From an optimization exercise on the open Yosys and OpenROAD flow, aimed at small area; shortcuts taken in it are not production practice. Function was checked by simulation only, so behaviour that the tests miss may differ from the original. Not every run is shown, and edits may drop behaviour that the tests do not exercise.

$ cat design.v
module key
(
	input                   clk,        
	input                reset_n,
	input   	[2:0]           key,
	output   				change_dis,
	output					add_km,
	output					stop,
	output    sys_reset_n
);
reg[2:0] D_ff_1;           
reg[2:0] D_ff_2;     
reg[2:0] D_ff_3;   
reg D_ff_1_reset_n;
reg D_ff_2_reset_n;
reg D_ff_3_reset_n;
always@(posedge clk )
begin
	D_ff_1 <= ~key;  
   D_ff_1_reset_n<=~reset_n;	
end
always@(posedge clk )
begin
	D_ff_2 <= D_ff_1;     
	D_ff_2_reset_n<=D_ff_1_reset_n;
end
always@(posedge clk)
begin
	D_ff_3_reset_n<=D_ff_2_reset_n;
	D_ff_3 <= D_ff_2;      
end
assign change_dis = D_ff_1[2]&D_ff_2[2]&D_ff_3[2];
assign add_km	=	D_ff_1[1]&D_ff_2[1]&D_ff_3[1];
assign stop = D_ff_1[0]&D_ff_2[0]&D_ff_3[0];
assign sys_reset_n=~(D_ff_1_reset_n&D_ff_2_reset_n&D_ff_3_reset_n);
endmodule
module count_1s
(
	input clk,
	input sys_reset_n,
	input EN,
	output reg [7:0] data_s,
	output reg [7:0] data_m,
	output [3:0] point
);
parameter time_60=8'd60;
parameter MAX_NUM=5'd24;
reg [4:0] cnt;   
reg   clk_1s;   
wire  tick_s;   
assign point=4'b0100;
assign tick_s = EN && !(cnt<MAX_NUM) && clk_1s;
always @(posedge clk)
	begin
		if(!sys_reset_n)
			begin
				cnt<=1'b0;
				clk_1s<=1'b0;
		end
		else if(!EN)
			begin
				cnt<=cnt;
				clk_1s<=clk_1s;
			end
		else if(cnt<MAX_NUM)
			begin
				cnt<=cnt+1'b1;
			end
		else
			begin
				cnt<=0;
				clk_1s<=~clk_1s;
			end
	end
always @(posedge clk)	
	begin
		if(!sys_reset_n)
			begin
				data_s<=0;
			end
		else if(!tick_s)
			begin
				data_s<=data_s;
			end
		else if(data_s < time_60-1)
			begin
				data_s<=data_s+1'b1;		
			end
		else
			begin
				data_s<=0;
			end			
	end
always @(posedge clk)	
	begin
		if(!sys_reset_n)
			begin
				data_m<=0;
			end
		else if(!(tick_s && !(data_s < time_60-1)))
			begin
				data_m<=data_m;
			end
		else  
			begin
				if(data_m<time_60-1)
					begin
						data_m<=data_m+1'b1;
					end
				else
					begin
						data_m<=0;
					end
			end
	end
endmodule
module count_km(
	input clk,
	input key_dri,
	input sys_reset_n,
	input EN,
	output reg [15:0] data_km,
	output [3:0] point
);
parameter max_km=16'd9999; 
assign point=4'b0010;
reg key_dri_q;    
always @(posedge clk)
	key_dri_q<=key_dri;
always @(posedge clk)
	begin
		if(!sys_reset_n)
			begin
				data_km<=16'b0;
			end
		else if(!EN)
			data_km<=data_km;
		else if(key_dri_q && !key_dri)
			begin
				if(data_km<max_km)
					begin
						data_km<=data_km+1'b1;
					end
				else
					begin
						data_km<=16'd0;
					end
			end
	end
endmodule
module count_money(
	input [7:0] data_m,
	input [15:0] data_km,
	input sys_reset_n,
	input clk,
	output reg [15:0] data_price,
	output [3:0] point
);
assign point=4'b0010;
reg [15:0] price_km;
reg [15:0] price_time;
always @(posedge clk)
	begin
		if(!sys_reset_n)
			begin
				price_km<=16'd30;
			end
		else if(data_km < 16'd10)
			price_km<=16'd30;
		else if(data_km < 16'd15)
			price_km<=16'd40;
		else if(data_km < 16'd20)
			price_km<=16'd50;
		else if(data_km < 16'd25)
			price_km<=16'd60;
		else if(data_km < 16'd30)
			price_km<=16'd70;
		else
			begin
			price_km<=16'd80+((data_km-16'd30)/5)*4'd7;
			end			
	end
always @(posedge clk)
	begin
		if(!sys_reset_n)
			begin
				price_time<=16'd0;
			end
		else
			begin
				price_time<=(data_m/3)*4'd7;
			end
	end
always @(posedge clk)
	begin
		data_price<=price_km+price_time;
	end
endmodule
module stop_car(
	input  clk,
	input  stop_key,
	input  sys_reset_n,
	output reg  en_time,
	output reg 	en_km
);
reg stop_key_q;    
always @(posedge clk)
	stop_key_q<=stop_key;
always @(posedge clk)
	begin
		if(!sys_reset_n)
			begin
				en_time<=1'b0;
				en_km<=1'b1;
			end
		else if(stop_key && !stop_key_q)
			begin
				en_time<=~en_time;
				en_km<=~en_km;
			end
	end
endmodule
module mux(
	input             clk,
	input             key_dri,
	input 				sys_reset_n,
	input [15:0] 		data_1_kilometer,
	input [3:0]			data_1_point,
	input [15:0] 		data_2_time,
	input [3:0] 		data_2_point,
	input [15:0] 		data_3_price,
	input  [3:0]			data_3_point,
	output reg [15:0]	   dis_data,
	output reg [3:0]		dis_point
);
reg [1:0] cnt;
reg key_dri_q;    
always @(posedge clk)
	key_dri_q<=key_dri;
always @(posedge clk)
	begin
		if(!sys_reset_n)
			begin
				cnt<=0;
			end
		else if(!(key_dri && !key_dri_q))
			begin
				cnt<=cnt;
			end
		else if(cnt < 2'd2)
			begin
				cnt<=cnt +1'b1;
			end
		else
			begin
				cnt <= 0;
			end
	end
always @(*)
	begin
		case(cnt)
			2'd0: 
				begin
					dis_data = data_1_kilometer;
					dis_point = data_1_point;
				end
			2'd1:
				begin
					dis_data = data_2_time;
					dis_point = data_2_point;
				end
			default:
				begin
					dis_data = data_3_price;
					dis_point = data_3_point;
				end
		endcase
	end
endmodule
module seg
(
	input clk,   
	input sys_reset,
	input  [15:0] data,  
	input 	[3:0] point,   
	output reg [3:0] seg_sel,
	output reg [7:0] seg_led
);
localparam  CLK_DIVIDE = 4'd10     ;
localparam  MAX_NUM    = 3'd4      ;
reg [3:0] clk_cnt;
reg  dri_clk;
wire dri_en;        
reg [15:0] num;   
reg [2:0]       cnt0;
reg               flag;   
reg [4:0] num_disp;
reg  point_disp;
reg [1:0]    cnt_sel;   
wire [3:0] data0;
wire [3:0] data1;
wire [3:0] data2;
wire [3:0] data3;
assign  data0 = data % 4'd10;
assign  data1 = data /4'd10 % 4'd10;
assign  data2 = data /7'd100%4'd10;
assign  data3 = data /10'd1000%4'd10;
assign  dri_en = (clk_cnt == CLK_DIVIDE/2 - 1'd1) && !dri_clk;
always @(posedge clk) 
	begin
   if(!sys_reset) 
		begin
       clk_cnt <= 4'd0;
       dri_clk <= 1'b1;
		end
   else if(clk_cnt == CLK_DIVIDE/2 - 1'd1) 
		begin
       clk_cnt <= 4'd0;
       dri_clk <= ~dri_clk;
		end
   else 
		begin
       clk_cnt <= clk_cnt + 1'b1;
       dri_clk <= dri_clk;
		end
end
always @(posedge clk)
	begin
		if(!sys_reset)
		begin
			num<=16'd0;
		end
		else if(dri_en)
		begin
		num[15:12]<=data3;
		num[11:8]<=data2;
		num[7:4]<=data1;
		num[3:0]<=data0;
		end
	end
always @(posedge clk)
	begin
		if(!sys_reset)
			begin
			cnt0<=3'b0;
			flag<=1'b0;
			end
		else if(!dri_en)
			begin
			cnt0<=cnt0;
			flag<=flag;
			end
		else if (cnt0 < MAX_NUM - 1'b1) 
			begin
        cnt0 <= cnt0 + 1'b1;
        flag <= 1'b0;
			end
		else 
		begin
        cnt0 <= 3'b0;
        flag <= 1'b1;
		end
	end
always @(posedge clk)
	begin
		if(!sys_reset)
			begin
			 cnt_sel<=2'b0;
			end 
		else	if(dri_en && flag)
			begin
				if(cnt_sel==2'b11)
					begin
						cnt_sel<=2'b00;
					end
				else
					begin
						cnt_sel<=cnt_sel+1'b1;
					end
			end
		else
			begin
				cnt_sel<=cnt_sel;
			end
	end
always @(posedge clk)
	begin
		if(!sys_reset)
			begin
			 seg_sel<=4'b1111;
			 num_disp<=5'b00000;   
			 point_disp<=1'b1;
			end 
		else if(dri_en)
			begin
				case (cnt_sel)
					2'd0:
					begin
						seg_sel  <= 4'b1110;
						num_disp <= {1'b0,num[3:0]};
						point_disp <= ~point[0];
					end
					2'd1:
					begin
						seg_sel  <= 4'b1101;   
						num_disp <= {1'b0,num[7:4]};
						point_disp <= ~point[1];
					end
					2'd2:
					begin
						seg_sel  <= 4'b1011;
						num_disp <= {1'b0,num[11:8]} ;
						point_disp <= ~point[2];
					end
					2'd3:
					begin
						seg_sel  <= 4'b0111;
						num_disp <= {1'b0,num[15:12]} ;
						point_disp <= ~point[3];
					end
				endcase
		end
	end
always @(posedge clk)
	begin
		if(!sys_reset)
			begin
				seg_led <= 8'b1111_1111;
			end
		else if(dri_en)
			begin
				case (num_disp)
					5'd0 : seg_led <= {point_disp,7'b1000000};   
					5'd1 : seg_led <= {point_disp,7'b1111001};   
					5'd2 : seg_led <= {point_disp,7'b0100100};   
					5'd3 : seg_led <= {point_disp,7'b0110000};   
					5'd4 : seg_led <= {point_disp,7'b0011001};   
					5'd5 : seg_led <= {point_disp,7'b0010010};   
					5'd6 : seg_led <= {point_disp,7'b0000010};   
					5'd7 : seg_led <= {point_disp,7'b1111000};   
					5'd8 : seg_led <= {point_disp,7'b0000000};   
					5'd9 : seg_led <= {point_disp,7'b0010000};   
					default : seg_led <= seg_led;
				endcase
			end
	end
endmodule
module top_czcjj(
	input sys_clk,
	input reset_n,
	input   [2:0]    key,   
	output [3:0] seg_sel,
	output [7:0] seg_led
);
wire sys_reset_n;
wire [7:0] data_s;
wire [7:0] data_m;
wire [3:0] second_point;
wire [15:0] dis_data;
wire [3:0] dis_point;
wire change_dis;
wire add_km;
wire [15:0] data_km;
wire [3:0]	point_km;
wire [15:0]	data_price;
wire [3:0] point_price;
wire stop_key;
wire en_time;
wire en_km;
wire [15:0] data_time;
assign data_time = data_m*7'd100+data_s;
key u_key(
	.clk          			(sys_clk),
	.reset_n    		   (reset_n),
	.key 			         (key),
	.change_dis      		(change_dis),
	.add_km					(add_km),
	.stop						(stop_key),
	.sys_reset_n  			(sys_reset_n)
);
count_1s u_count_1(
	.clk						(sys_clk),
	.sys_reset_n			(sys_reset_n),
	.EN                  (en_time),
	.data_s					(data_s),
	.data_m					(data_m),
	.point               (second_point)
);
seg u_seg(
	.clk						(sys_clk),
	.sys_reset				(sys_reset_n),
	.data						(dis_data),
	.point					(dis_point),
	.seg_sel					(seg_sel),
	.seg_led					(seg_led)
);
mux u_mux(
	.clk						(sys_clk),
	.key_dri					(change_dis),
	.sys_reset_n 			(sys_reset_n),
	.data_1_kilometer		(data_km),
	.data_1_point			(point_km),
	.data_2_time			(data_time),
	.data_2_point			(second_point),
	.data_3_price			(data_price),
	.data_3_point			(point_price),
	.dis_data				(dis_data),
	.dis_point				(dis_point)
);
count_km u_count_km(
	.clk						(sys_clk),
	.key_dri					(add_km),
	.sys_reset_n			(sys_reset_n),
	.EN						(en_km),
	.data_km					(data_km),
	.point					(point_km)
);
count_money u_price(
	.data_m					(data_m),
	.data_km					(data_km),
	.sys_reset_n			(sys_reset_n),
	.clk						(sys_clk),
	.data_price				(data_price),
	.point					(point_price)
);
stop_car u_stop(
	.clk						(sys_clk),
	.stop_key				(stop_key),
	.sys_reset_n			(sys_reset_n),
	.en_time					(en_time),
	.en_km					(en_km)
);
endmodule
$ cat run.sh
#!/bin/bash
# synth_recipe.tcl (not shown) runs the flow's synth.tcl, then flattens the netlist and writes it again
# the make line also repeats each setting of config.mk as NAME=value (left out here)
make -C /OpenROAD-flow-scripts/flow DESIGN_CONFIG=/design/flow/config.mk WORK_HOME=/design/flow/orfs CLKGATE_MAP_FILE= SYNTH_SCRIPT=/design/flow/synth_recipe.tcl finish
$ cat config.mk
export PLATFORM = sky130hd
export DESIGN_NAME = top_czcjj
export DESIGN_NICKNAME = top_czcjj
export VERILOG_FILES = /design/flow/design.v
export SDC_FILE = /design/flow/constraint.sdc
export NUM_CORES = 4
export LEC_CHECK = 0
export CAP_MARGIN = 20
export CORE_MARGIN = 2
export CORE_UTILIZATION = 40
export PLACE_DENSITY = 0.6
export SLEW_MARGIN = 20
$ cat constraint.sdc
create_clock -name core_clock -period 14.0 [get_ports {sys_clk}]
set_input_delay 2.8000 -clock core_clock [delete_from_list [all_inputs] [get_ports {sys_clk}]]
set_output_delay 2.8000 -clock core_clock [all_outputs]
set_load 0.01 [all_outputs]
Figure 1. Congestion heat map (run 1).
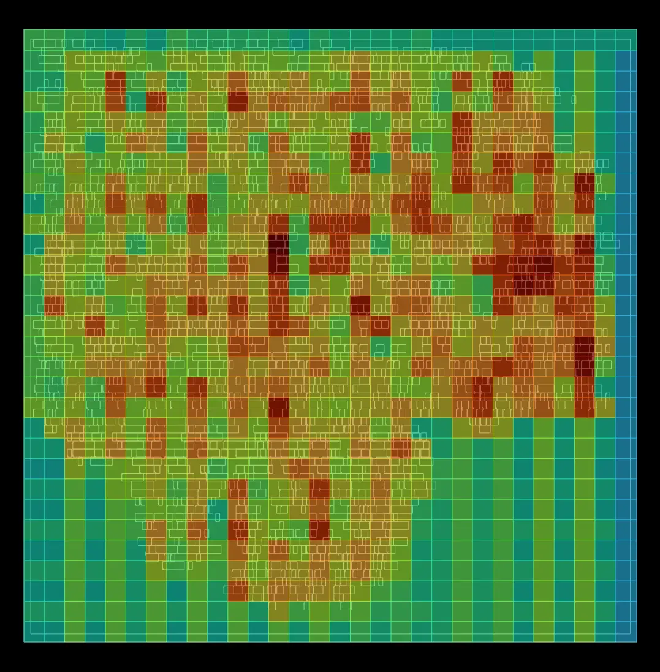
Wirelength per Cell: 16.2 µm
GRT met2 Usage: 0.345
GRT Max-Usage Layer: met2
Final Core Density: 0.434

Figure 2. Wiring by layer (run 1).
Only two layers are drawn.
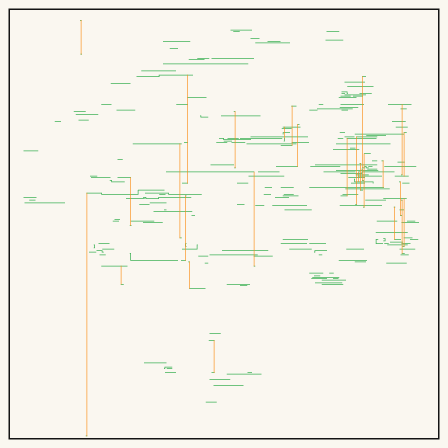
- green: metal 3 (wire length 1,860 µm)
- orange: metal 4 (wire length 744 µm)
Via Count: 16,200
drt total wl: 44,500 µm
GRT Total Usage: 0.201

Figure 3. M1 wires (run 1).
Bar = 50 µm.
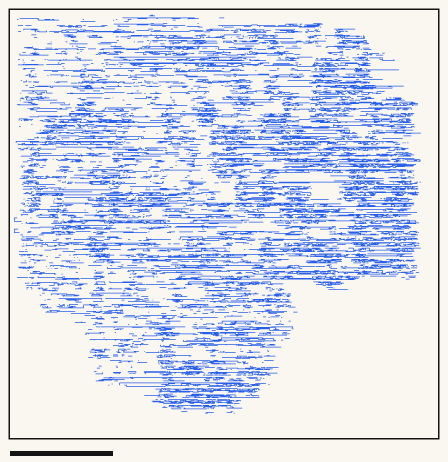
- wire length on this layer: 20.9 mm
- share of all routed wire: 47%
- main direction: horizontal
- nets with wire on the layer: 2,237
M1 GR Usage: 0.272

==> reports/summary.txt, run 1 <==
most frequent cells in the layout = nor2_1 (240), nand2_1 (218), a21oi_1 (163)
Pre-antenna DRT Iters = 7
XOR/XNOR Fraction of Synth Area = 0.0868
sequential cell count = 143
Synth top area share = 0.173
Antenna Nets Post-Route = 0
Synth area leader = dfxtp_1
via count of the first global-routing pass = 15,100
top cell category = multi-input gates
Adder-Cell Fraction of Synth Area = 0.139
Placer Congestion = 0.922
leading post-synthesis cells by cell area = dfxtp_1 (17%), ha_1 (10%), xnor2_1 (6.4%)
status = finished clean
number of distinct library cells after synthesis = 114
largest family of logic cells by synthesized area = compound AO/OA/AOI/OAI gates
final non-filler cell total = 2,742
share of layout cells above drive strength 1 = 0.0643
final net count = 2,362
worst-margin pin slew = 0.970 ns
Fin Setup TNS = 0 ns
sequential area share after synthesis = 0.173
pin count of the biggest net entering global routing = 47
nonclk inv count = 133
IO Port Bufs = 16
Ports = 17
YS warnings = 7
Post-DP HPWL = 33,900 µm
Worst Path Arrival = 13.11 ns
Signal buffers = 42
Clock Tree Buf Depth = 2
Crit. End Element = register
Primary FF master, synth = dfxtp_1
Site Rows = 74
global-route wire length before repair = 74,300 µm
layout overhead on the synthesized area = 7.21%
worst min-delay path class = reg2reg
synthesized flop and latch total = 143
Non-clock buffers, area share = 0.0200
final period utilization = 0.911
cells after synthesis = 2,251
Starting Density = 0.405
Max stage delay on crit path = 0.78 ns
ClkCell Share = 0.0361
pre-CTS setup slack = 0.617 ns
Die Y = 207 µm
DP Area = 17,100 µm²
root buf cell = clkbuf_16
drc violations = 0
Die X-Extent = 207 µm
Hold Buf Count CTS = 0
cts repair resizes = 0
fin area = 17,700 µm²
Post-synth EDFFs = 0
Antenna Cells = 0
area of the multi-input gates = 12,700 µm²
Worst Path Required = 14.36 ns
CTS tree = built
Fin. Hold Viols = 0
tap cells = 532
fraction of area in registers = 0.161
multi-input gates = 1,860
commonest non-fill, non-tap cell in the layout = nor2_1
## run 1: synthesized netlist by cell type, types with 8 or more instances
library cell  number
nor2_1           241
nand2_1          218
a21oi_1          163
dfxtp_1          143
ha_1             136
inv_1            129
o21ai_0          122
xnor2_1          120
nand3_1           87
clkbuf_1          77
nor3_1            56
xor2_1            42
a31oi_1           40
mux2i_1           32
and3_1            30
a21o_1            28
o211ai_1          25
a211oi_1          24
fa_1              24
nand4_1           22
o22ai_1           22
o31ai_1           22
and2_1            20
o21a_1            20
nand2b_1          19
buf_2             18
nor2b_1           15
o21bai_1          15
a22oi_1           14
buf_1             14
mux2_2            13
nor4_1            13
o21ai_1           13
or3_1             13
a211o_1           12
o221ai_1          12
maj3_1            11
or2_2             11
o32ai_1           10
a221oi_1           9
nand3b_1           8
## run 1: sequential cells by signal (all words and copies together) (netlist names), 4 cells and up
| register | flops |
|---|---|
| u_count_1.data_s | 8 |
| u_seg.num | 16 |
| u_seg.num_disp | 4 |
| u_count_km.data_km | 16 |
| u_price.price_time | 10 |
| u_seg.clk_cnt | 4 |
| u_price.data_price | 16 |
| u_price.price_km | 16 |
| u_seg.seg_sel | 4 |
| u_count_1.data_m | 8 |
| u_count_1.cnt | 5 |
| u_seg.seg_led | 8 |
## run 1: worst paths after layout
| kind | from | endpoint | slack (ns) | depth (start not counted) |
|---|---|---|---|---|
| worst min register to register | u_key.D_ff_2[2] | u_key.D_ff_3[2] | 0.34 | 0 |
| worst max-delay path | u_count_1.data_m[3] | u_seg.num[13] | 1.25 | 45 |
| worst max register to register | u_count_1.data_m[3] | u_seg.num[13] | 1.25 | 45 |
| worst min-delay path | u_key.D_ff_2[2] | u_key.D_ff_3[2] | 0.34 | 0 |
## run 1: layer usage
| layer | up-vias | wire [µm] | track usage |
|---|---|---|---|
| met5 | - | 0 | 0 |
| met4 | 0 | 743 | 0.0554 |
| met1 | 7655 | 20900 | 0.272 |
| met2 | 445 | 21000 | 0.345 |
| li1 | 8078 | - | - |
| met3 | 63 | 1860 | 0.0132 |
## run 1: cell families after synthesis
logic type,count (synthesis)
mux,46
simple gates,790
other cells,1
flops,143
fa+ha+maj,171
xor+xnor,163
compound gates,689
buf+inv,248
--- run 2 (changed files replaced; the others as in run 1) ---
removed: run.sh
==> design.v <==
module top_czcjj(
	input sys_clk,
	input reset_n,
	input   [2:0]    key,
	output [3:0] seg_sel,
	output [7:0] seg_led
);
reg [2:0] r_ff;                  
reg [2:0] k0_ff, k1_ff, k2_ff;   
reg k0_q, k1_q, k2_q;            
always @(posedge sys_clk) begin
	r_ff  <= {r_ff[1:0],  ~reset_n};
	k0_ff <= {k0_ff[1:0], ~key[0]};
	k1_ff <= {k1_ff[1:0], ~key[1]};
	k2_ff <= {k2_ff[1:0], ~key[2]};
end
wire rst  = &r_ff;
wire stop = &k0_ff;
wire addk = &k1_ff;
wire chd  = &k2_ff;
always @(posedge sys_clk) begin
	k0_q <= stop;
	k1_q <= addk;
	k2_q <= chd;
end
wire stop_ev = stop & ~k0_q;
wire add_ev  = k1_q & ~addk;
wire chd_ev  = chd & ~k2_q;
reg waiting;         
reg [1:0] mode;      
always @(posedge sys_clk) begin
	if (rst) waiting <= 1'b0;
	else if (stop_ev) waiting <= ~waiting;
end
always @(posedge sys_clk) begin
	if (rst) mode <= 2'd0;
	else if (chd_ev) mode <= mode[1] ? 2'd0 : mode + 2'd1;
end
reg [5:0] pre;        
wire tick = waiting & (&pre);
always @(posedge sys_clk) begin
	if (rst) pre <= 6'd14;
	else if (waiting) pre <= (&pre) ? 6'd14 : pre + 6'd1;
end
reg [2:0] s_t; reg [3:0] s_o;
reg [2:0] m_t; reg [3:0] m_o;
wire s_o9  = (s_o == 4'd9);
wire s_59  = s_o9 & (s_t == 3'd5);
wire m_o9  = (m_o == 4'd9);
wire m_59  = m_o9 & (m_t == 3'd5);
wire m_ev  = tick & s_59;
always @(posedge sys_clk) begin
	if (rst) begin
		s_o <= 4'd0; s_t <= 3'd0;
	end else if (tick) begin
		s_o <= s_o9 ? 4'd0 : s_o + 4'd1;
		if (s_o9) s_t <= (s_t == 3'd5) ? 3'd0 : s_t + 3'd1;
	end
end
always @(posedge sys_clk) begin
	if (rst) begin
		m_o <= 4'd0; m_t <= 3'd0;
	end else if (m_ev) begin
		m_o <= m_o9 ? 4'd0 : m_o + 4'd1;
		if (m_o9) m_t <= (m_t == 3'd5) ? 3'd0 : m_t + 3'd1;
	end
end
reg [15:0] km;
wire k_ev = ~waiting & add_ev;
wire [3:0] c9;
assign c9[0] = (km[3:0] == 4'd9);
assign c9[1] = c9[0] & (km[7:4] == 4'd9);
assign c9[2] = c9[1] & (km[11:8] == 4'd9);
assign c9[3] = c9[2] & (km[15:12] == 4'd9);
always @(posedge sys_clk) begin
	if (rst) km <= 16'd0;
	else if (k_ev) begin
		km[3:0]   <= c9[0] ? 4'd0 : km[3:0] + 4'd1;
		if (c9[0]) km[7:4]   <= c9[1] ? 4'd0 : km[7:4] + 4'd1;
		if (c9[1]) km[11:8]  <= c9[2] ? 4'd0 : km[11:8] + 4'd1;
		if (c9[2]) km[15:12] <= c9[3] ? 4'd0 : km[15:12] + 4'd1;
	end
end
reg kd1, kd2, md1, md2;
always @(posedge sys_clk) begin
	kd1 <= k_ev & ~rst;
	kd2 <= kd1 & ~rst;
	md1 <= m_ev & ~rst;
	md2 <= md1 & ~rst;
end
wire km_hi0   = (km[15:8] == 8'd0);
wire k_mul5   = (km[3:0] == 4'd0) | (km[3:0] == 4'd5);
wire k_zero   = km_hi0 & (km[7:0] == 8'd0);
wire k_five   = km_hi0 & (km[7:0] == 8'h05);
wire k_ten    = km_hi0 & ((km[7:4] == 4'd1) | (km[7:4] == 4'd2) | (km[7:0] == 8'h30));
wire m_zero   = (m_t == 3'd0) & (m_o == 4'd0);
wire [3:0] m_sum = {1'b0, m_t} + m_o;    
wire m_mul3   = (m_sum == 4'd0) | (m_sum == 4'd3) | (m_sum == 4'd6) | (m_sum == 4'd9) | (m_sum == 4'd12);
reg [15:0] delta;
always @(*) begin
	delta = 16'h0000;
	if (kd2) begin
		if (k_zero)                 delta = 16'h5999;
		else if (k_mul5 & ~k_five)  delta = k_ten ? 16'h0010 : 16'h0007;
	end else if (md2) begin
		if (m_zero)      delta = 16'h9867;
		else if (m_mul3) delta = 16'h0007;
	end
end
reg [15:0] fare;
reg [15:0] fare_n;
reg [4:0] dsum;
reg cy;
integer i;
always @(*) begin
	cy = 1'b0;
	for (i = 0; i < 4; i = i + 1) begin
		dsum = fare[4*i +: 4] + delta[4*i +: 4] + cy;
		if (dsum > 5'd9) begin
			fare_n[4*i +: 4] = dsum - 5'd10;
			cy = 1'b1;
		end else begin
			fare_n[4*i +: 4] = dsum[3:0];
			cy = 1'b0;
		end
	end
end
always @(posedge sys_clk) begin
	if (rst) fare <= 16'h0030;
	else fare <= fare_n;
end
reg [3:0] q;           
wire dri_en = &q;
always @(posedge sys_clk) begin
	if (rst) q <= 4'd6;
	else q <= dri_en ? 4'd6 : q + 4'd1;
end
reg [3:0] v;           
reg b;                 
always @(posedge sys_clk) begin
	if (rst) begin
		v <= 4'd0; b <= 1'b1;
	end else if (dri_en) begin
		v <= v + 4'd1;
		if (v[0]) b <= 1'b0;
	end
end
wire [3:0] vm1 = v - 4'd1;
wire [1:0] cs  = b ? 2'd0 : vm1[3:2];
reg [3:0] dig;
always @(*) begin
	case (mode)
		2'd0: case (v[3:2])
			2'd0: dig = km[3:0];
			2'd1: dig = km[7:4];
			2'd2: dig = km[11:8];
			default: dig = km[15:12];
		endcase
		2'd1: case (v[3:2])
			2'd0: dig = s_o;
			2'd1: dig = {1'b0, s_t};
			2'd2: dig = m_o;
			default: dig = {1'b0, m_t};
		endcase
		default: case (v[3:2])
			2'd0: dig = fare[3:0];
			2'd1: dig = fare[7:4];
			2'd2: dig = fare[11:8];
			default: dig = fare[15:12];
		endcase
	endcase
end
wire pt = (mode == 2'd1) ? (cs == 2'd2) : (cs == 2'd1);
reg [3:0] s0, nd, od;
reg pd, odp;
always @(posedge sys_clk) begin
	if (rst) begin
		s0 <= 4'd0; nd <= 4'd0; pd <= 1'b1; od <= 4'd15; odp <= 1'b1;
	end else if (dri_en) begin
		s0 <= dig;
		nd <= s0;
		pd <= ~pt;
		od <= nd;
		odp <= pd;
	end
end
wire [3:0] vm2 = v - 4'd2;
wire [1:0] ss = vm2[3:2];
assign seg_sel = b ? (v[0] ? 4'b1110 : 4'b1111) : ~(4'b0001 << ss);
wire [6:0] seg7 =
	(od == 4'd0) ? 7'b1000000 :
	(od == 4'd1) ? 7'b1111001 :
	(od == 4'd2) ? 7'b0100100 :
	(od == 4'd3) ? 7'b0110000 :
	(od == 4'd4) ? 7'b0011001 :
	(od == 4'd5) ? 7'b0010010 :
	(od == 4'd6) ? 7'b0000010 :
	(od == 4'd7) ? 7'b1111000 :
	(od == 4'd8) ? 7'b0000000 :
	(od == 4'd9) ? 7'b0010000 : 7'b1111111;
assign seg_led = {odp, seg7};
endmodule
==> flow/run.sh <==
#!/bin/bash
# Own layout flow: the standard flow (standard.sh) with an area-oriented synthesis
# (own_synth.tcl) and plain buf_1 cells as the port buffers.
set -euo pipefail
W=$(pwd)
F=$W/flow
export OWN_ABC_SCRIPT=$F/abc_area_min.script
bash "$W/standard.sh" "SYNTH_SCRIPT=$F/own_synth.tcl" "ADDER_MAP_FILE=" \
  "BUFFER_PORTS_ARGS=-buffer_cell sky130_fd_sc_hd__buf_1" finish > "$W/own_flow_make.log" 2>&1
==> flow/abc_area_min.script <==
strash
&get -n
&fraig -x
&put
dc2
strash
&get -n
&dch -f
&nf -R 1000 -a
&put
==> flow/own_synth.tcl <==
# Standard synthesis (synth_recipe.tcl) with two changes for area: full/half adder
# extraction is skipped, and ABC maps with an area-only script (no buffering or upsizing).
proc synth {args} { yosys synth -nofsm -noshare {*}$args }
proc extract_fa {args} { puts "own flow: extract_fa skipped" }
proc abc {args} {
  set out {}
  set skip 0
  foreach a $args {
    if { $skip } { set skip 0; continue }
    if { $a eq "-script" || $a eq "-constr" || $a eq "-D" } { set skip 1; continue }
    lappend out $a
  }
  puts "own flow: abc -script $::env(OWN_ABC_SCRIPT) $out"
  yosys abc -script $::env(OWN_ABC_SCRIPT) {*}$out
}
source $::env(SCRIPTS_DIR)/synth.tcl
# left out here: clear keep_hierarchy, flatten, clean up, hide names made inside functions, write 1_2_yosys.v
==> standard.sh <==
#!/bin/bash
# synth_recipe.tcl (not shown) runs the flow's synth.tcl, then flattens the netlist and writes it again
# the make line also repeats each setting of config.mk as NAME=value (left out here)
make -C /OpenROAD-flow-scripts/flow DESIGN_CONFIG=/design/flow/config.mk WORK_HOME=/design/flow/orfs CLKGATE_MAP_FILE= SYNTH_SCRIPT=/design/flow/synth_recipe.tcl "${@:-finish}"
Figure 4. M1 wires (run 2).
Bar = 20 µm.
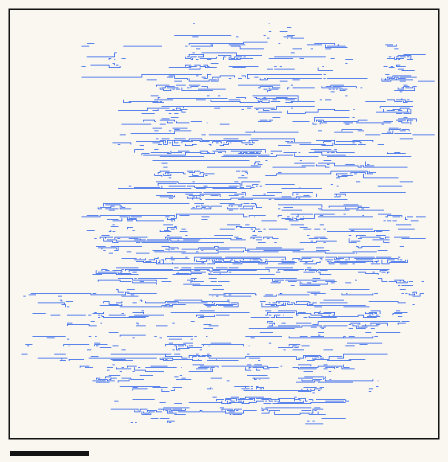
- wire length on this layer: 4,550 µm
- main direction: horizontal
- nets with wire on the layer: 523
- longest straight run: 24.4 µm
drt total wl: 9550 µm
Via Count: 3,770
M1 GR Usage: 0.218

Figure 5. Cell classes on the final placement (run 2).
Fill, decap, tap and diode cells in gray.
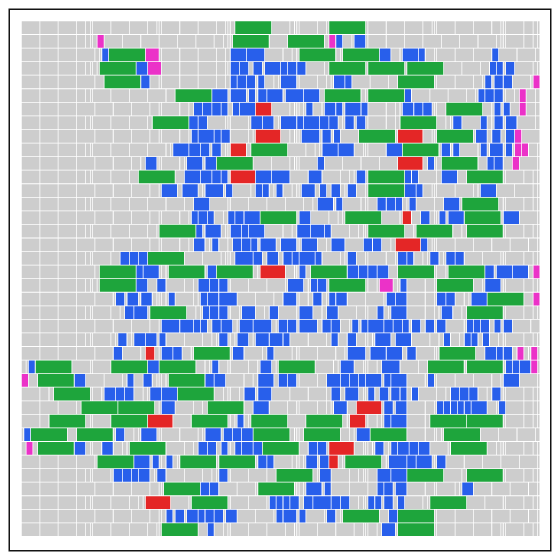
- magenta: remaining buffers and delay cells (cells 19; share of their area 1.8%)
- red: clock drivers and dummy loads (cells 16; share of their area 3.9%)
- blue: combinational and other logic (cells 423; share of their area 52%)
- green: sequential cells (cells 97; share of their area 42%)
Core Area: 10,700 µm²
Site Rows: 38
Final Core Density: 0.445

==> run 2 against run 1 <==
Critical path depth decreased by 7. Sequential share of layout area increased by 24 points. Non-clock buffer count decreased by 23. Highest routed layer unchanged.
==> reports/summary.txt, run 2 <==
status = finished clean
Die Y = 108 µm (-48%)
Adder-Cell Fraction of Synth Area = 0.00921 (-0.129)
worst-margin pin slew = 0.781 ns (-0.189 ns)
Clock Latency Late Sink = 0.36 ns
CP startpoint kind = register
crit-path most repeated cell = o21ai_0
layout overhead on the synthesized area = 9.87%
CP Class = reg2reg
clk sinks = 97
pin count of the biggest net entering global routing = 42 (-11%)
Placer Congestion = 0.770 (-16%)
DP Area = 4600 µm² (-73%)
Fin Setup TNS = 0 ns (unchanged)
global-route wire length before repair = 16,000 µm (-78%)
via count of the first global-routing pass = 3,412 (-77%)
cell area after synthesis = 4350 µm²
commonest cells in the netlist = dfxtp_1 (97), nand2_1 (59), a21oi_1 (57), nor2_1 (53), o21ai_0 (48)
cts repair resizes = 0 (unchanged)
vias per cell = 5.42
GRT overflow = 0
H-Tree Depth = 3
final net count = 555 (-77%)
max-cap viol count = 0
TritonCTS Buffers = 9
share of layout cells above drive strength 1 = 0.0342 (-0.0300)
sequential area share after synthesis = 0.446 (+0.273)
Ports = 17 (unchanged)
Post-DP HPWL = 6790 µm (-80%)
number of distinct library cells after synthesis = 39 (-66%)
PnR worst setup slack = 6.51 ns
Worst Path Required = 14.26 ns (-0.10 ns)
pre-CTS setup slack = 6.59 ns (+5.97 ns)
fin area = 4780 µm² (-73%)
Achievable Freq = 134 MHz
Cells after DPL = 679
simple-gate share of the synthesized area = 0.234
CP max stage cell = dfxtp_1
fraction of registers with async set/reset = 0
Post-CTS Setup Repair Bufs = 0
worst min-delay path class = reg2reg
YS warnings = 1 (-6)
die area = 11,700 µm²
initial antenna violation count = 0
RSZ-0062 raised after global routing = no
synthesized net count = 526
final period utilization = 0.535 (-0.376)
Synth top area share = 0.446 (+0.273)
Antenna Nets Post-Route = 0 (unchanged)
compound-gate portion of the synthesized area = 0.210
Post-synth EDFFs = 0 (unchanged)
Clk pin slew, worst setup/hold paths = 0.09 ns
Hold Buf Count CTS = 0 (unchanged)
Synth area leader = dfxtp_1
XOR/XNOR Fraction of Synth Area = 0.0886 (+0.00183)
leading post-synthesis cells by cell area = dfxtp_1 (45%), a21oi_1 (6.6%), o21ai_0 (5.5%)
post-layout min period = 7.49 ns
# setup viols final = 0
Starting DRT DRC Count = 203
Die X-Extent = 108 µm (-48%)
Clock Tree Buf Depth = 2 (unchanged)
Worst Skew = 0.00508 ns
Max stage delay on crit path = 0.49 ns (-0.29 ns)
IO Port Bufs = 16 (unchanged)
most frequent cells in the layout = dfxtp_1 (97), nand2_1 (59), a21oi_1 (57)
relative slew slack = 0.477
root buf cell = clkbuf_8
Pre-antenna DRT Iters = 5 (-2)
Top delay family on crit path = compound AO/OA/AOI/OAI gates
Starting Density = 0.405 (about the same)
CTS tree = built
CP Buf/Inv Count = 0
Fin. Hold Viols = 0 (unchanged)
Final Max Tran Viols = 0
cells after synthesis = 521 (-77%)
Primary FF master, synth = dfxtp_1
Crit. End Element = register
Worst Path Arrival = 7.74 ns (-5.37 ns)
Top Registers = fare (16), km (16), pre (6)
synthesized flop and latch total = 97 (-32%)
most frequent cell after synthesis = dfxtp_1
largest family of logic cells by synthesized area = simple AND/OR/NAND/NOR gates
drc violations = 0 (unchanged)
syn avg cell area = 8.35 µm²
CP max FO = 9
Antenna Cells = 0 (unchanged)
mux cell area share after synthesis = 0
Figure 6. Wiring by layer (run 2).
Only two layers are drawn.
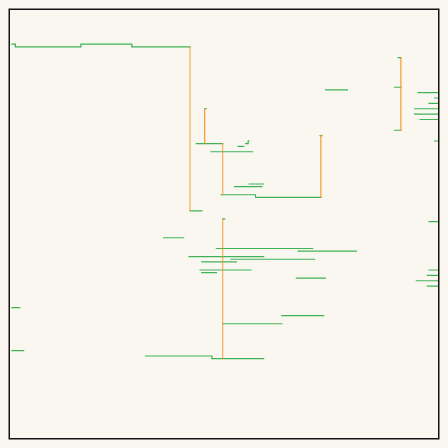
- green: metal 3 (wire length 333 µm)
- orange: metal 4 (wire length 133 µm)
GRT Total Usage: 0.173
Wirelength per Cell: 13.7 µm

Figure 7. Gate families picked out (run 2).
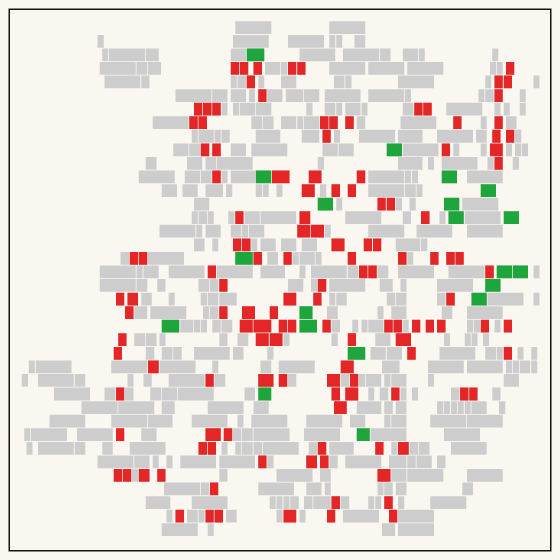
- green: non-inverting ao/oa cells (cells 20)
- red: aoi and oai cells (cells 133)
final non-filler cell total: 695
fraction of area in multi-input gates: 0.494
commonest non-fill, non-tap cell in the layout: dfxtp_1

run 2: changes by cell type in the layout (fill, tap and decap cells not counted), moves of 72 or more:
cell	before	now
inv_1	129	0
o21ai_0	120	48
nand2_1	218	59
nor2_1	240	53
ha_1	136	0
xnor2_1	120	25
a21oi_1	163	57
nand3_1	87	12
run 2: worst register-to-register path, delay by kind of cell, from the launching register on:
| family | cells | cell delay [ns] |
|---|---|---|
| xor+xnor | 7 | 1.29 |
| compound gates | 13 | 2.70 |
| fa+ha+maj | 2 | 0.66 |
| flops | 1 | 0.49 |
| simple gates | 16 | 2.23 |
run 2: kinds of logic after synthesis:
group,Yosys count
simple gates,211
fa+ha+maj,4
buf+inv,12
flops,97
xor+xnor,44
compound gates,153
run 2: area by class of cell:
type,count,area [µm²]
Sequential cell,97,1940
Clock buffer,10,138
Fill cell,1095,5970
Tap cell,140,175
Inverter,11,41.3
Multi-Input combinational cell,412,2360
Clock inverter,6,41.3
Timing Repair Buffer,19,82.6
run 2: final timing paths:
kind              startpoint  cells after the start       end  slack, ns
setup reg to reg      m_o[0]                     38  fare[14]       6.51
setup / recovery      m_o[0]                     38  fare[14]       6.51
hold / removal      k2_ff[0]                      0  k2_ff[1]       0.35
hold reg to reg     k2_ff[0]                      0  k2_ff[1]       0.35
run 2: metrics by stage:
stage | utilization | hold slack, ns
after global placement | 0.428 | 0.329
final | 0.445 | 0.347
after detailed placement | 0.428 | 0.332
after floorplan | - | 0.323
after global routing | 0.445 | 0.366
after CTS | 0.445 | 0.353
run 2: routing by layer:
layer / track usage / wire length (µm) / part of all wire / up-vias
met5: 0 / 0 / 0 / -
met3: 0.0422 / 333 / 0.035 / 14
li1: - / - / - / 1931
met4: 0.0614 / 132 / 0.014 / 0
met2: 0.291 / 4530 / 0.47 / 60
met1: 0.218 / 4550 / 0.48 / 1765
==> run 2 -> run 3 <==
==> run.sh (new file) <==
#!/bin/bash
# synth_recipe.tcl (not shown) runs the flow's synth.tcl, then flattens the netlist and writes it again
# the make line also repeats each setting of config.mk as NAME=value (left out here)
make -C /OpenROAD-flow-scripts/flow DESIGN_CONFIG=/design/flow/config.mk WORK_HOME=/design/flow/orfs CLKGATE_MAP_FILE= SYNTH_SCRIPT=/design/flow/synth_recipe.tcl finish
removed: flow/run.sh
removed: flow/abc_area_min.script
removed: flow/own_synth.tcl
removed: standard.sh
Figure 8. Cell classes on the final placement (run 3).
Fill, decap, tap and diode cells in gray.
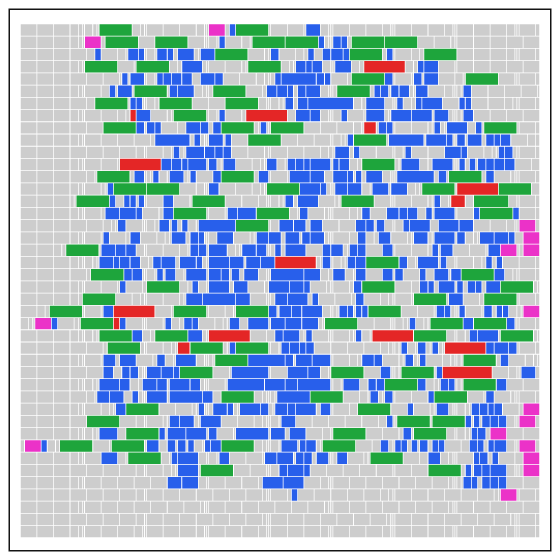
- magenta: remaining buffers and delay cells (cells 16; share of their area 2.8%)
- red: clock drivers and dummy loads (cells 15; share of their area 5.0%)
- blue: combinational and other logic (cells 485; share of their area 58%)
- green: sequential cells (cells 97; share of their area 34%)
Core Area: 13,200 µm²
Site Rows: 42
Final Core Density: 0.452

Figure 9. Wiring by layer (run 3).
Only two layers are drawn.
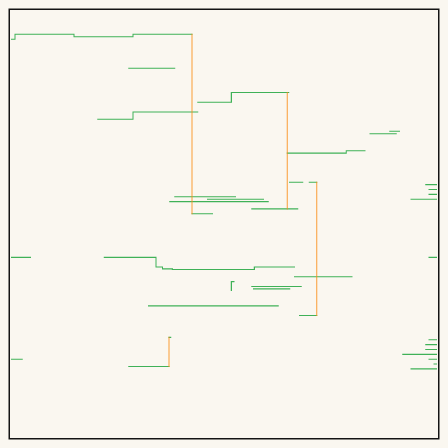
- orange: metal 4 (wire length 129 µm)
- green: metal 3 (wire length 447 µm)
Wirelength per Cell: 13.5 µm
GRT Total Usage: 0.158
drt total wl: 10,600 µm
Via Count: 4,163

==> run 3 against run 2 <==
Core utilization is 0.71 points higher. Flip-flop and latch count stayed put. Clock-buffer cell count is 1 higher. Routed wire length is 11% higher. Non-clock buffer count is 3 lower. Synthesized area is 24% higher. Critical path depth is 5 lower. Cell count is 14% higher. Critical endpoint unchanged.
==> reports/summary.txt, run 3 <==
status = finished clean
Crit. End Element = register
sequential area share after synthesis = 0.361 (-0.0860)
final period utilization = 0.652 (+0.117)
worst reg2reg setup slack = 4.87 ns (-1.64 ns)
CTS tree = built
Fin Setup TNS = 0 ns (unchanged)
Filler Cell Count = 1,281 (+17%)
Worst Skew = 0.00746 ns (+0.00238 ns)
Antenna Nets Post-Route = 0 (unchanged)
final net count = 659 (+19%)
Reg area = 1940 µm² (about the same)
GRT overflow = 0 (unchanged)
relative slew slack = 0.427 (-0.0504)
# setup viols final = 0 (unchanged)
die area = 14,400 µm² (+23%)
via count of the first global-routing pass = 3,962 (+16%)
Primary FF master, synth = dfxtp_1
Post-synth EDFFs = 0 (unchanged)
share of layout cells above drive strength 1 = 0.0653 (+0.0310)
Worst Path Arrival = 9.39 ns (+1.65 ns)
worst min-delay path class = reg2reg
synthesized net count = 657 (+25%)
path depth of the worst reg2reg path = 33 (-13%)
Hold Buf Count CTS = 0 (unchanged)
CP Class = reg2reg
number of distinct library cells after synthesis = 60 (+54%)
commonest non-fill, non-tap cell in the layout = dfxtp_1
leading post-synthesis cells by cell area = dfxtp_1 (36%), ha_1 (9.1%), a21oi_1 (4.1%)
layout overhead on the synthesized area = 10.6%
vias per cell = 5.28 (-2.7%)
commonest cells in the netlist = dfxtp_1 (97), nand2_1 (58), nor2_1 (52), a21oi_1 (44), ha_1 (39)
worst-margin pin slew = 0.858 ns (+0.0767 ns)
drc violations = 0 (unchanged)
Clock Tree Buf Depth = 2 (unchanged)
Top Registers = fare (16), km (16), pre (6)
Worst Hold Launch = k0_ff[1]
Starting Density = 0.408 (+0.00362)
reg2reg start = m_t[0]
crit path from = m_t[0]
max-cap viol count = 0 (unchanged)
Placer Congestion = 0.833 (+8.2%)
synthesized flop and latch total = 97 (unchanged)
Worst Path Required = 14.26 ns (about the same)
most frequent cell after synthesis = dfxtp_1
YS warnings = 1 (unchanged)
Pre-antenna DRT Iters = 4 (-1)
global-route wire length before repair = 18,300 µm (+14%)
most frequent cells in the layout = dfxtp_1 (96), nand2_1 (58), nor2_1 (52)
PnR worst setup slack = 4.87 ns (-1.64 ns)
IO Port Bufs = 16 (unchanged)
fraction of registers with async set/reset = 0 (unchanged)
Post-CTS Setup Repair Bufs = 0 (unchanged)
Synth top area share = 0.361 (-0.0860)
cell area after synthesis = 5390 µm² (+24%)
Max stage delay on crit path = 0.64 ns (+0.15 ns)
CP max stage cell = nor4b_1
Achievable Freq = 110 MHz (-18%)
CP Capture Point = fare[14]
Clk pin slew, worst setup/hold paths = 0.06 ns (-0.03 ns)
Clock Latency Late Sink = 0.35 ns (about the same)
Antenna Cells = 0 (unchanged)
crit-path most repeated cell = ha_1
RSZ-0062 raised after global routing = no
TritonCTS Buffers = 9 (unchanged)
Die Y = 120 µm (+11%)
pin count of the biggest net entering global routing = 55 (+31%)
syn avg cell area = 8.87 µm² (+6.3%)
root buf cell = clkbuf_16
CP startpoint kind = register
reg2reg end = fare[14]
Starting DRT DRC Count = 234 (+15%)
pre-CTS setup slack = 4.93 ns (-1.66 ns)
post-layout min period = 9.13 ns (+1.64 ns)
H-Tree Depth = 3 (unchanged)
Post-DP HPWL = 7710 µm (+13%)
initial antenna violation count = 0 (unchanged)
Ports = 17 (unchanged)
CP max FO = 5 (-4)
Die X-Extent = 120 µm (+11%)
Cells after DPL = 774 (+14%)
Synth area leader = dfxtp_1
Final Max Tran Viols = 0 (unchanged)
cts repair resizes = 0 (unchanged)
cells after synthesis = 607 (+17%)
area of the multi-input gates = 3260 µm² (+38%)
Fin. Hold Viols = 0 (unchanged)
clk sinks = 97 (unchanged)
Figure 10. Gate families picked out (run 3).
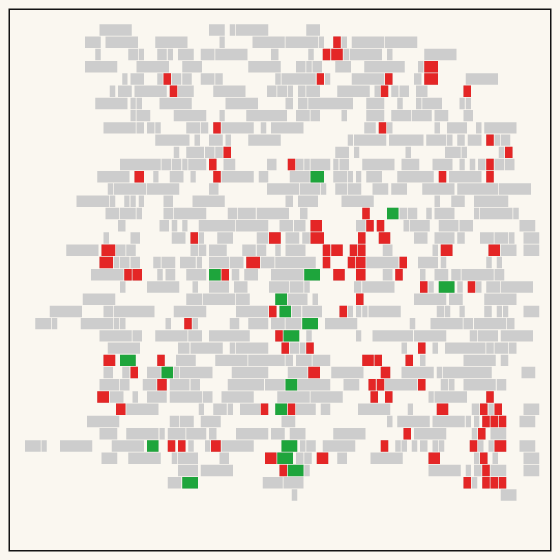
- red: aoi and oai cells (cells 104; where all over the die)
- green: non-inverting ao/oa cells (cells 18)
fraction of area in multi-input gates: 0.546
final non-filler cell total: 789

Figure 11. Congestion heat map (run 3).
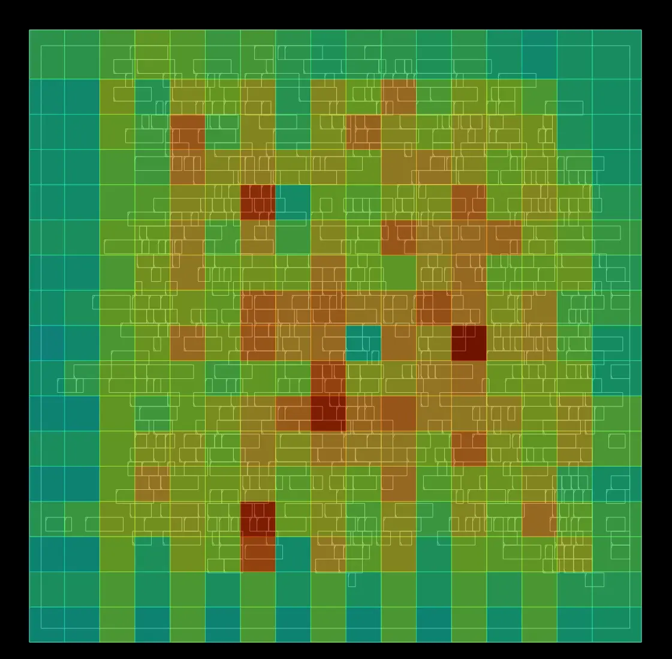
GRT met2 Usage: 0.261
met3 Usage GRT: 0.0480
M1 GR Usage: 0.200

-- run 3: cell type report --
type                            instances  share of cell area
Clock buffer                           11              0.0391
Clock inverter                          4             0.00903
Inverter                               25              0.0157
Multi-Input combinational cell        460               0.546
Sequential cell                        97               0.326
Tap cell                              176              0.0370
Timing Repair Buffer                   16              0.0269
-- run 3: through the flow --
step	hold WS [ns]	cell area, µm²
2_1_floorplan	0.323	5390
5_1_grt	0.356	5960
6_report	0.349	5960
4_1_cts	0.352	5950
3_3_place_gp	0.329	5660
3_5_place_dp	0.337	5660
-- run 3: cells by family (layout without fill, tap and decap cells) --
| kind of cell | count (synthesis) | in the layout | share of synthesized area |
|---|---|---|---|
| flops | 97 | 97 | 0.361 |
| mux | 26 | 26 | 0.0613 |
| xor+xnor | 40 | 40 | 0.0650 |
| compound gates | 122 | 122 | 0.140 |
| buf+inv | 50 | 56 | 0.0369 |
| simple gates | 227 | 227 | 0.223 |
| fa+ha+maj | 45 | 45 | 0.113 |
-- run 3: layer usage --
layer  up-vias  track usage  share of wire
met2        53        0.261           0.47
met3         9       0.0480          0.042
met4         0       0.0478          0.012
li1       2135            -              -
met1      1966        0.200           0.48
met5         -            0              0
-- run 3: worst max-delay path, delay by kind of cell, from the launching register on --
family          cells  cell delay (ns)
fa+ha+maj          13             4.15
compound gates     10             2.02
xor+xnor            6             1.60
simple gates        4             0.94
flops               1             0.35
-- run 3: worst min-delay path by stage --
stage               end  slack (ns)  depth (start not counted)
3_5_place_dp   k2_ff[1]        0.34                          0
4_1_cts        k2_ff[1]        0.35                          0
2_1_floorplan  k0_ff[2]        0.32                          0
3_3_place_gp   k2_ff[2]        0.33                          0
5_1_grt        k0_ff[2]        0.36                          0
6_report       k0_ff[2]        0.35                          0
==> run 4: a larger rewrite; changed files in full <==
removed: run.sh
==> design.v <==
module bcd_inc(input [3:0] d, input c, output [3:0] o, output co);
	assign co   = c & d[3] & d[0];
	assign o[0] = d[0] ^ c;
	assign o[1] = d[1] ^ (c & d[0] & ~d[3]);
	assign o[2] = d[2] ^ (c & d[0] & d[1]);
	assign o[3] = d[3] ^ (c & d[0] & (d[3] | (d[1] & d[2])));
endmodule
module six_inc(input [2:0] d, input c, output [2:0] o, output co);
	assign co   = c & d[2] & d[0];
	assign o[0] = d[0] ^ c;
	assign o[1] = d[1] ^ (c & d[0] & ~d[2]);
	assign o[2] = d[2] ^ (c & d[0] & (d[1] | d[2]));
endmodule
module top_czcjj(
	input sys_clk,
	input reset_n,
	input   [2:0]    key,
	output [3:0] seg_sel,
	output [7:0] seg_led
);
reg [2:0] r_ff;
reg [3:0] k0_ff, k1_ff, k2_ff;
always @(posedge sys_clk) begin
	r_ff  <= {r_ff[1:0],  ~reset_n};
	k0_ff <= {k0_ff[2:0], ~key[0]};
	k1_ff <= {k1_ff[2:0], ~key[1]};
	k2_ff <= {k2_ff[2:0], ~key[2]};
end
wire rst     = &r_ff;
wire stop_ev = (&k0_ff[2:0]) & ~k0_ff[3];           
wire add_ev  = (&k1_ff[3:1]) & ~k1_ff[0];           
wire chd_ev  = (&k2_ff[2:0]) & ~k2_ff[3];           
reg waiting;         
reg [1:0] mode;      
always @(posedge sys_clk) begin
	if (rst) waiting <= 1'b0;
	else if (stop_ev) waiting <= ~waiting;
end
always @(posedge sys_clk) begin
	if (rst) mode <= 2'd0;
	else if (chd_ev) mode <= {mode[0], ~mode[1] & ~mode[0]};
end
reg [5:0] pre;        
wire [5:0] pre_c = {&pre[4:0], &pre[3:0], &pre[2:0], &pre[1:0], pre[0], 1'b1};
wire tick = waiting & (&pre);
always @(posedge sys_clk) begin
	if (rst) pre <= 6'd14;
	else if (waiting) pre <= (pre ^ pre_c) | {2'b00, {3{&pre}}, 1'b0};
end
reg [3:0] s_o; reg [2:0] s_t;
reg [3:0] m_o; reg [2:0] m_t;
wire [3:0] s_o_n, m_o_n; wire [2:0] s_t_n, m_t_n;
wire c_so, c_st, c_mo, c_mt;
bcd_inc u_so(.d(s_o), .c(tick), .o(s_o_n), .co(c_so));
six_inc u_st(.d(s_t), .c(c_so), .o(s_t_n), .co(c_st));
bcd_inc u_mo(.d(m_o), .c(c_st), .o(m_o_n), .co(c_mo));
six_inc u_mt(.d(m_t), .c(c_mo), .o(m_t_n), .co(c_mt));
wire m_ev = c_st;
always @(posedge sys_clk) begin
	if (rst) begin
		s_o <= 4'd0; s_t <= 3'd0; m_o <= 4'd0; m_t <= 3'd0;
	end else begin
		s_o <= s_o_n; s_t <= s_t_n; m_o <= m_o_n; m_t <= m_t_n;
	end
end
reg [15:0] km;
wire [15:0] km_n;
wire k_ev = ~waiting & add_ev;
wire ck0, ck1, ck2, ck3;
bcd_inc u_k0(.d(km[3:0]),   .c(k_ev), .o(km_n[3:0]),   .co(ck0));
bcd_inc u_k1(.d(km[7:4]),   .c(ck0),  .o(km_n[7:4]),   .co(ck1));
bcd_inc u_k2(.d(km[11:8]),  .c(ck1),  .o(km_n[11:8]),  .co(ck2));
bcd_inc u_k3(.d(km[15:12]), .c(ck2),  .o(km_n[15:12]), .co(ck3));
always @(posedge sys_clk) begin
	if (rst) km <= 16'd0;
	else km <= km_n;
end
reg kd1, kd2, md1, md2;
always @(posedge sys_clk) begin
	kd1 <= k_ev & ~rst;
	kd2 <= kd1 & ~rst;
	md1 <= m_ev & ~rst;
	md2 <= md1 & ~rst;
end
wire km_hi0   = ~(|km[15:8]);
wire k_mul5   = ~km[3] & ~km[1] & (km[2] ~^ km[0]);    
wire k_zero   = km_hi0 & ~(|km[7:0]);
wire k_five   = km_hi0 & ~(|km[7:4]) & km[2];
wire k_ten    = km_hi0 & ((km[7:4] == 4'd1) | (km[7:4] == 4'd2) | ((km[7:4] == 4'd3) & ~km[2]));
wire m_zero   = ~(|m_t) & ~(|m_o);
wire [3:0] m_sum = {1'b0, m_t} + m_o;    
wire m_mul3   = (m_sum == 4'd0) | (m_sum == 4'd3) | (m_sum == 4'd6) | (m_sum == 4'd9) | (m_sum == 4'd12);
reg [15:0] delta;
always @(*) begin
	delta = 16'h0000;
	if (kd2) begin
		if (k_zero)                 delta = 16'h5999;
		else if (k_mul5 & ~k_five)  delta = k_ten ? 16'h0010 : 16'h0007;
	end else if (md2) begin
		if (m_zero)      delta = 16'h9867;
		else if (m_mul3) delta = 16'h0007;
	end
end
reg [15:0] fare;
reg [15:0] fare_n;
reg [4:0] dsum;
reg cy;
integer i;
always @(*) begin
	cy = 1'b0;
	for (i = 0; i < 4; i = i + 1) begin
		dsum = fare[4*i +: 4] + delta[4*i +: 4] + cy;
		if (dsum > 5'd9) begin
			fare_n[4*i +: 4] = dsum - 5'd10;
			cy = 1'b1;
		end else begin
			fare_n[4*i +: 4] = dsum[3:0];
			cy = 1'b0;
		end
	end
end
always @(posedge sys_clk) begin
	if (rst) fare <= 16'h0030;
	else fare <= fare_n;
end
reg [3:0] q;           
wire dri_en = &q;
always @(posedge sys_clk) begin
	if (rst) q <= 4'd6;
	else q <= (q + 4'd1) | {1'b0, dri_en, dri_en, 1'b0};
end
reg [3:0] v;           
reg b;                 
always @(posedge sys_clk) begin
	if (rst) begin
		v <= 4'd0; b <= 1'b1;
	end else if (dri_en) begin
		v <= v + 4'd1;
		if (v[0]) b <= 1'b0;
	end
end
wire [1:0] cs = b ? 2'd0 : (v[3:2] - {1'b0, ~|v[1:0]});
reg [3:0] dig;
always @(*) begin
	case (mode)
		2'd0: case (v[3:2])
			2'd0: dig = km[3:0];
			2'd1: dig = km[7:4];
			2'd2: dig = km[11:8];
			default: dig = km[15:12];
		endcase
		2'd1: case (v[3:2])
			2'd0: dig = s_o;
			2'd1: dig = {1'b0, s_t};
			2'd2: dig = m_o;
			default: dig = {1'b0, m_t};
		endcase
		default: case (v[3:2])
			2'd0: dig = fare[3:0];
			2'd1: dig = fare[7:4];
			2'd2: dig = fare[11:8];
			default: dig = fare[15:12];
		endcase
	endcase
end
wire pt = mode[0] ? (cs == 2'd2) : (cs == 2'd1);
reg [3:0] s0, nd, od;
reg pd, odp;
always @(posedge sys_clk) begin
	if (rst) begin
		s0 <= 4'd0; nd <= 4'd0; pd <= 1'b1; od <= 4'd15; odp <= 1'b1;
	end else if (dri_en) begin
		s0 <= dig;
		nd <= s0;
		pd <= ~pt;
		od <= nd;
		odp <= pd;
	end
end
wire [1:0] ss = v[3:2] - {1'b0, ~v[1]};
assign seg_sel = b ? {3'b111, ~v[0]} : ~(4'b0001 << ss);
wire [6:0] seg7 =
	(od == 4'd0) ? 7'b1000000 :
	(od == 4'd1) ? 7'b1111001 :
	(od == 4'd2) ? 7'b0100100 :
	(od == 4'd3) ? 7'b0110000 :
	(od == 4'd4) ? 7'b0011001 :
	(od == 4'd5) ? 7'b0010010 :
	(od == 4'd6) ? 7'b0000010 :
	(od == 4'd7) ? 7'b1111000 :
	(od == 4'd8) ? 7'b0000000 :
	(od == 4'd9) ? 7'b0010000 : 7'b1111111;
assign seg_led = {odp, seg7};
endmodule
==> flow/run.sh <==
#!/bin/bash
# Own layout flow: the standard flow (standard.sh) with an area-oriented synthesis
# (own_synth.tcl) and plain buf_1 cells as the port buffers.
set -euo pipefail
W=$(pwd)
F=$W/flow
export OWN_ABC_SCRIPT=$F/abc_area_min.script
bash "$W/standard.sh" "SYNTH_SCRIPT=$F/own_synth.tcl" "ADDER_MAP_FILE=" \
  "BUFFER_PORTS_ARGS=-buffer_cell sky130_fd_sc_hd__buf_1" finish > "$W/own_flow_make.log" 2>&1
==> flow/abc_area_min.script <==
strash
&get -n
&fraig -x
&put
dc2
strash
&get -n
&dch -f
&nf -R 1000 -a
&put
==> flow/own_synth.tcl <==
# Standard synthesis (synth_recipe.tcl) with two changes for area: full/half adder
# extraction is skipped, and ABC maps with an area-only script (no buffering or upsizing).
proc synth {args} { yosys synth -nofsm -noshare {*}$args }
proc extract_fa {args} { puts "own flow: extract_fa skipped" }
proc abc {args} {
  set out {}
  set skip 0
  foreach a $args {
    if { $skip } { set skip 0; continue }
    if { $a eq "-script" || $a eq "-constr" || $a eq "-D" } { set skip 1; continue }
    lappend out $a
  }
  puts "own flow: abc -script $::env(OWN_ABC_SCRIPT) $out"
  yosys abc -script $::env(OWN_ABC_SCRIPT) {*}$out
}
source $::env(SCRIPTS_DIR)/synth.tcl
# left out here: clear keep_hierarchy, flatten, clean up, hide names made inside functions, write 1_2_yosys.v
==> standard.sh <==
#!/bin/bash
# synth_recipe.tcl (not shown) runs the flow's synth.tcl, then flattens the netlist and writes it again
# the make line also repeats each setting of config.mk as NAME=value (left out here)
make -C /OpenROAD-flow-scripts/flow DESIGN_CONFIG=/design/flow/config.mk WORK_HOME=/design/flow/orfs CLKGATE_MAP_FILE= SYNTH_SCRIPT=/design/flow/synth_recipe.tcl "${@:-finish}"
Figure 12. Cell classes on the final placement (run 4).
Fill, decap, tap and diode cells in gray.
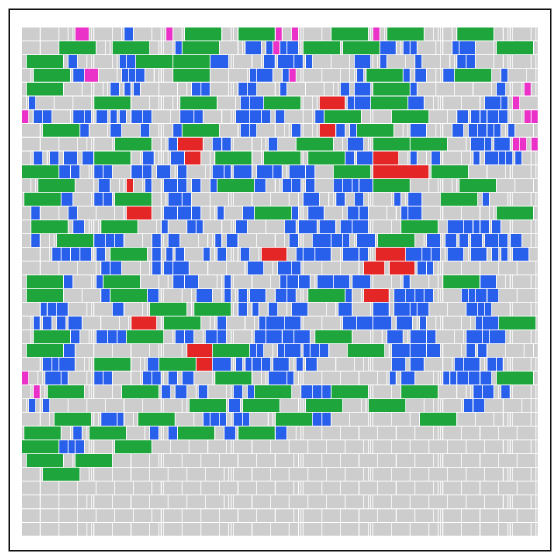
- blue: combinational and other logic (cells 398; share of their area 51%)
- magenta: remaining buffers and delay cells (cells 18; share of their area 1.7%)
- green: sequential cells (cells 97; share of their area 43%)
- red: clock drivers and dummy loads (cells 16; share of their area 4.7%)
Core Area: 10,300 µm²
Final Core Density: 0.455
Site Rows: 37
fin area: 4670 µm²
fraction of area in registers: 0.416

Figure 13. M1 wires (run 4).
Bar = 20 µm.
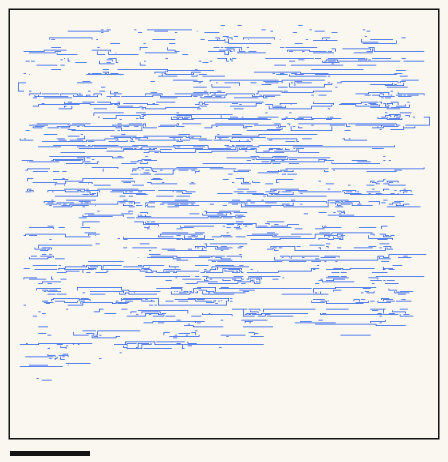
- wire length on this layer: 4,650 µm
- longest straight run: 44.2 µm
- share of all routed wire: 51%
- nets with wire on the layer: 500
drt total wl: 9140 µm
Via Count: 3,577
M1 GR Usage: 0.236

==> run 4 against run 3 <==
Flip-flop and latch count stayed put. Cell count is 16% lower. Global-route usage is 1.2 points higher. Synthesized area is 22% lower. Sequential share of layout area is 8.9 points higher. Clock-buffer cell count is 1 lower. Clock skew is 0.0089 ns higher. Routed wire length is 14% lower. Register-to-register slack better by 1.4 ns. First-iteration DRC count is 19% lower.
==> reports/summary.txt, run 4 <==
cell area after synthesis = 4220 µm² (-22%)
most frequent cells in the layout = dfxtp_1 (97), a21oi_1 (67), nor2_1 (50)
path depth of the worst reg2reg path = 35 (+6.1%)
vias per cell = 5.38 (+1.9%)
Antenna Cells = 0 (unchanged)
initial antenna violation count = 0 (unchanged)
Antenna Nets Post-Route = 0 (unchanged)
cells after synthesis = 496 (-18%)
DP Area = 4460 µm² (-21%)
CTS tree = built
die area = 11,400 µm² (-21%)
CP startpoint kind = register
Starting DRT DRC Count = 189 (-19%)
reg2reg end = fare[13]
# setup viols final = 0 (unchanged)
Fin Setup TNS = 0 ns (unchanged)
Die X-Extent = 107 µm (-11%)
Cells after DPL = 649 (-16%)
Post-synth EDFFs = 0 (unchanged)
leading post-synthesis cells by cell area = dfxtp_1 (46%), a21oi_1 (7.9%), o21ai_0 (5.5%)
commonest non-fill, non-tap cell in the layout = dfxtp_1
H-Tree Depth = 3 (unchanged)
drc violations = 0 (unchanged)
pin count of the biggest net entering global routing = 42 (-24%)
CP max FO = 7 (+2)
TritonCTS Buffers = 9 (unchanged)
worst-margin pin slew = 0.861 ns (+0.00303 ns)
Worst Path Required = 14.30 ns (+0.04 ns)
reg2reg start = m_o[1]
Top delay family on crit path = adder cells
root buf cell = clkbuf_8
Post-DP HPWL = 6380 µm (-17%)
clk sinks = 97 (unchanged)
YS warnings = 1 (unchanged)
Post-CTS Setup Repair Bufs = 0 (unchanged)
Fin. Hold Viols = 0 (unchanged)
CP Capture Point = fare[13]
commonest cells in the netlist = dfxtp_1 (97), a21oi_1 (67), nor2_1 (50), o21ai_0 (46), nand2_1 (42)
Die Y = 107 µm (-11%)
CP Buf/Inv Count = 0 (unchanged)
Hold Buf Count CTS = 0 (unchanged)
Pre-antenna DRT Iters = 4 (unchanged)
worst min-delay path class = reg2reg
CP Class = reg2reg
Worst Path Arrival = 8.00 ns (-1.39 ns)
final net count = 529 (-20%)
Synth top area share = 0.460 (+0.0992)
via count of the first global-routing pass = 3,305 (-17%)
Achievable Freq = 130 MHz (+19%)
Placer Congestion = 0.817 (-2.0%)
final period utilization = 0.550 (-0.102)
Starting Density = 0.411 (+0.00264)
Top Registers = fare (16), km (16), pre (6)
syn avg cell area = 8.52 µm² (-4.0%)
status = finished clean
Worst Skew = 0.0163 ns (+0.00886 ns)
synthesized net count = 501 (-24%)
IO Port Bufs = 16 (unchanged)
RSZ-0062 raised after global routing = no
Ports = 17 (unchanged)
Synth area leader = dfxtp_1
post-layout min period = 7.70 ns (-1.43 ns)
max-cap viol count = 0 (unchanged)
global-route wire length before repair = 15,700 µm (-15%)
Crit. path cell count = 35 (+6.1%)
Wirelength per Cell = 13.7 µm (+2.1%)
relative slew slack = 0.425 (-0.00196)
Clock Tree Buf Depth = 2 (unchanged)
most frequent cell after synthesis = dfxtp_1
Filler Cell Count = 1,056 (-18%)
Clock Latency Late Sink = 0.37 ns (+0.02 ns)
worst reg2reg setup slack = 6.30 ns (+1.43 ns)
layout overhead on the synthesized area = 10.6% (about the same)
Clk pin slew, worst setup/hold paths = 0.10 ns (+0.04 ns)
Primary FF master, synth = dfxtp_1
sequential area share after synthesis = 0.460 (+0.0992)
Crit. End Element = register
Final Max Tran Viols = 0 (unchanged)
GRT overflow = 0 (unchanged)
WHS = 0.353 ns (+0.00369 ns)
crit path from = m_o[1]
share of layout cells above drive strength 1 = 0.0321 (-0.0331)
synthesized flop and latch total = 97 (unchanged)
number of distinct library cells after synthesis = 39 (-35%)
cts repair resizes = 0 (unchanged)
fraction of registers with async set/reset = 0 (unchanged)
Max stage delay on crit path = 0.43 ns (-0.21 ns)
CP max stage cell = maj3_1
Figure 14. Congestion heat map (run 4).
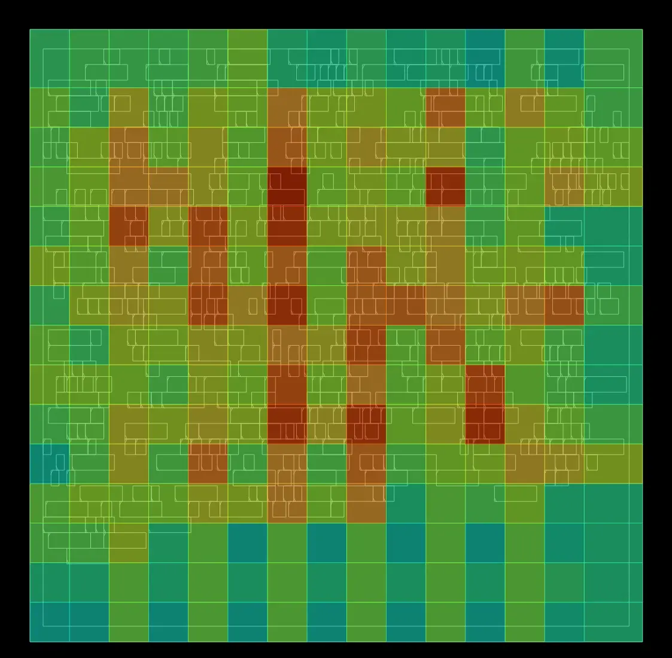
met3 Usage GRT: 0.0365
GRT met2 Usage: 0.264
GRT Total Usage: 0.171

Figure 15. Gate families picked out (run 4).
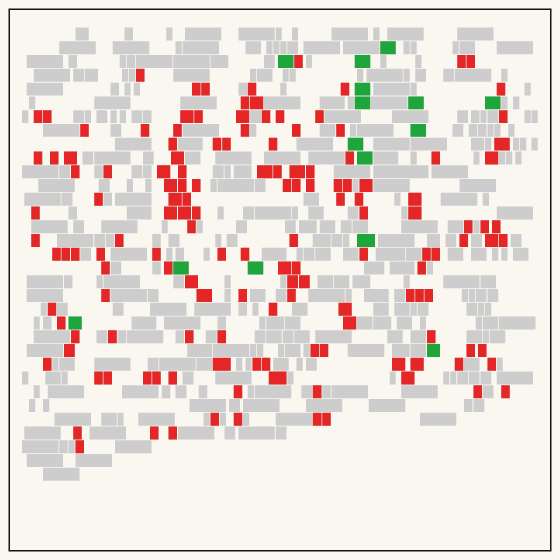
- red: aoi and oai cells (cells 144)
- green: non-inverting ao/oa cells (cells 15)
final non-filler cell total: 665
fraction of area in multi-input gates: 0.481

==> run 4: layout make-up <==
cell class	instances	area, µm²	share of cell area
multi-input combinational	391	2250	0.481
sequential	97	1940	0.416
tap	136	170	0.0364
clock buffer	10	128	0.0273
clock inverter	6	83.8	0.0179
timing repair buffer	18	75.1	0.0161
inverter	7	26.3	0.00562
==> run 4: routing by layer <==
layer | global-route usage | share of wire | routed length, µm
met1 | 0.236 | 0.51 | 4650
met2 | 0.264 | 0.45 | 4100
met3 | 0.0365 | 0.027 | 243
met4 | 0.0584 | 0.016 | 148
met5 | 0 | 0 | 0
==> run 4: cell families (layout without fill, tap and decap cells) <==
family / count (synthesis) / count (layout) / synth area share
xor+xnor: 35 / 35 / 0.0726
buf+inv: 8 / 41 / 0.00800
simple gates: 190 / 190 / 0.222
fa+ha+maj: 6 / 6 / 0.0142
compound gates: 159 / 159 / 0.221
flops: 97 / 97 / 0.460
mux: 1 / 1 / 0.00237
==> run 4: how the worst min path moves through the flow <==
| stage | startpoint | endpoint | slack [ns] | cells after the start |
|---|---|---|---|---|
| 2_1_floorplan | k1_ff[2] | k1_ff[3] | 0.32 | 0 |
| 6_report | k2_ff[0] | k2_ff[1] | 0.35 | 0 |
| 4_1_cts | k2_ff[0] | k2_ff[1] | 0.36 | 0 |
| 5_1_grt | k1_ff[0] | k1_ff[1] | 0.36 | 0 |
| 3_3_place_gp | k2_ff[1] | k2_ff[2] | 0.33 | 0 |
| 3_5_place_dp | k2_ff[0] | k2_ff[1] | 0.33 | 0 |
==> run 4: worst register-to-register path, delay by kind of cell (launching register included) <==
family / cells / cell delay, ns
AOI/OAI and AO/OA: 11 / 1.74
xor gates and xnor gates: 5 / 0.86
and+or+nand+nor: 13 / 2.26
DFF: 1 / 0.38
adders and majority gates: 6 / 2.41
==> run 4: per-stage QoR <==
stage                     setup WS (ns)   util
after global routing               5.57  0.455
after global placement             6.79  0.434
after detailed placement           6.39  0.434
after CTS                          6.34  0.455
after floorplan                    7.10      -
final                              6.30  0.455
==> run 4 -> run 5 <==
--- a/design.v
+++ b/design.v
@@ -124,9 +124,9 @@
 	else fare <= fare_n;
 end
-reg [3:0] q;           
-wire dri_en = &q;
+reg [4:0] q;
+wire dri_en = q[4] & ~q[3];
 always @(posedge sys_clk) begin
-	if (rst) q <= 4'd6;
-	else q <= (q + 4'd1) | {1'b0, dri_en, dri_en, 1'b0};
+	if (rst) q <= 5'd0;
+	else q <= {q[3:0], ~q[4]};
 end
 reg [3:0] v;           
@@ -137,5 +137,5 @@
 	end else if (dri_en) begin
 		v <= v + 4'd1;
-		if (v[0]) b <= 1'b0;
+		if (v[1]) b <= 1'b0;
 	end
 end
@@ -168,7 +168,5 @@
 reg pd, odp;
 always @(posedge sys_clk) begin
-	if (rst) begin
-		s0 <= 4'd0; nd <= 4'd0; pd <= 1'b1; od <= 4'd15; odp <= 1'b1;
-	end else if (dri_en) begin
+	if (dri_en) begin
 		s0 <= dig;
 		nd <= s0;
@@ -179,5 +177,5 @@
 end
 wire [1:0] ss = v[3:2] - {1'b0, ~v[1]};
-assign seg_sel = b ? {3'b111, ~v[0]} : ~(4'b0001 << ss);
+assign seg_sel = b ? {3'b111, ~|v[1:0]} : ~(4'b0001 << ss);
 wire [6:0] seg7 =
 	(od == 4'd0) ? 7'b1000000 :
@@ -189,6 +187,6 @@
 	(od == 4'd6) ? 7'b0000010 :
 	(od == 4'd7) ? 7'b1111000 :
-	(od == 4'd8) ? 7'b0000000 :
-	(od == 4'd9) ? 7'b0010000 : 7'b1111111;
-assign seg_led = {odp, seg7};
+	(od == 4'd8) ? 7'b0000000 : 7'b0010000;
+wire blank = ~|v[1:0];
+assign seg_led = b ? {2'b11, {6{blank}}} : {odp, seg7};
 endmodule
==> flow/run.sh (replaced) <==
#!/bin/bash
# Own layout flow: the standard flow (standard.sh) with an area-oriented synthesis
# (own_synth.tcl), plain buf_1 cells as the port buffers and a clock tree without dummy loads.
set -euo pipefail
W=$(pwd)
F=$W/flow
export OWN_ABC_SCRIPT=$F/abc_area_min.script
CTS="-sink_clustering_enable -repair_clock_nets -dont_use_dummy_load"
bash "$W/standard.sh" "SYNTH_SCRIPT=$F/own_synth.tcl" "ADDER_MAP_FILE=" \
  "BUFFER_PORTS_ARGS=-buffer_cell sky130_fd_sc_hd__buf_1" "CTS_ARGS=$CTS" finish > "$W/own_flow_make.log" 2>&1
Figure 16. Wiring by layer (run 5).
Only two layers are drawn.
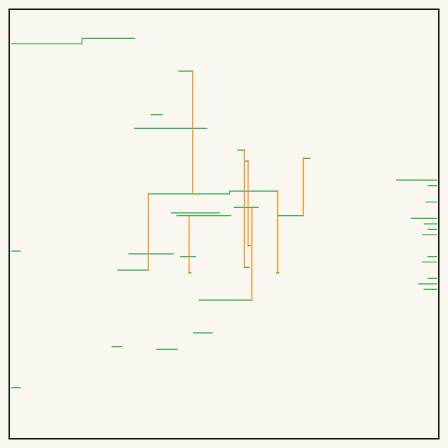
- green: metal 3 (wire length 228 µm)
- orange: metal 4 (wire length 172 µm)
Wirelength per Cell: 13.1 µm
GRT Total Usage: 0.153
Via Count: 3,355

Figure 17. M1 wires (run 5).
Bar = 20 µm.
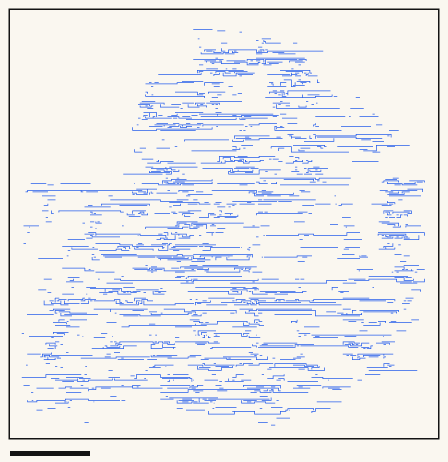
- main direction: horizontal
- wire length on this layer: 3,980 µm
- share of all routed wire: 48%
drt total wl: 8220 µm
M1 GR Usage: 0.192

==> run 5 against run 4 <==
Still clean. Cell count down 5.9%. Non-clock buffer count rose by 1. Synthesized cell count down 6.9%. First-iteration DRC count is 24% higher. Largest cell class is now flip-flops and latches.
==> reports/summary.txt, run 5 <==
status = finished clean
worst min-delay path class = reg2reg
CP max stage cell = dfxtp_1
initial antenna violation count = 0 (unchanged)
Ports = 17 (unchanged)
via count of the first global-routing pass = 3,031 (-8.3%)
reg2reg start = m_o[1]
Clock Latency Late Sink = 0.38 ns (about the same)
commonest cells in the netlist = dfxtp_1 (84), a21oi_1 (52), o21ai_0 (45), nand2_1 (42), nor2_1 (36)
Fin Setup TNS = 0 ns (unchanged)
Fin. Hold Viols = 0 (unchanged)
# setup viols final = 0 (unchanged)
Primary FF master, synth = dfxtp_1
worst reg2reg setup slack = 7.06 ns (+0.77 ns)
path depth of the worst reg2reg path = 33 (-5.7%)
hold depth = 0 (unchanged)
Die Y = 107 µm (about the same)
Final Max Tran Viols = 0 (unchanged)
Synth area leader = dfxtp_1
Clock Tree Buf Depth = 2 (unchanged)
syn avg cell area = 9.13 µm² (+7.2%)
global-route wire length before repair = 14,000 µm (-11%)
PnR worst setup slack = 7.06 ns (+0.765 ns)
Placer Congestion = 0.829 (+1.6%)
Worst Skew = 0.0427 ns (+0.0264 ns)
cts repair resizes = 0 (unchanged)
Die X-Extent = 107 µm (about the same)
Worst Path Required = 14.22 ns (-0.08 ns)
sequential area share after synthesis = 0.499 (+0.0388)
H-Tree Depth = 3 (unchanged)
reg2reg end = fare[13]
Synth top area share = 0.399 (-0.0609)
Hold Buf Count CTS = 0 (unchanged)
vias per cell = 5.36 (-0.36%)
fraction of registers with async set/reset = 0 (unchanged)
area of the multi-input gates = 2080 µm² (-7.3%)
pre-CTS setup slack = 7.15 ns (+0.755 ns)
TritonCTS Buffers = 9 (unchanged)
share of layout cells above drive strength 1 = 0.0245 (-0.00765)
GRT overflow = 0 (unchanged)
Worst Hold Launch = k2_ff[0]
RSZ-0062 raised after global routing = no
die area = 11,400 µm² (-0.17%)
Filler Cell Count = 1,000 (-5.3%)
Top Registers = fare (16), km (16), pre (6)
number of distinct library cells after synthesis = 40 (+2.6%)
CP startpoint kind = register
Post-DP HPWL = 5810 µm (-8.9%)
final period utilization = 0.495 (-0.0547)
IO Port Bufs = 16 (unchanged)
Starting Density = 0.410 (-0.000730)
CP max FO = 8 (+1)
Worst Path Arrival = 7.15 ns (-0.85 ns)
drc violations = 0 (unchanged)
layout overhead on the synthesized area = 8.93%
post-layout min period = 6.94 ns (-0.765 ns)
Antenna Cells = 0 (unchanged)
leading post-synthesis cells by cell area = dfxtp_1 (40%), edfxtp_1 (10%), a21oi_1 (6.2%)
Post-synth EDFFs = 14 (+14)
Post-CTS Setup Repair Bufs = 0 (unchanged)
synthesized flop and latch total = 98 (+1.0%)
root buf cell = clkbuf_8
clk sinks = 98 (+1.0%)
Antenna Nets Post-Route = 0 (unchanged)
Achievable Freq = 144 MHz (+11%)
met3 Usage GRT = 0.0304 (-0.00608)
Max stage delay on crit path = 0.47 ns (+0.04 ns)
cell area after synthesis = 4220 µm² (-0.18%)
Clk pin slew, worst setup/hold paths = 0.10 ns (about the same)
Starting DRT DRC Count = 234 (+24%)
Core Area = 10,300 µm² (unchanged)
most frequent cells in the layout = dfxtp_1 (84), a21oi_1 (52), o21ai_0 (45)
synthesized net count = 467 (-6.8%)
CTS tree = built
GRT met2 Usage = 0.250 (-0.0141)
cells after synthesis = 462 (-6.9%)
Figure 18. Gate families picked out (run 5).
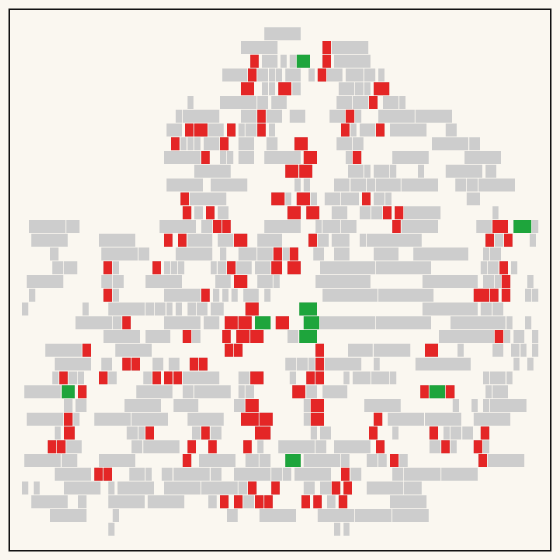
- green: non-inverting ao/oa cells (cells 9)
- red: aoi and oai cells (cells 131)
final non-filler cell total: 626
fraction of area in multi-input gates: 0.454

Figure 19. Cell classes on the final placement (run 5).
Fill, decap, tap and diode cells in gray.
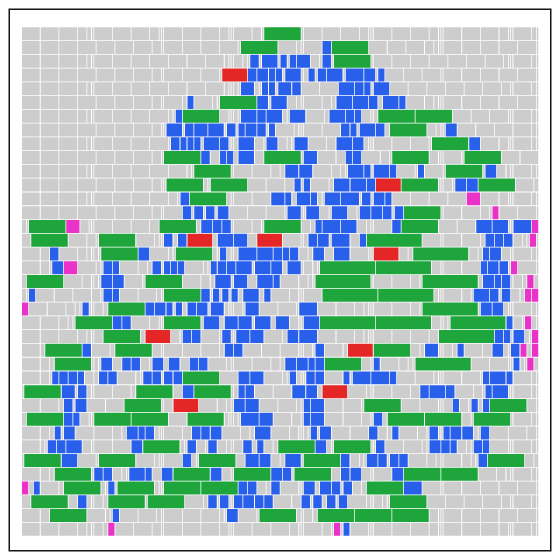
- red: clock drivers (cells 9; share of their area 2.8%)
- magenta: remaining buffers and delay cells (cells 19; share of their area 1.9%)
- blue: combinational and other logic (cells 364; share of their area 48%)
- green: sequential cells (cells 98; share of their area 48%)
Final Core Density: 0.447
fraction of area in registers: 0.458
fin area: 4590 µm²

## run 5: critical path, delay by kind of cell, from the launching register on
kind,cells,cell delay (ns)
flops,1,0.47
simple gates,14,1.94
fa+ha+maj,5,1.87
xor+xnor,4,0.68
compound gates,10,1.87
## run 5: cell families after synthesis
| kind of cell | after synthesis | synth area share |
|---|---|---|
| and+or+nand+nor | 171 | 0.203 |
| muxes | 2 | 0.00475 |
| AOI/OAI and AO/OA | 140 | 0.196 |
| DFF | 98 | 0.499 |
| xor gates and xnor gates | 38 | 0.0789 |
| buffers and inverters | 8 | 0.00712 |
| adders and majority gates | 5 | 0.0119 |
## run 5: how the worst max path moves through the flow
stage	end	startpoint	slack (ns)
finish	fare[13]	m_o[1]	7.06
global route	fare[13]	m_t[0]	6.25
CTS	fare[13]	m_t[0]	7.09
detailed placement	fare[13]	m_o[1]	7.15
global placement	fare[13]	m_o[1]	7.37
floorplan	fare[13]	m_o[0]	7.69
## run 5: per-stage QoR
| step | instances | hold WS, ns | area, µm² |
|---|---|---|---|
| 6_report | 626 | 0.354 | 4590 |
| 5_1_grt | 626 | 0.364 | 4590 |
| 4_1_cts | 626 | 0.357 | 4590 |
| 3_5_place_dp | 617 | 0.338 | 4470 |
| 3_3_place_gp | 617 | 0.330 | 4470 |
| 2_1_floorplan | 462 | 0.323 | 4220 |
## run 5: final cells by class
cell class              instances  area share
clock buffers                   9      0.0270
inverters                       8     0.00654
multi-input cells             356       0.454
flip-flops and latches         98       0.458
well taps                     136      0.0370
repair buffers                 19      0.0180
## run 5: layer usage
metal,wire (µm),vias to the layer above
met3,228,17
met4,172,0
met5,0,-
met2,3840,51
met1,3980,1558
li1,-,1729
==> run 5 -> run 6 <==
--- a/design.v
+++ b/design.v
@@ -89,6 +89,10 @@
 wire k_ten    = km_hi0 & ((km[7:4] == 4'd1) | (km[7:4] == 4'd2) | ((km[7:4] == 4'd3) & ~km[2]));
 wire m_zero   = ~(|m_t) & ~(|m_o);
-wire [3:0] m_sum = {1'b0, m_t} + m_o;    
-wire m_mul3   = (m_sum == 4'd0) | (m_sum == 4'd3) | (m_sum == 4'd6) | (m_sum == 4'd9) | (m_sum == 4'd12);
+reg [1:0] r3;
+always @(posedge sys_clk) begin
+	if (rst) r3 <= 2'd0;
+	else if (m_ev) r3 <= {r3[0], ~r3[1] & ~r3[0]};
+end
+wire m_mul3 = ~|r3;
 reg [15:0] delta;
 always @(*) begin
--- a/flow/run.sh
+++ b/flow/run.sh
@@ -6,5 +6,5 @@
 F=$W/flow
 export OWN_ABC_SCRIPT=$F/abc_area_min.script
-CTS="-sink_clustering_enable -repair_clock_nets -dont_use_dummy_load"
+CTS="-sink_clustering_enable -repair_clock_nets -dont_use_dummy_load -buf_list sky130_fd_sc_hd__clkbuf_8 -sink_clustering_size 30 -sink_clustering_max_diameter 150"
 bash "$W/standard.sh" "SYNTH_SCRIPT=$F/own_synth.tcl" "ADDER_MAP_FILE=" \
   "BUFFER_PORTS_ARGS=-buffer_cell sky130_fd_sc_hd__buf_1" "CTS_ARGS=$CTS" finish > "$W/own_flow_make.log" 2>&1
Figure 20. Wiring by layer (run 6).
Only two layers are drawn.
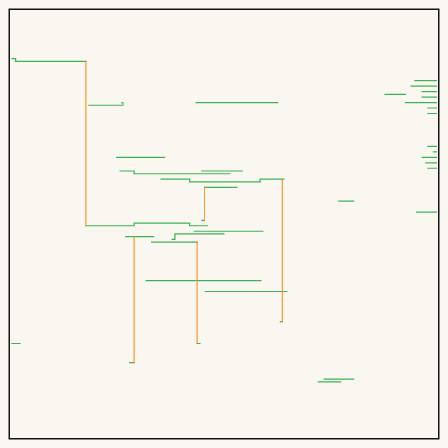
- green: metal 3 (wire length 341 µm)
- orange: metal 4 (wire length 141 µm)
Wirelength per Cell: 13.7 µm
Via Count: 3,307

Figure 21. Gate families picked out (run 6).
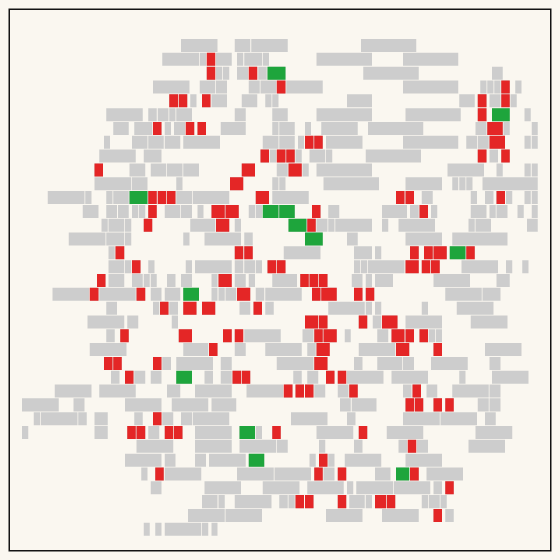
- red: aoi and oai cells (cells 126)
- green: non-inverting ao/oa cells (cells 13)
fraction of area in multi-input gates: 0.440
final non-filler cell total: 621

==> run 6 against run 5 <==
Still clean. First-iteration DRC count down 21%. Clock skew down 0.0020 ns. Core utilization down 0.12 points. Clock-buffer cell count unchanged. Flip-flop and latch count up 2. Cell count down 0.80%. Synthesized area down 0.77%.
==> reports/summary.txt, run 6 <==
pin count of the biggest net entering global routing = 36
Placer Congestion = 0.831 (+0.18%)
Pre-antenna DRT Iters = 4
Worst Path Required = 14.23 ns (about the same)
Primary FF master, synth = dfxtp_1
via count of the first global-routing pass = 3,096 (+2.1%)
Post-CTS Setup Repair Bufs = 0 (unchanged)
area of the multi-input gates = 2000 µm² (-3.8%)
leading post-synthesis cells by cell area = dfxtp_1 (41%), edfxtp_1 (10%), a21oi_1 (6.6%)
Worst Hold Launch = k2_ff[0]
IO Port Bufs = 16 (unchanged)
YS warnings = 1
Synth top area share = 0.411 (+0.0127)
Post-synth EDFFs = 14 (unchanged)
initial antenna violation count = 0 (unchanged)
Antenna Cells = 0 (unchanged)
layout overhead on the synthesized area = 9.00% (about the same)
TritonCTS Buffers = 9 (unchanged)
Achievable Freq = 139 MHz (-3.6%)
share of layout cells above drive strength 1 = 0.0247 (+0.000252)
Starting Density = 0.409 (-0.00132)
Final Max Tran Viols = 0 (unchanged)
cell area after synthesis = 4180 µm² (-0.77%)
Die Y = 106 µm (-0.37%)
CP max FO = 7 (-1)
Reg area = 2140 µm²
synthesized net count = 462 (-1.1%)
Antenna Nets Post-Route = 0 (unchanged)
Hold Buf Count CTS = 0 (unchanged)
Clock Latency Late Sink = 0.37 ns (about the same)
final period utilization = 0.514 (+0.0187)
crit-path most repeated cell = nor2_1
Die X-Extent = 106 µm (-0.37%)
CP Class = reg2reg
H-Tree Depth = 3 (unchanged)
commonest cells in the netlist = dfxtp_1 (86), a21oi_1 (55), o21ai_0 (46), nor2_1 (40), nand2_1 (37)
final net count = 492
Crit. End Element = register
post-layout min period = 7.20 ns (+0.262 ns)
cells after synthesis = 457 (-1.1%)
Clk pin slew, worst setup/hold paths = 0.08 ns (-0.02 ns)
synthesized flop and latch total = 100 (+2.0%)
Site Rows = 37
# setup viols final = 0 (unchanged)
worst min-delay path class = reg2reg
status = finished clean
CP startpoint kind = register
commonest non-fill, non-tap cell in the layout = dfxtp_1
sequential area share after synthesis = 0.512 (+0.0134)
Worst Path Arrival = 7.43 ns (+0.28 ns)
Max stage delay on crit path = 0.42 ns (-0.05 ns)
Starting DRT DRC Count = 185 (-21%)
most frequent cells in the layout = dfxtp_1 (86), a21oi_1 (55), o21ai_0 (46)
Worst Skew = 0.0407 ns (-0.00202 ns)
vias per cell = 5.33 (-0.64%)
relative slew slack = 0.434
syn avg cell area = 9.16 µm² (+0.31%)
RSZ-0062 raised after global routing = no
most frequent cell after synthesis = dfxtp_1
CP max stage cell = maj3_1
root buf cell = clkbuf_8
drt total wl = 8520 µm (+3.7%)
Clock Tree Buf Depth = 2 (unchanged)
reg2reg start = km[11]
PnR worst setup slack = 6.80 ns (-0.262 ns)
DP Area = 4440 µm² (-0.73%)
max-cap viol count = 0
number of distinct library cells after synthesis = 40 (unchanged)
drc violations = 0 (unchanged)
Fin. Hold Viols = 0 (unchanged)
Fin Setup TNS = 0 ns (unchanged)
Synth area leader = dfxtp_1
GRT overflow = 0 (unchanged)
Top Registers = fare (16), km (16), pre (6)
worst reg2reg setup slack = 6.80 ns (-0.26 ns)
clk sinks = 100 (+2.0%)
pre-CTS setup slack = 6.82 ns (-0.324 ns)
Post-DP HPWL = 5890 µm (+1.3%)
CTS tree = built
fraction of registers with async set/reset = 0 (unchanged)
die area = 11,300 µm² (-0.74%)
cts repair resizes = 0 (unchanged)
Ports = 17 (unchanged)
global-route wire length before repair = 14,700 µm (+5.5%)
crit path from = km[11]
worst-margin pin slew = 0.846 ns
Filler Cell Count = 1,001 (+0.10%)
Figure 22. Cell classes on the final placement (run 6).
Fill, decap, tap and diode cells in gray.
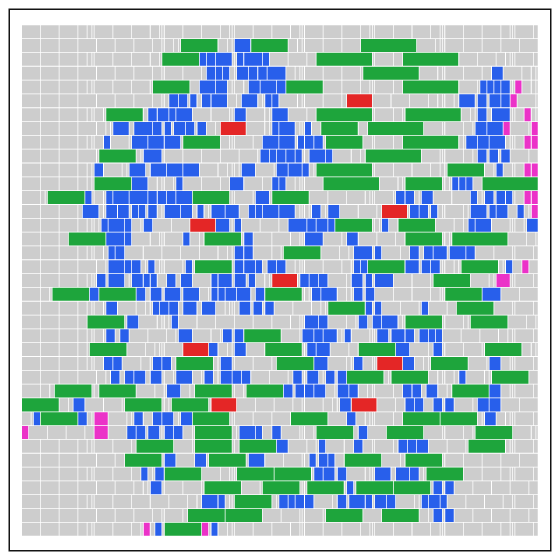
- red: clock drivers (cells 9; share of their area 2.8%)
- magenta: remaining buffers and delay cells (cells 19; share of their area 1.9%)
- green: sequential cells (cells 100; share of their area 49%)
- blue: combinational and other logic (cells 357; share of their area 47%)
fraction of area in registers: 0.470
Core Area: 10,200 µm²
Final Core Density: 0.446
fin area: 4560 µm²

Figure 23. Congestion heat map (run 6).
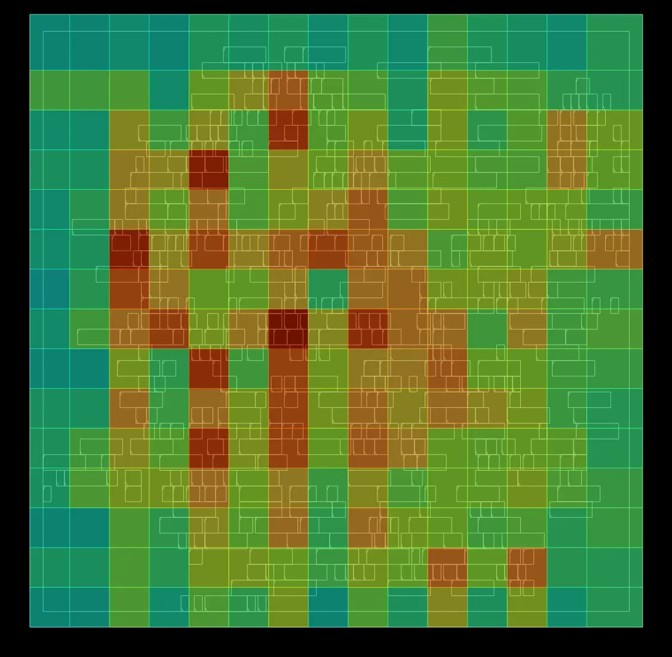
M1 GR Usage: 0.215
GRT Total Usage: 0.163

## run 6: cell count changes in the layout (fill, tap and decap cells not counted), moves of 3 or more
cell / delta
nand2_1: -5
nor2_1: +4
xnor2_1: -5
a22o_1: +3
nor3_1: +3
nand2b_1: +3
a21oi_1: +3
## run 6: logic make-up (layout without fill, tap and decap cells)
family          Yosys count  after routing  share of synthesized area
flops                   100            100                      0.512
simple gates            171            171                      0.205
fa+ha+maj                 4              4                    0.00957
buf+inv                  10             38                    0.00897
mux                       2              2                    0.00478
compound gates          139            139                      0.195
xor+xnor                 31             31                     0.0649
## run 6: cell type report
| type | instances | area share |
|---|---|---|
| sequential | 100 | 0.470 |
| multi-input combinational | 347 | 0.440 |
| inverter | 10 | 0.00823 |
| timing repair buffer | 19 | 0.0181 |
| clock buffer | 9 | 0.0272 |
| tap | 136 | 0.0373 |
## run 6: stage by stage
| stage | instances | hold WS, ns |
|---|---|---|
| 2_1_floorplan | 457 | 0.323 |
| 3_3_place_gp | 612 | 0.330 |
| 3_5_place_dp | 612 | 0.335 |
| 4_1_cts | 621 | 0.340 |
| 5_1_grt | 621 | 0.341 |
| 6_report | 621 | 0.341 |
## run 6: path summary, 6_finish.rpt
check | end | cells past startpoint
max | fare[13] | 37
min | k2_ff[1] | 0
max reg2reg | fare[13] | 37
min reg2reg | k2_ff[1] | 0
## run 6: metal layers
metal	part of all wire	GRT usage	vias up
li1	-	-	1709
met1	0.49	0.215	1532
met2	0.46	0.255	55
met3	0.040	0.0454	11
met4	0.016	0.0602	0
met5	0	0	-
## run 6: worst max-delay path, delay by kind of cell (launching register included)
kind | cells | cell delay (ns)
adders and majority gates | 3 | 1.20
and+or+nand+nor | 18 | 2.43
buffers and inverters | 1 | 0.12
DFF | 1 | 0.37
AOI/OAI and AO/OA | 10 | 2.07
xor gates and xnor gates | 5 | 0.88
==> run 6 -> run 7 <==
==> flow/run.sh (replaced) <==
#!/bin/bash
# Own layout flow: the standard flow (standard.sh) with an area-oriented synthesis
# (own_synth.tcl), plain buf_1 cells as the port buffers and a clock tree without dummy loads.
set -euo pipefail
W=$(pwd)
F=$W/flow
export OWN_ABC_SCRIPT=$F/abc_area_min.script
CTS="-sink_clustering_enable -repair_clock_nets -dont_use_dummy_load -sink_clustering_size 24 -sink_clustering_max_diameter 100"
bash "$W/standard.sh" "SYNTH_SCRIPT=$F/own_synth.tcl" "ADDER_MAP_FILE=" \
  "BUFFER_PORTS_ARGS=-buffer_cell sky130_fd_sc_hd__buf_1" "CTS_ARGS=$CTS" finish > "$W/own_flow_make.log" 2>&1
Figure 24. M1 wires (run 7).
Bar = 20 µm.
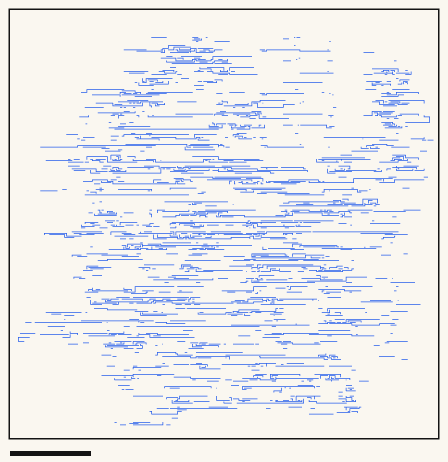
- nets with wire on the layer: 466
- share of all routed wire: 49%
drt total wl: 8520 µm

==> run 7 against run 6 <==
Still clean on timing, DRC and antenna. Cell count did not move. Sequential share of layout area did not move. Register-to-register slack barely moved. Design area did not move. Via count did not move. Hold slack did not move. Synthesized cell count did not move.
==> reports/summary.txt, run 7 <==
status = finished clean
DP Area = 4440 µm² (unchanged)
layout overhead on the synthesized area = 9.00% (unchanged)
Final Max Tran Viols = 0 (unchanged)
Antenna Nets Post-Route = 0 (unchanged)
Post-synth EDFFs = 14 (unchanged)
post-layout min period = 7.20 ns (unchanged)
Worst Path Required = 14.23 ns (about the same)
pin count of the biggest net entering global routing = 36 (unchanged)
Post-CTS Setup Repair Bufs = 0 (unchanged)
final non-filler cell total = 621 (unchanged)
IO Port Bufs = 16 (unchanged)
Max stage delay on crit path = 0.42 ns (about the same)
WHS = 0.341 ns (unchanged)
YS warnings = 1 (unchanged)
Site Rows = 37 (unchanged)
Hold Buf Count CTS = 0 (unchanged)
Synth area leader = dfxtp_1
Reg area = 2140 µm² (unchanged)
CP max stage cell = maj3_1
Starting DRT DRC Count = 185 (unchanged)
vias per cell = 5.33 (unchanged)
commonest non-fill, non-tap cell in the layout = dfxtp_1
Worst Path Arrival = 7.43 ns (about the same)
cts repair resizes = 0 (unchanged)
sequential area share after synthesis = 0.512 (unchanged)
relative slew slack = 0.434 (unchanged)
Worst Skew = 0.0407 ns (unchanged)
global-route wire length before repair = 14,700 µm (unchanged)
H-Tree Depth = 3 (unchanged)
Filler Cell Count = 1,001 (unchanged)
number of distinct library cells after synthesis = 40 (unchanged)
fin area = 4560 µm² (unchanged)
die area = 11,300 µm² (unchanged)
area of the multi-input gates = 2000 µm² (unchanged)
Fin. Hold Viols = 0 (unchanged)
crit-path most repeated cell = nor2_1
Post-DP HPWL = 5890 µm (unchanged)
final net count = 492 (unchanged)
root buf cell = clkbuf_8
Achievable Freq = 139 MHz (unchanged)
Final Core Density = 0.446 (unchanged)
Core Area = 10,200 µm² (unchanged)
cells after synthesis = 457 (unchanged)
Cells after DPL = 612 (unchanged)
initial antenna violation count = 0 (unchanged)
cell area after synthesis = 4180 µm² (unchanged)
CTS tree = built
most frequent cell after synthesis = dfxtp_1
pre-CTS setup slack = 6.82 ns (unchanged)
Primary FF master, synth = dfxtp_1
final period utilization = 0.514 (unchanged)
Wirelength per Cell = 13.7 µm (unchanged)
Synth top area share = 0.411 (unchanged)
synthesized net count = 462 (unchanged)
Die Y = 106 µm (unchanged)
CP startpoint kind = register
CP max FO = 7 (unchanged)
Die X-Extent = 106 µm (unchanged)
Via Count = 3,307 (unchanged)
worst-margin pin slew = 0.846 ns (unchanged)
clk sinks = 100 (unchanged)
# setup viols final = 0 (unchanged)
Pre-antenna DRT Iters = 4 (unchanged)
Clock Tree Buf Depth = 2 (unchanged)
Starting Density = 0.409 (unchanged)
synthesized flop and latch total = 100 (unchanged)
max-cap viol count = 0 (unchanged)
Crit. End Element = register
worst reg2reg setup slack = 6.80 ns (about the same)
RSZ-0062 raised after global routing = no
PnR worst setup slack = 6.80 ns (unchanged)
Ports = 17 (unchanged)
Clk pin slew, worst setup/hold paths = 0.08 ns (about the same)
drc violations = 0 (unchanged)
leading post-synthesis cells by cell area = dfxtp_1 (41%), edfxtp_1 (10%), a21oi_1 (6.6%)
Fin Setup TNS = 0 ns (unchanged)
via count of the first global-routing pass = 3,096 (unchanged)
GRT overflow = 0 (unchanged)
commonest cells in the netlist = dfxtp_1 (86), a21oi_1 (55), o21ai_0 (46), nor2_1 (40), nand2_1 (37)
Top Registers = fare (16), km (16), pre (6)
GRT Total Usage = 0.163 (unchanged)
Antenna Cells = 0 (unchanged)
syn avg cell area = 9.16 µm² (unchanged)
worst min-delay path class = reg2reg
TritonCTS Buffers = 9 (unchanged)
share of layout cells above drive strength 1 = 0.0247 (unchanged)
CP Class = reg2reg
==> run 7: path summary, 6_finish.rpt <==
path / from / endpoint / cells after the start
worst max-delay path: km[11] / fare[13] / 37
worst min-delay path: k2_ff[0] / k2_ff[1] / 0
worst max register to register: km[11] / fare[13] / 37
worst min register to register: k2_ff[0] / k2_ff[1] / 0
==> run 7: per-layer routing <==
metal  wire length, µm  track usage  vias to the layer above  part of all wire
met1              4140        0.215                     1532              0.49
met3               341       0.0454                       11             0.040
met5                 0            0                        -                 0
li1                  -            -                     1709                 -
met2              3900        0.255                       55              0.46
met4               140       0.0602                        0             0.016
==> run 7: cell families (layout without fill, tap and decap cells) <==
| kind of cell | after synthesis | count (layout) | share of synthesized area |
|---|---|---|---|
| fa+ha+maj | 4 | 4 | 0.00957 |
| xor+xnor | 31 | 31 | 0.0649 |
| flops | 100 | 100 | 0.512 |
| buf+inv | 10 | 38 | 0.00897 |
| mux | 2 | 2 | 0.00478 |
| simple gates | 171 | 171 | 0.205 |
| compound gates | 139 | 139 | 0.195 |
==> run 7: worst max-delay path, delay by kind of cell, from the launching register on <==
kind,cells,cell delay (ns)
fa+ha+maj,3,1.20
flops,1,0.37
xor+xnor,5,0.88
buf+inv,1,0.12
simple gates,18,2.43
compound gates,10,2.07
==> run 7: cell type report <==
| cell class | instances | area share |
|---|---|---|
| sequential | 100 | 0.470 |
| multi-input combinational | 347 | 0.440 |
| tap | 136 | 0.0373 |
| clock buffer | 9 | 0.0272 |
| timing repair buffer | 19 | 0.0181 |
| inverter | 10 | 0.00823 |
==> run 7 -> run 8 <==
==> flow/abc_area_min.script (replaced) <==
strash
&get -n
&fraig -x
&put
dc2
strash
&get -n
&deepsyn -T 120
&put
strash
&get -n
&dch -f
&nf -R 1000 -a
&put
Figure 25. M1 wires (run 8).
Bar = 20 µm.
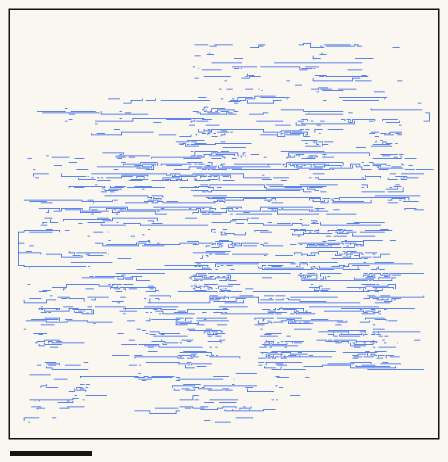
- wire length on this layer: 4,240 µm
- main direction: horizontal
Via Count: 3,358
drt total wl: 8960 µm

Figure 26. Gate families picked out (run 8).
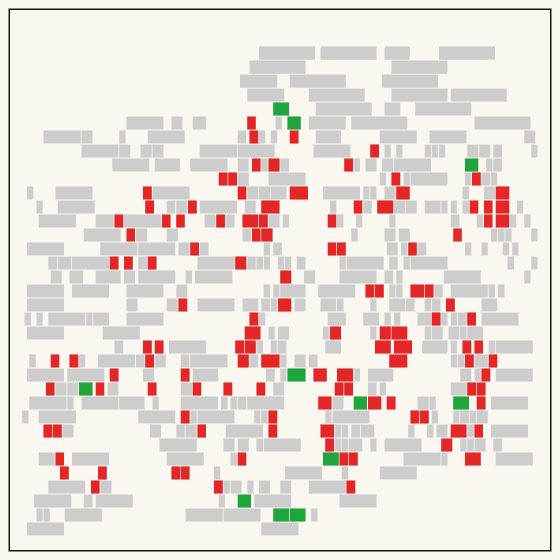
- green: non-inverting ao/oa cells (cells 11)
- red: aoi and oai cells (cells 120)
fraction of area in multi-input gates: 0.423
final non-filler cell total: 620

==> run 8 against run 7 <==
Synthesized cell count increased by 0.44%. Core utilization increased by 0.71 points. Highest routed layer unchanged. Die area decreased by 2.5%. Synthesized area decreased by 2.6%. Flip-flop and latch count unchanged. Cell count decreased by 0.16%. Setup slack improved by 2.0 ns. Design area decreased by 2.5%. Largest cell class unchanged. Hold slack improved by 0.012 ns. Routed wire length increased by 5.2%. Critical path type unchanged.
==> reports/summary.txt, run 8 <==
RSZ-0062 raised after global routing = no
Core Area = 9820 µm² (-4.0%)
Worst Skew = 0.0233 ns (-0.0174 ns)
Post-DP HPWL = 6260 µm (+6.2%)
Site Rows = 36 (-2.7%)
Fin. Hold Viols = 0 (unchanged)
Primary FF master, synth = dfxtp_1
CP max stage cell = a211oi_1
Die Y = 105 µm (-1.3%)
Post-CTS Setup Repair Bufs = 0 (unchanged)
synthesized net count = 464 (+0.43%)
final net count = 494 (+0.41%)
CTS tree = built
status = finished clean
final period utilization = 0.370 (-0.144)
Clock Latency Late Sink = 0.37 ns
Synth area leader = dfxtp_1
max-cap viol count = 0 (unchanged)
post-layout min period = 5.18 ns (-2.02 ns)
CP Class = reg2reg
Final Max Tran Viols = 0 (unchanged)
die area = 11,000 µm² (-2.5%)
sequential area share after synthesis = 0.526 (+0.0138)
cell area after synthesis = 4070 µm² (-2.6%)
worst min-delay path class = reg2reg
CP cell instances = nor4_1 > nand4_1 > a211oi_1 > and2_0 > a41o_1 > a211oi_1 > a32oi_1 > maj3_1 > xor2_1 > nand2_1 > nand3b_1 > o21ai_0 > nand4_1 > a21oi_1 > nor3b_1 > a21oi_1 > a22o_1 > nor2_1 > nand2_1 > o311ai_0 > and3_1
Starting DRT DRC Count = 271 (+46%)
root buf cell = clkbuf_8
# setup viols final = 0 (unchanged)
vias per cell = 5.42 (+1.7%)
H-Tree Depth = 3 (unchanged)
cells after synthesis = 459 (+0.44%)
Max stage delay on crit path = 0.43 ns (about the same)
Filler Cell Count = 1,000 (-0.10%)
Starting Density = 0.415 (+0.00593)
Post-synth EDFFs = 14 (unchanged)
Crit. End Element = register
Worst Path Arrival = 5.47 ns (-1.96 ns)
CP Buf/Inv Count = 0 (-1)
Hold Buf Count CTS = 0 (unchanged)
Clock Tree Buf Depth = 2 (unchanged)
Top delay family on crit path = compound AO/OA/AOI/OAI gates
share of layout cells above drive strength 1 = 0.0246 (-0.000102)
Die X-Extent = 105 µm (-1.3%)
leading post-synthesis cells by cell area = dfxtp_1 (42%), edfxtp_1 (10%), a21oi_1 (5.7%)
Antenna Nets Post-Route = 0 (unchanged)
GRT overflow = 0 (unchanged)
clk sinks = 100 (unchanged)
cts repair resizes = 0 (unchanged)
drc violations = 0 (unchanged)
Top Registers = fare (16), km (16), pre (6)
Clk pin slew, worst setup/hold paths = 0.10 ns (+0.02 ns)
initial antenna violation count = 0 (unchanged)
Ports = 17 (unchanged)
number of distinct library cells after synthesis = 42 (+5.0%)
YS warnings = 1 (unchanged)
global-route wire length before repair = 15,100 µm (+2.3%)
most frequent cells in the layout = dfxtp_1 (86), nor2_1 (50), nand2_1 (47)
fraction of registers with async set/reset = 0
Synth top area share = 0.423 (+0.0111)
TritonCTS Buffers = 9 (unchanged)
IO Port Bufs = 16 (unchanged)
relative slew slack = 0.589 (+0.155)
worst reg2reg setup slack = 8.82 ns (+2.02 ns)
synthesized flop and latch total = 100 (unchanged)
syn avg cell area = 8.88 µm² (-3.1%)
Pre-antenna DRT Iters = 9 (+5)
GRT Max-Usage Layer = met2
Fin Setup TNS = 0 ns (unchanged)
CP startpoint kind = register
most frequent cell after synthesis = dfxtp_1
Worst Path Required = 14.29 ns (+0.06 ns)
Antenna Cells = 0 (unchanged)
GRT met2 Usage = 0.278 (+0.0237)
commonest non-fill, non-tap cell in the layout = dfxtp_1
worst-margin pin slew = 0.613 ns (-0.232 ns)
commonest cells in the netlist = dfxtp_1 (86), nor2_1 (50), nand2_1 (47), a21oi_1 (46), o21ai_0 (42)
layout overhead on the synthesized area = 9.15%
Placer Congestion = 0.854
via count of the first global-routing pass = 3,153 (+1.8%)
pin count of the biggest net entering global routing = 39 (+8.3%)
CP max FO = 9 (+2)
met3 Usage GRT = 0.0381 (-0.00732)
Achievable Freq = 193 MHz (+39%)
Figure 27. Wiring by layer (run 8).
Only two layers are drawn.
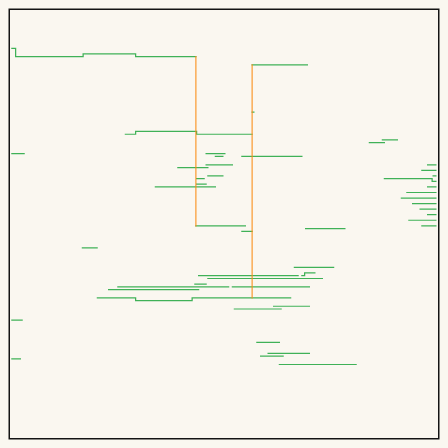
- orange: metal 4 (wire length 98.6 µm)
- green: metal 3 (wire length 500 µm)
GRT Total Usage: 0.172
Wirelength per Cell: 14.5 µm

Figure 28. Congestion heat map (run 8).
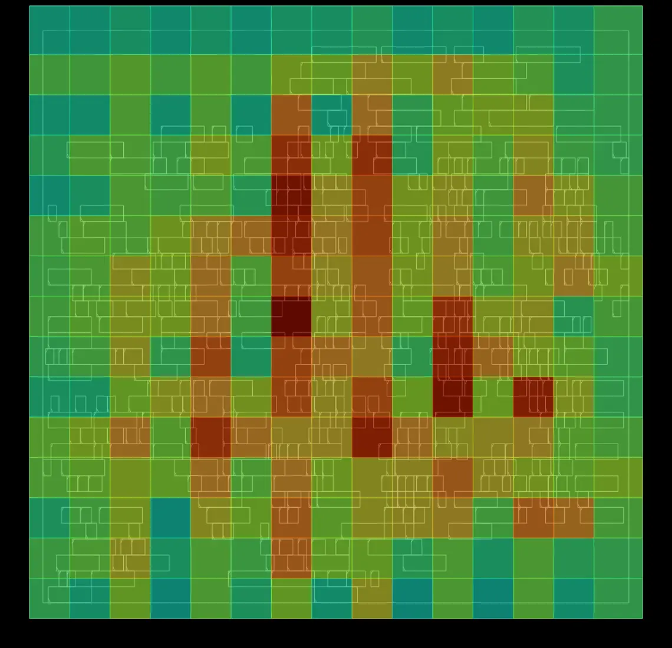
Final Core Density: 0.453
M1 GR Usage: 0.223

-- run 8: kinds of logic (layout without fill, tap and decap cells) --
family,count (synthesis),count (layout),synth area share
and+or+nand+nor,203,203,0.244
AOI/OAI and AO/OA,131,131,0.192
DFF,100,100,0.526
buffers and inverters,13,41,0.0120
xor gates and xnor gates,11,11,0.0236
adders and majority gates,1,1,0.00246
-- run 8: layout make-up --
class	instances	area, µm²	area share
Inverter	13	48.8	0.0110
Timing Repair Buffer	19	82.6	0.0186
Clock buffer	9	124	0.0279
Tap cell	133	166	0.0374
Multi-Input combinational cell	346	1880	0.423
Sequential cell	100	2140	0.482
-- run 8: path summary, 6_finish.rpt --
| check | startpoint | end | depth (start not counted) |
|---|---|---|---|
| setup / recovery | km[15] | fare[13] | 21 |
| hold / removal | k1_ff[2] | k1_ff[3] | 0 |
| hold reg to reg | k1_ff[2] | k1_ff[3] | 0 |
| setup reg to reg | km[15] | fare[13] | 21 |
-- run 8: per-layer routing --
layer | up-vias | wire length, µm | part of all wire
li1 | 1729 | - | -
met1 | 1541 | 4240 | 0.47
met2 | 81 | 4130 | 0.46
met3 | 7 | 500 | 0.056
met4 | 0 | 98 | 0.011
met5 | - | 0 | 0
-- run 8: stage by stage --
step	utilization	cells	cell area, µm²	setup WS (ns)	hold slack (ns)
floorplan	-	459	4070	9.61	0.323
CTS	0.453	620	4450	8.85	0.355
global route	0.453	620	4450	8.02	0.365
global placement	0.440	611	4320	9.10	0.330
finish	0.453	620	4450	8.82	0.353
detailed placement	0.440	611	4320	8.87	0.337
==> run 8 -> run 9 <==
--- a/flow/run.sh
+++ b/flow/run.sh
@@ -6,5 +6,5 @@
 F=$W/flow
 export OWN_ABC_SCRIPT=$F/abc_area_min.script
-CTS="-sink_clustering_enable -repair_clock_nets -dont_use_dummy_load -sink_clustering_size 24 -sink_clustering_max_diameter 100"
+CTS="-sink_clustering_enable -repair_clock_nets -dont_use_dummy_load -sink_clustering_levels 1"
 bash "$W/standard.sh" "SYNTH_SCRIPT=$F/own_synth.tcl" "ADDER_MAP_FILE=" \
   "BUFFER_PORTS_ARGS=-buffer_cell sky130_fd_sc_hd__buf_1" "CTS_ARGS=$CTS" finish > "$W/own_flow_make.log" 2>&1
==> flow/abc_area_min.script (replaced) <==
strash
&get -n
&fraig -x
&put
dc2
strash
&get -n
&dch -f
&nf -R 1000 -a
&put
==> run 9 against run 8 <==
Critical path type unchanged. Via count is 1.5% lower. Die area increased by 2.6%. Non-clock buffer count unchanged. Clock skew up 0.017 ns. Still clean.
==> reports/summary.txt, run 9 <==
number of distinct library cells after synthesis = 40 (-4.8%)
Post-CTS Setup Repair Bufs = 0 (unchanged)
Final Max Tran Viols = 0 (unchanged)
GRT overflow = 0 (unchanged)
pre-CTS setup slack = 6.82 ns (-2.04 ns)
post-layout min period = 7.20 ns (+2.02 ns)
Starting Density = 0.409 (-0.00593)
Filler Cell Count = 1,001 (+0.10%)
YS warnings = 1 (unchanged)
commonest cells in the netlist = dfxtp_1 (86), a21oi_1 (55), o21ai_0 (46), nor2_1 (40), nand2_1 (37)
fraction of registers with async set/reset = 0 (unchanged)
Pre-antenna DRT Iters = 4 (-5)
cell area after synthesis = 4180 µm² (+2.7%)
Cells after DPL = 612 (+0.16%)
vias per cell = 5.33 (-1.7%)
cells after synthesis = 457 (-0.44%)
XOR/XNOR Fraction of Synth Area = 0.0649 (+0.0412)
via count of the first global-routing pass = 3,096 (-1.8%)
final net count = 492 (-0.40%)
WHS = 0.341 ns (-0.0124 ns)
layout overhead on the synthesized area = 9.00%
synthesized flop and latch total = 100 (unchanged)
reg2reg end = fare[13]
Top Registers = fare (16), km (16), pre (6)
CP Capture Point = fare[13]
RSZ-0062 raised after global routing = no
Placer Congestion = 0.831 (-2.7%)
most frequent cell after synthesis = dfxtp_1
Post-synth EDFFs = 14 (unchanged)
global-route wire length before repair = 14,700 µm (-2.2%)
IO Port Bufs = 16 (unchanged)
# setup viols final = 0 (unchanged)
Die X-Extent = 106 µm (+1.3%)
commonest non-fill, non-tap cell in the layout = dfxtp_1
Synth top area share = 0.411 (-0.0111)
GRT Total Usage = 0.163 (-0.00906)
clk sinks = 100 (unchanged)
drc violations = 0 (unchanged)
largest family of logic cells by synthesized area = simple AND/OR/NAND/NOR gates
most frequent cells in the layout = dfxtp_1 (86), a21oi_1 (55), o21ai_0 (46)
path depth of the worst reg2reg path = 37 (+76%)
relative slew slack = 0.434 (-0.155)
crit-path most repeated cell = nor2_1
Post-DP HPWL = 5890 µm (-5.8%)
final non-filler cell total = 621 (+0.16%)
Clk pin slew, worst setup/hold paths = 0.08 ns (-0.02 ns)
PnR worst setup slack = 6.80 ns (-2.02 ns)
CP startpoint kind = register
Worst Skew = 0.0407 ns (+0.0174 ns)
Crit. End Element = register
TritonCTS Buffers = 9 (unchanged)
DP Area = 4440 µm² (+2.6%)
Worst Path Arrival = 7.43 ns (+1.96 ns)
max-cap viol count = 0 (unchanged)
Antenna Cells = 0 (unchanged)
Clock Tree Buf Depth = 2 (unchanged)
Achievable Freq = 139 MHz (-28%)
simple-gate share of the synthesized area = 0.205 (-0.0390)
syn avg cell area = 9.16 µm² (+3.2%)
drt total wl = 8520 µm (-5.0%)
mux cell area share after synthesis = 0.00478 (+0.00478)
share of layout cells above drive strength 1 = 0.0247 (+0.000102)
worst min-delay path class = reg2reg
cts repair resizes = 0 (unchanged)
H-Tree Depth = 3 (unchanged)
fin area = 4560 µm² (+2.6%)
worst reg2reg setup slack = 6.80 ns (-2.02 ns)
CP max FO = 7 (-2)
status = finished clean
root buf cell = clkbuf_8
Adder-Cell Fraction of Synth Area = 0.00957 (+0.00711)
synthesized net count = 462 (-0.43%)
Clock Latency Late Sink = 0.37 ns (about the same)
die area = 11,300 µm² (+2.6%)
pin count of the biggest net entering global routing = 36 (-7.7%)
Max stage delay on crit path = 0.42 ns (about the same)
Hold Buf Count CTS = 0 (unchanged)
Ports = 17 (unchanged)
Site Rows = 37 (+2.8%)
Final Core Density = 0.446 (-0.00709)
Die Y = 106 µm (+1.3%)
Antenna Nets Post-Route = 0 (unchanged)
initial antenna violation count = 0 (unchanged)
final period utilization = 0.514 (+0.144)
sequential area share after synthesis = 0.512 (-0.0138)
reg2reg start = km[11]
Starting DRT DRC Count = 185 (-32%)
Fin. Hold Viols = 0 (unchanged)
worst-margin pin slew = 0.846 ns (+0.232 ns)
CP Class = reg2reg
crit path from = km[11]
Fin Setup TNS = 0 ns (unchanged)
Synth area leader = dfxtp_1
Core Area = 10,200 µm² (+4.2%)
Via Count = 3,307 (-1.5%)
compound-gate portion of the synthesized area = 0.195 (+0.00272)
CTS tree = built
leading post-synthesis cells by cell area = dfxtp_1 (41%), edfxtp_1 (10%), a21oi_1 (6.6%)
Primary FF master, synth = dfxtp_1
Worst Path Required = 14.23 ns (-0.06 ns)
Wirelength per Cell = 13.7 µm (-5.1%)
CP max stage cell = maj3_1
[run 9: cell types whose count changed after synthesis, sizes merged, moves of 5 or more]
cell	change
xor2	+5
a22oi	+14
nand3	-11
o22ai	-6
xnor2	+15
nand2	-10
nor2	-10
a222oi	-5
a21oi	+9
[run 9: cell families after synthesis]
group           after synthesis
mux                           2
compound gates              139
simple gates                171
fa+ha+maj                     4
xor+xnor                     31
buf+inv                      10
flops                       100
[run 9: routing by layer]
metal,vias up,part of all wire,track usage,routed length (µm)
met1,1532,0.49,0.215,4140
met4,0,0.016,0.0602,140
met3,11,0.040,0.0454,341
met2,55,0.46,0.255,3900
met5,-,0,0,0
li1,1709,-,-,-
[run 9: critical path, delay by kind of cell (launching register included)]
| family | cells | cell delay [ns] |
|---|---|---|
| AO/OA/AOI/OAI | 10 | 2.07 |
| flip-flops | 1 | 0.37 |
| adder cells (fa/ha/maj) | 3 | 1.20 |
| AND/OR/NAND/NOR | 18 | 2.43 |
| XOR/XNOR | 5 | 0.88 |
| buffers and inverters | 1 | 0.12 |
[run 9: worst min-delay path by stage]
stage,from,endpoint,cells past startpoint
after global placement,k1_ff[2],k1_ff[3],0
final,k2_ff[0],k2_ff[1],0
after CTS,k2_ff[0],k2_ff[1],0
after floorplan,k1_ff[2],k1_ff[3],0
after detailed placement,k2_ff[1],k2_ff[2],0
after global routing,k2_ff[0],k2_ff[1],0
[run 9: layout make-up]
class | instances | area [µm²] | area share
Tap cell | 136 | 170 | 0.0373
Inverter | 10 | 37.5 | 0.00823
Sequential cell | 100 | 2140 | 0.470
Timing Repair Buffer | 19 | 82.6 | 0.0181
Clock buffer | 9 | 124 | 0.0272
Multi-Input combinational cell | 347 | 2000 | 0.440

-- separate check: timing with driven ports --
How much do the figures lean on ideal ports? The routed layouts below were timed once more, with nothing changed but the port constraints. Step 1, drivers: a clkbuf_16 drives sys_clk and a buf_2 each remaining input, both assumed. Step 2 adds t to the input delays and takes it off the output delays; t is the mean of the earliest and latest rising clock arrival at the registers after step 1. Input paths then give back, and output paths get back, about the clock's delay inside the block. Three values: ideal, step 1, step 2; two values: the first two.
run | t (ns) | setup slack, ns | worst slew at a driven data input, ns
run 1 | 0.466 | 1.251 / 1.251 / 1.251 | 0.03
run 2 | 0.393 | 6.511 / 6.511 / 6.511 | 0.03
run 3 | 0.384 | 4.868 / 4.868 / 4.868 | 0.03
run 4 | 0.394 | 6.298 / 6.298 / 6.298 | 0.03
run 5 | 0.383 | 7.063 / 7.063 / 7.063 | 0.03
run 6 | 0.385 | 6.801 / 6.801 / 6.801 | 0.03
run 7 | 0.385 | 6.801 / 6.801 / 6.801 | 0.03
run 8 | 0.391 | 8.823 / 8.823 / 8.823 | 0.03
run 9 | 0.385 | 6.801 / 6.801 / 6.801 | 0.03
After both steps every run listed still meets setup and hold.
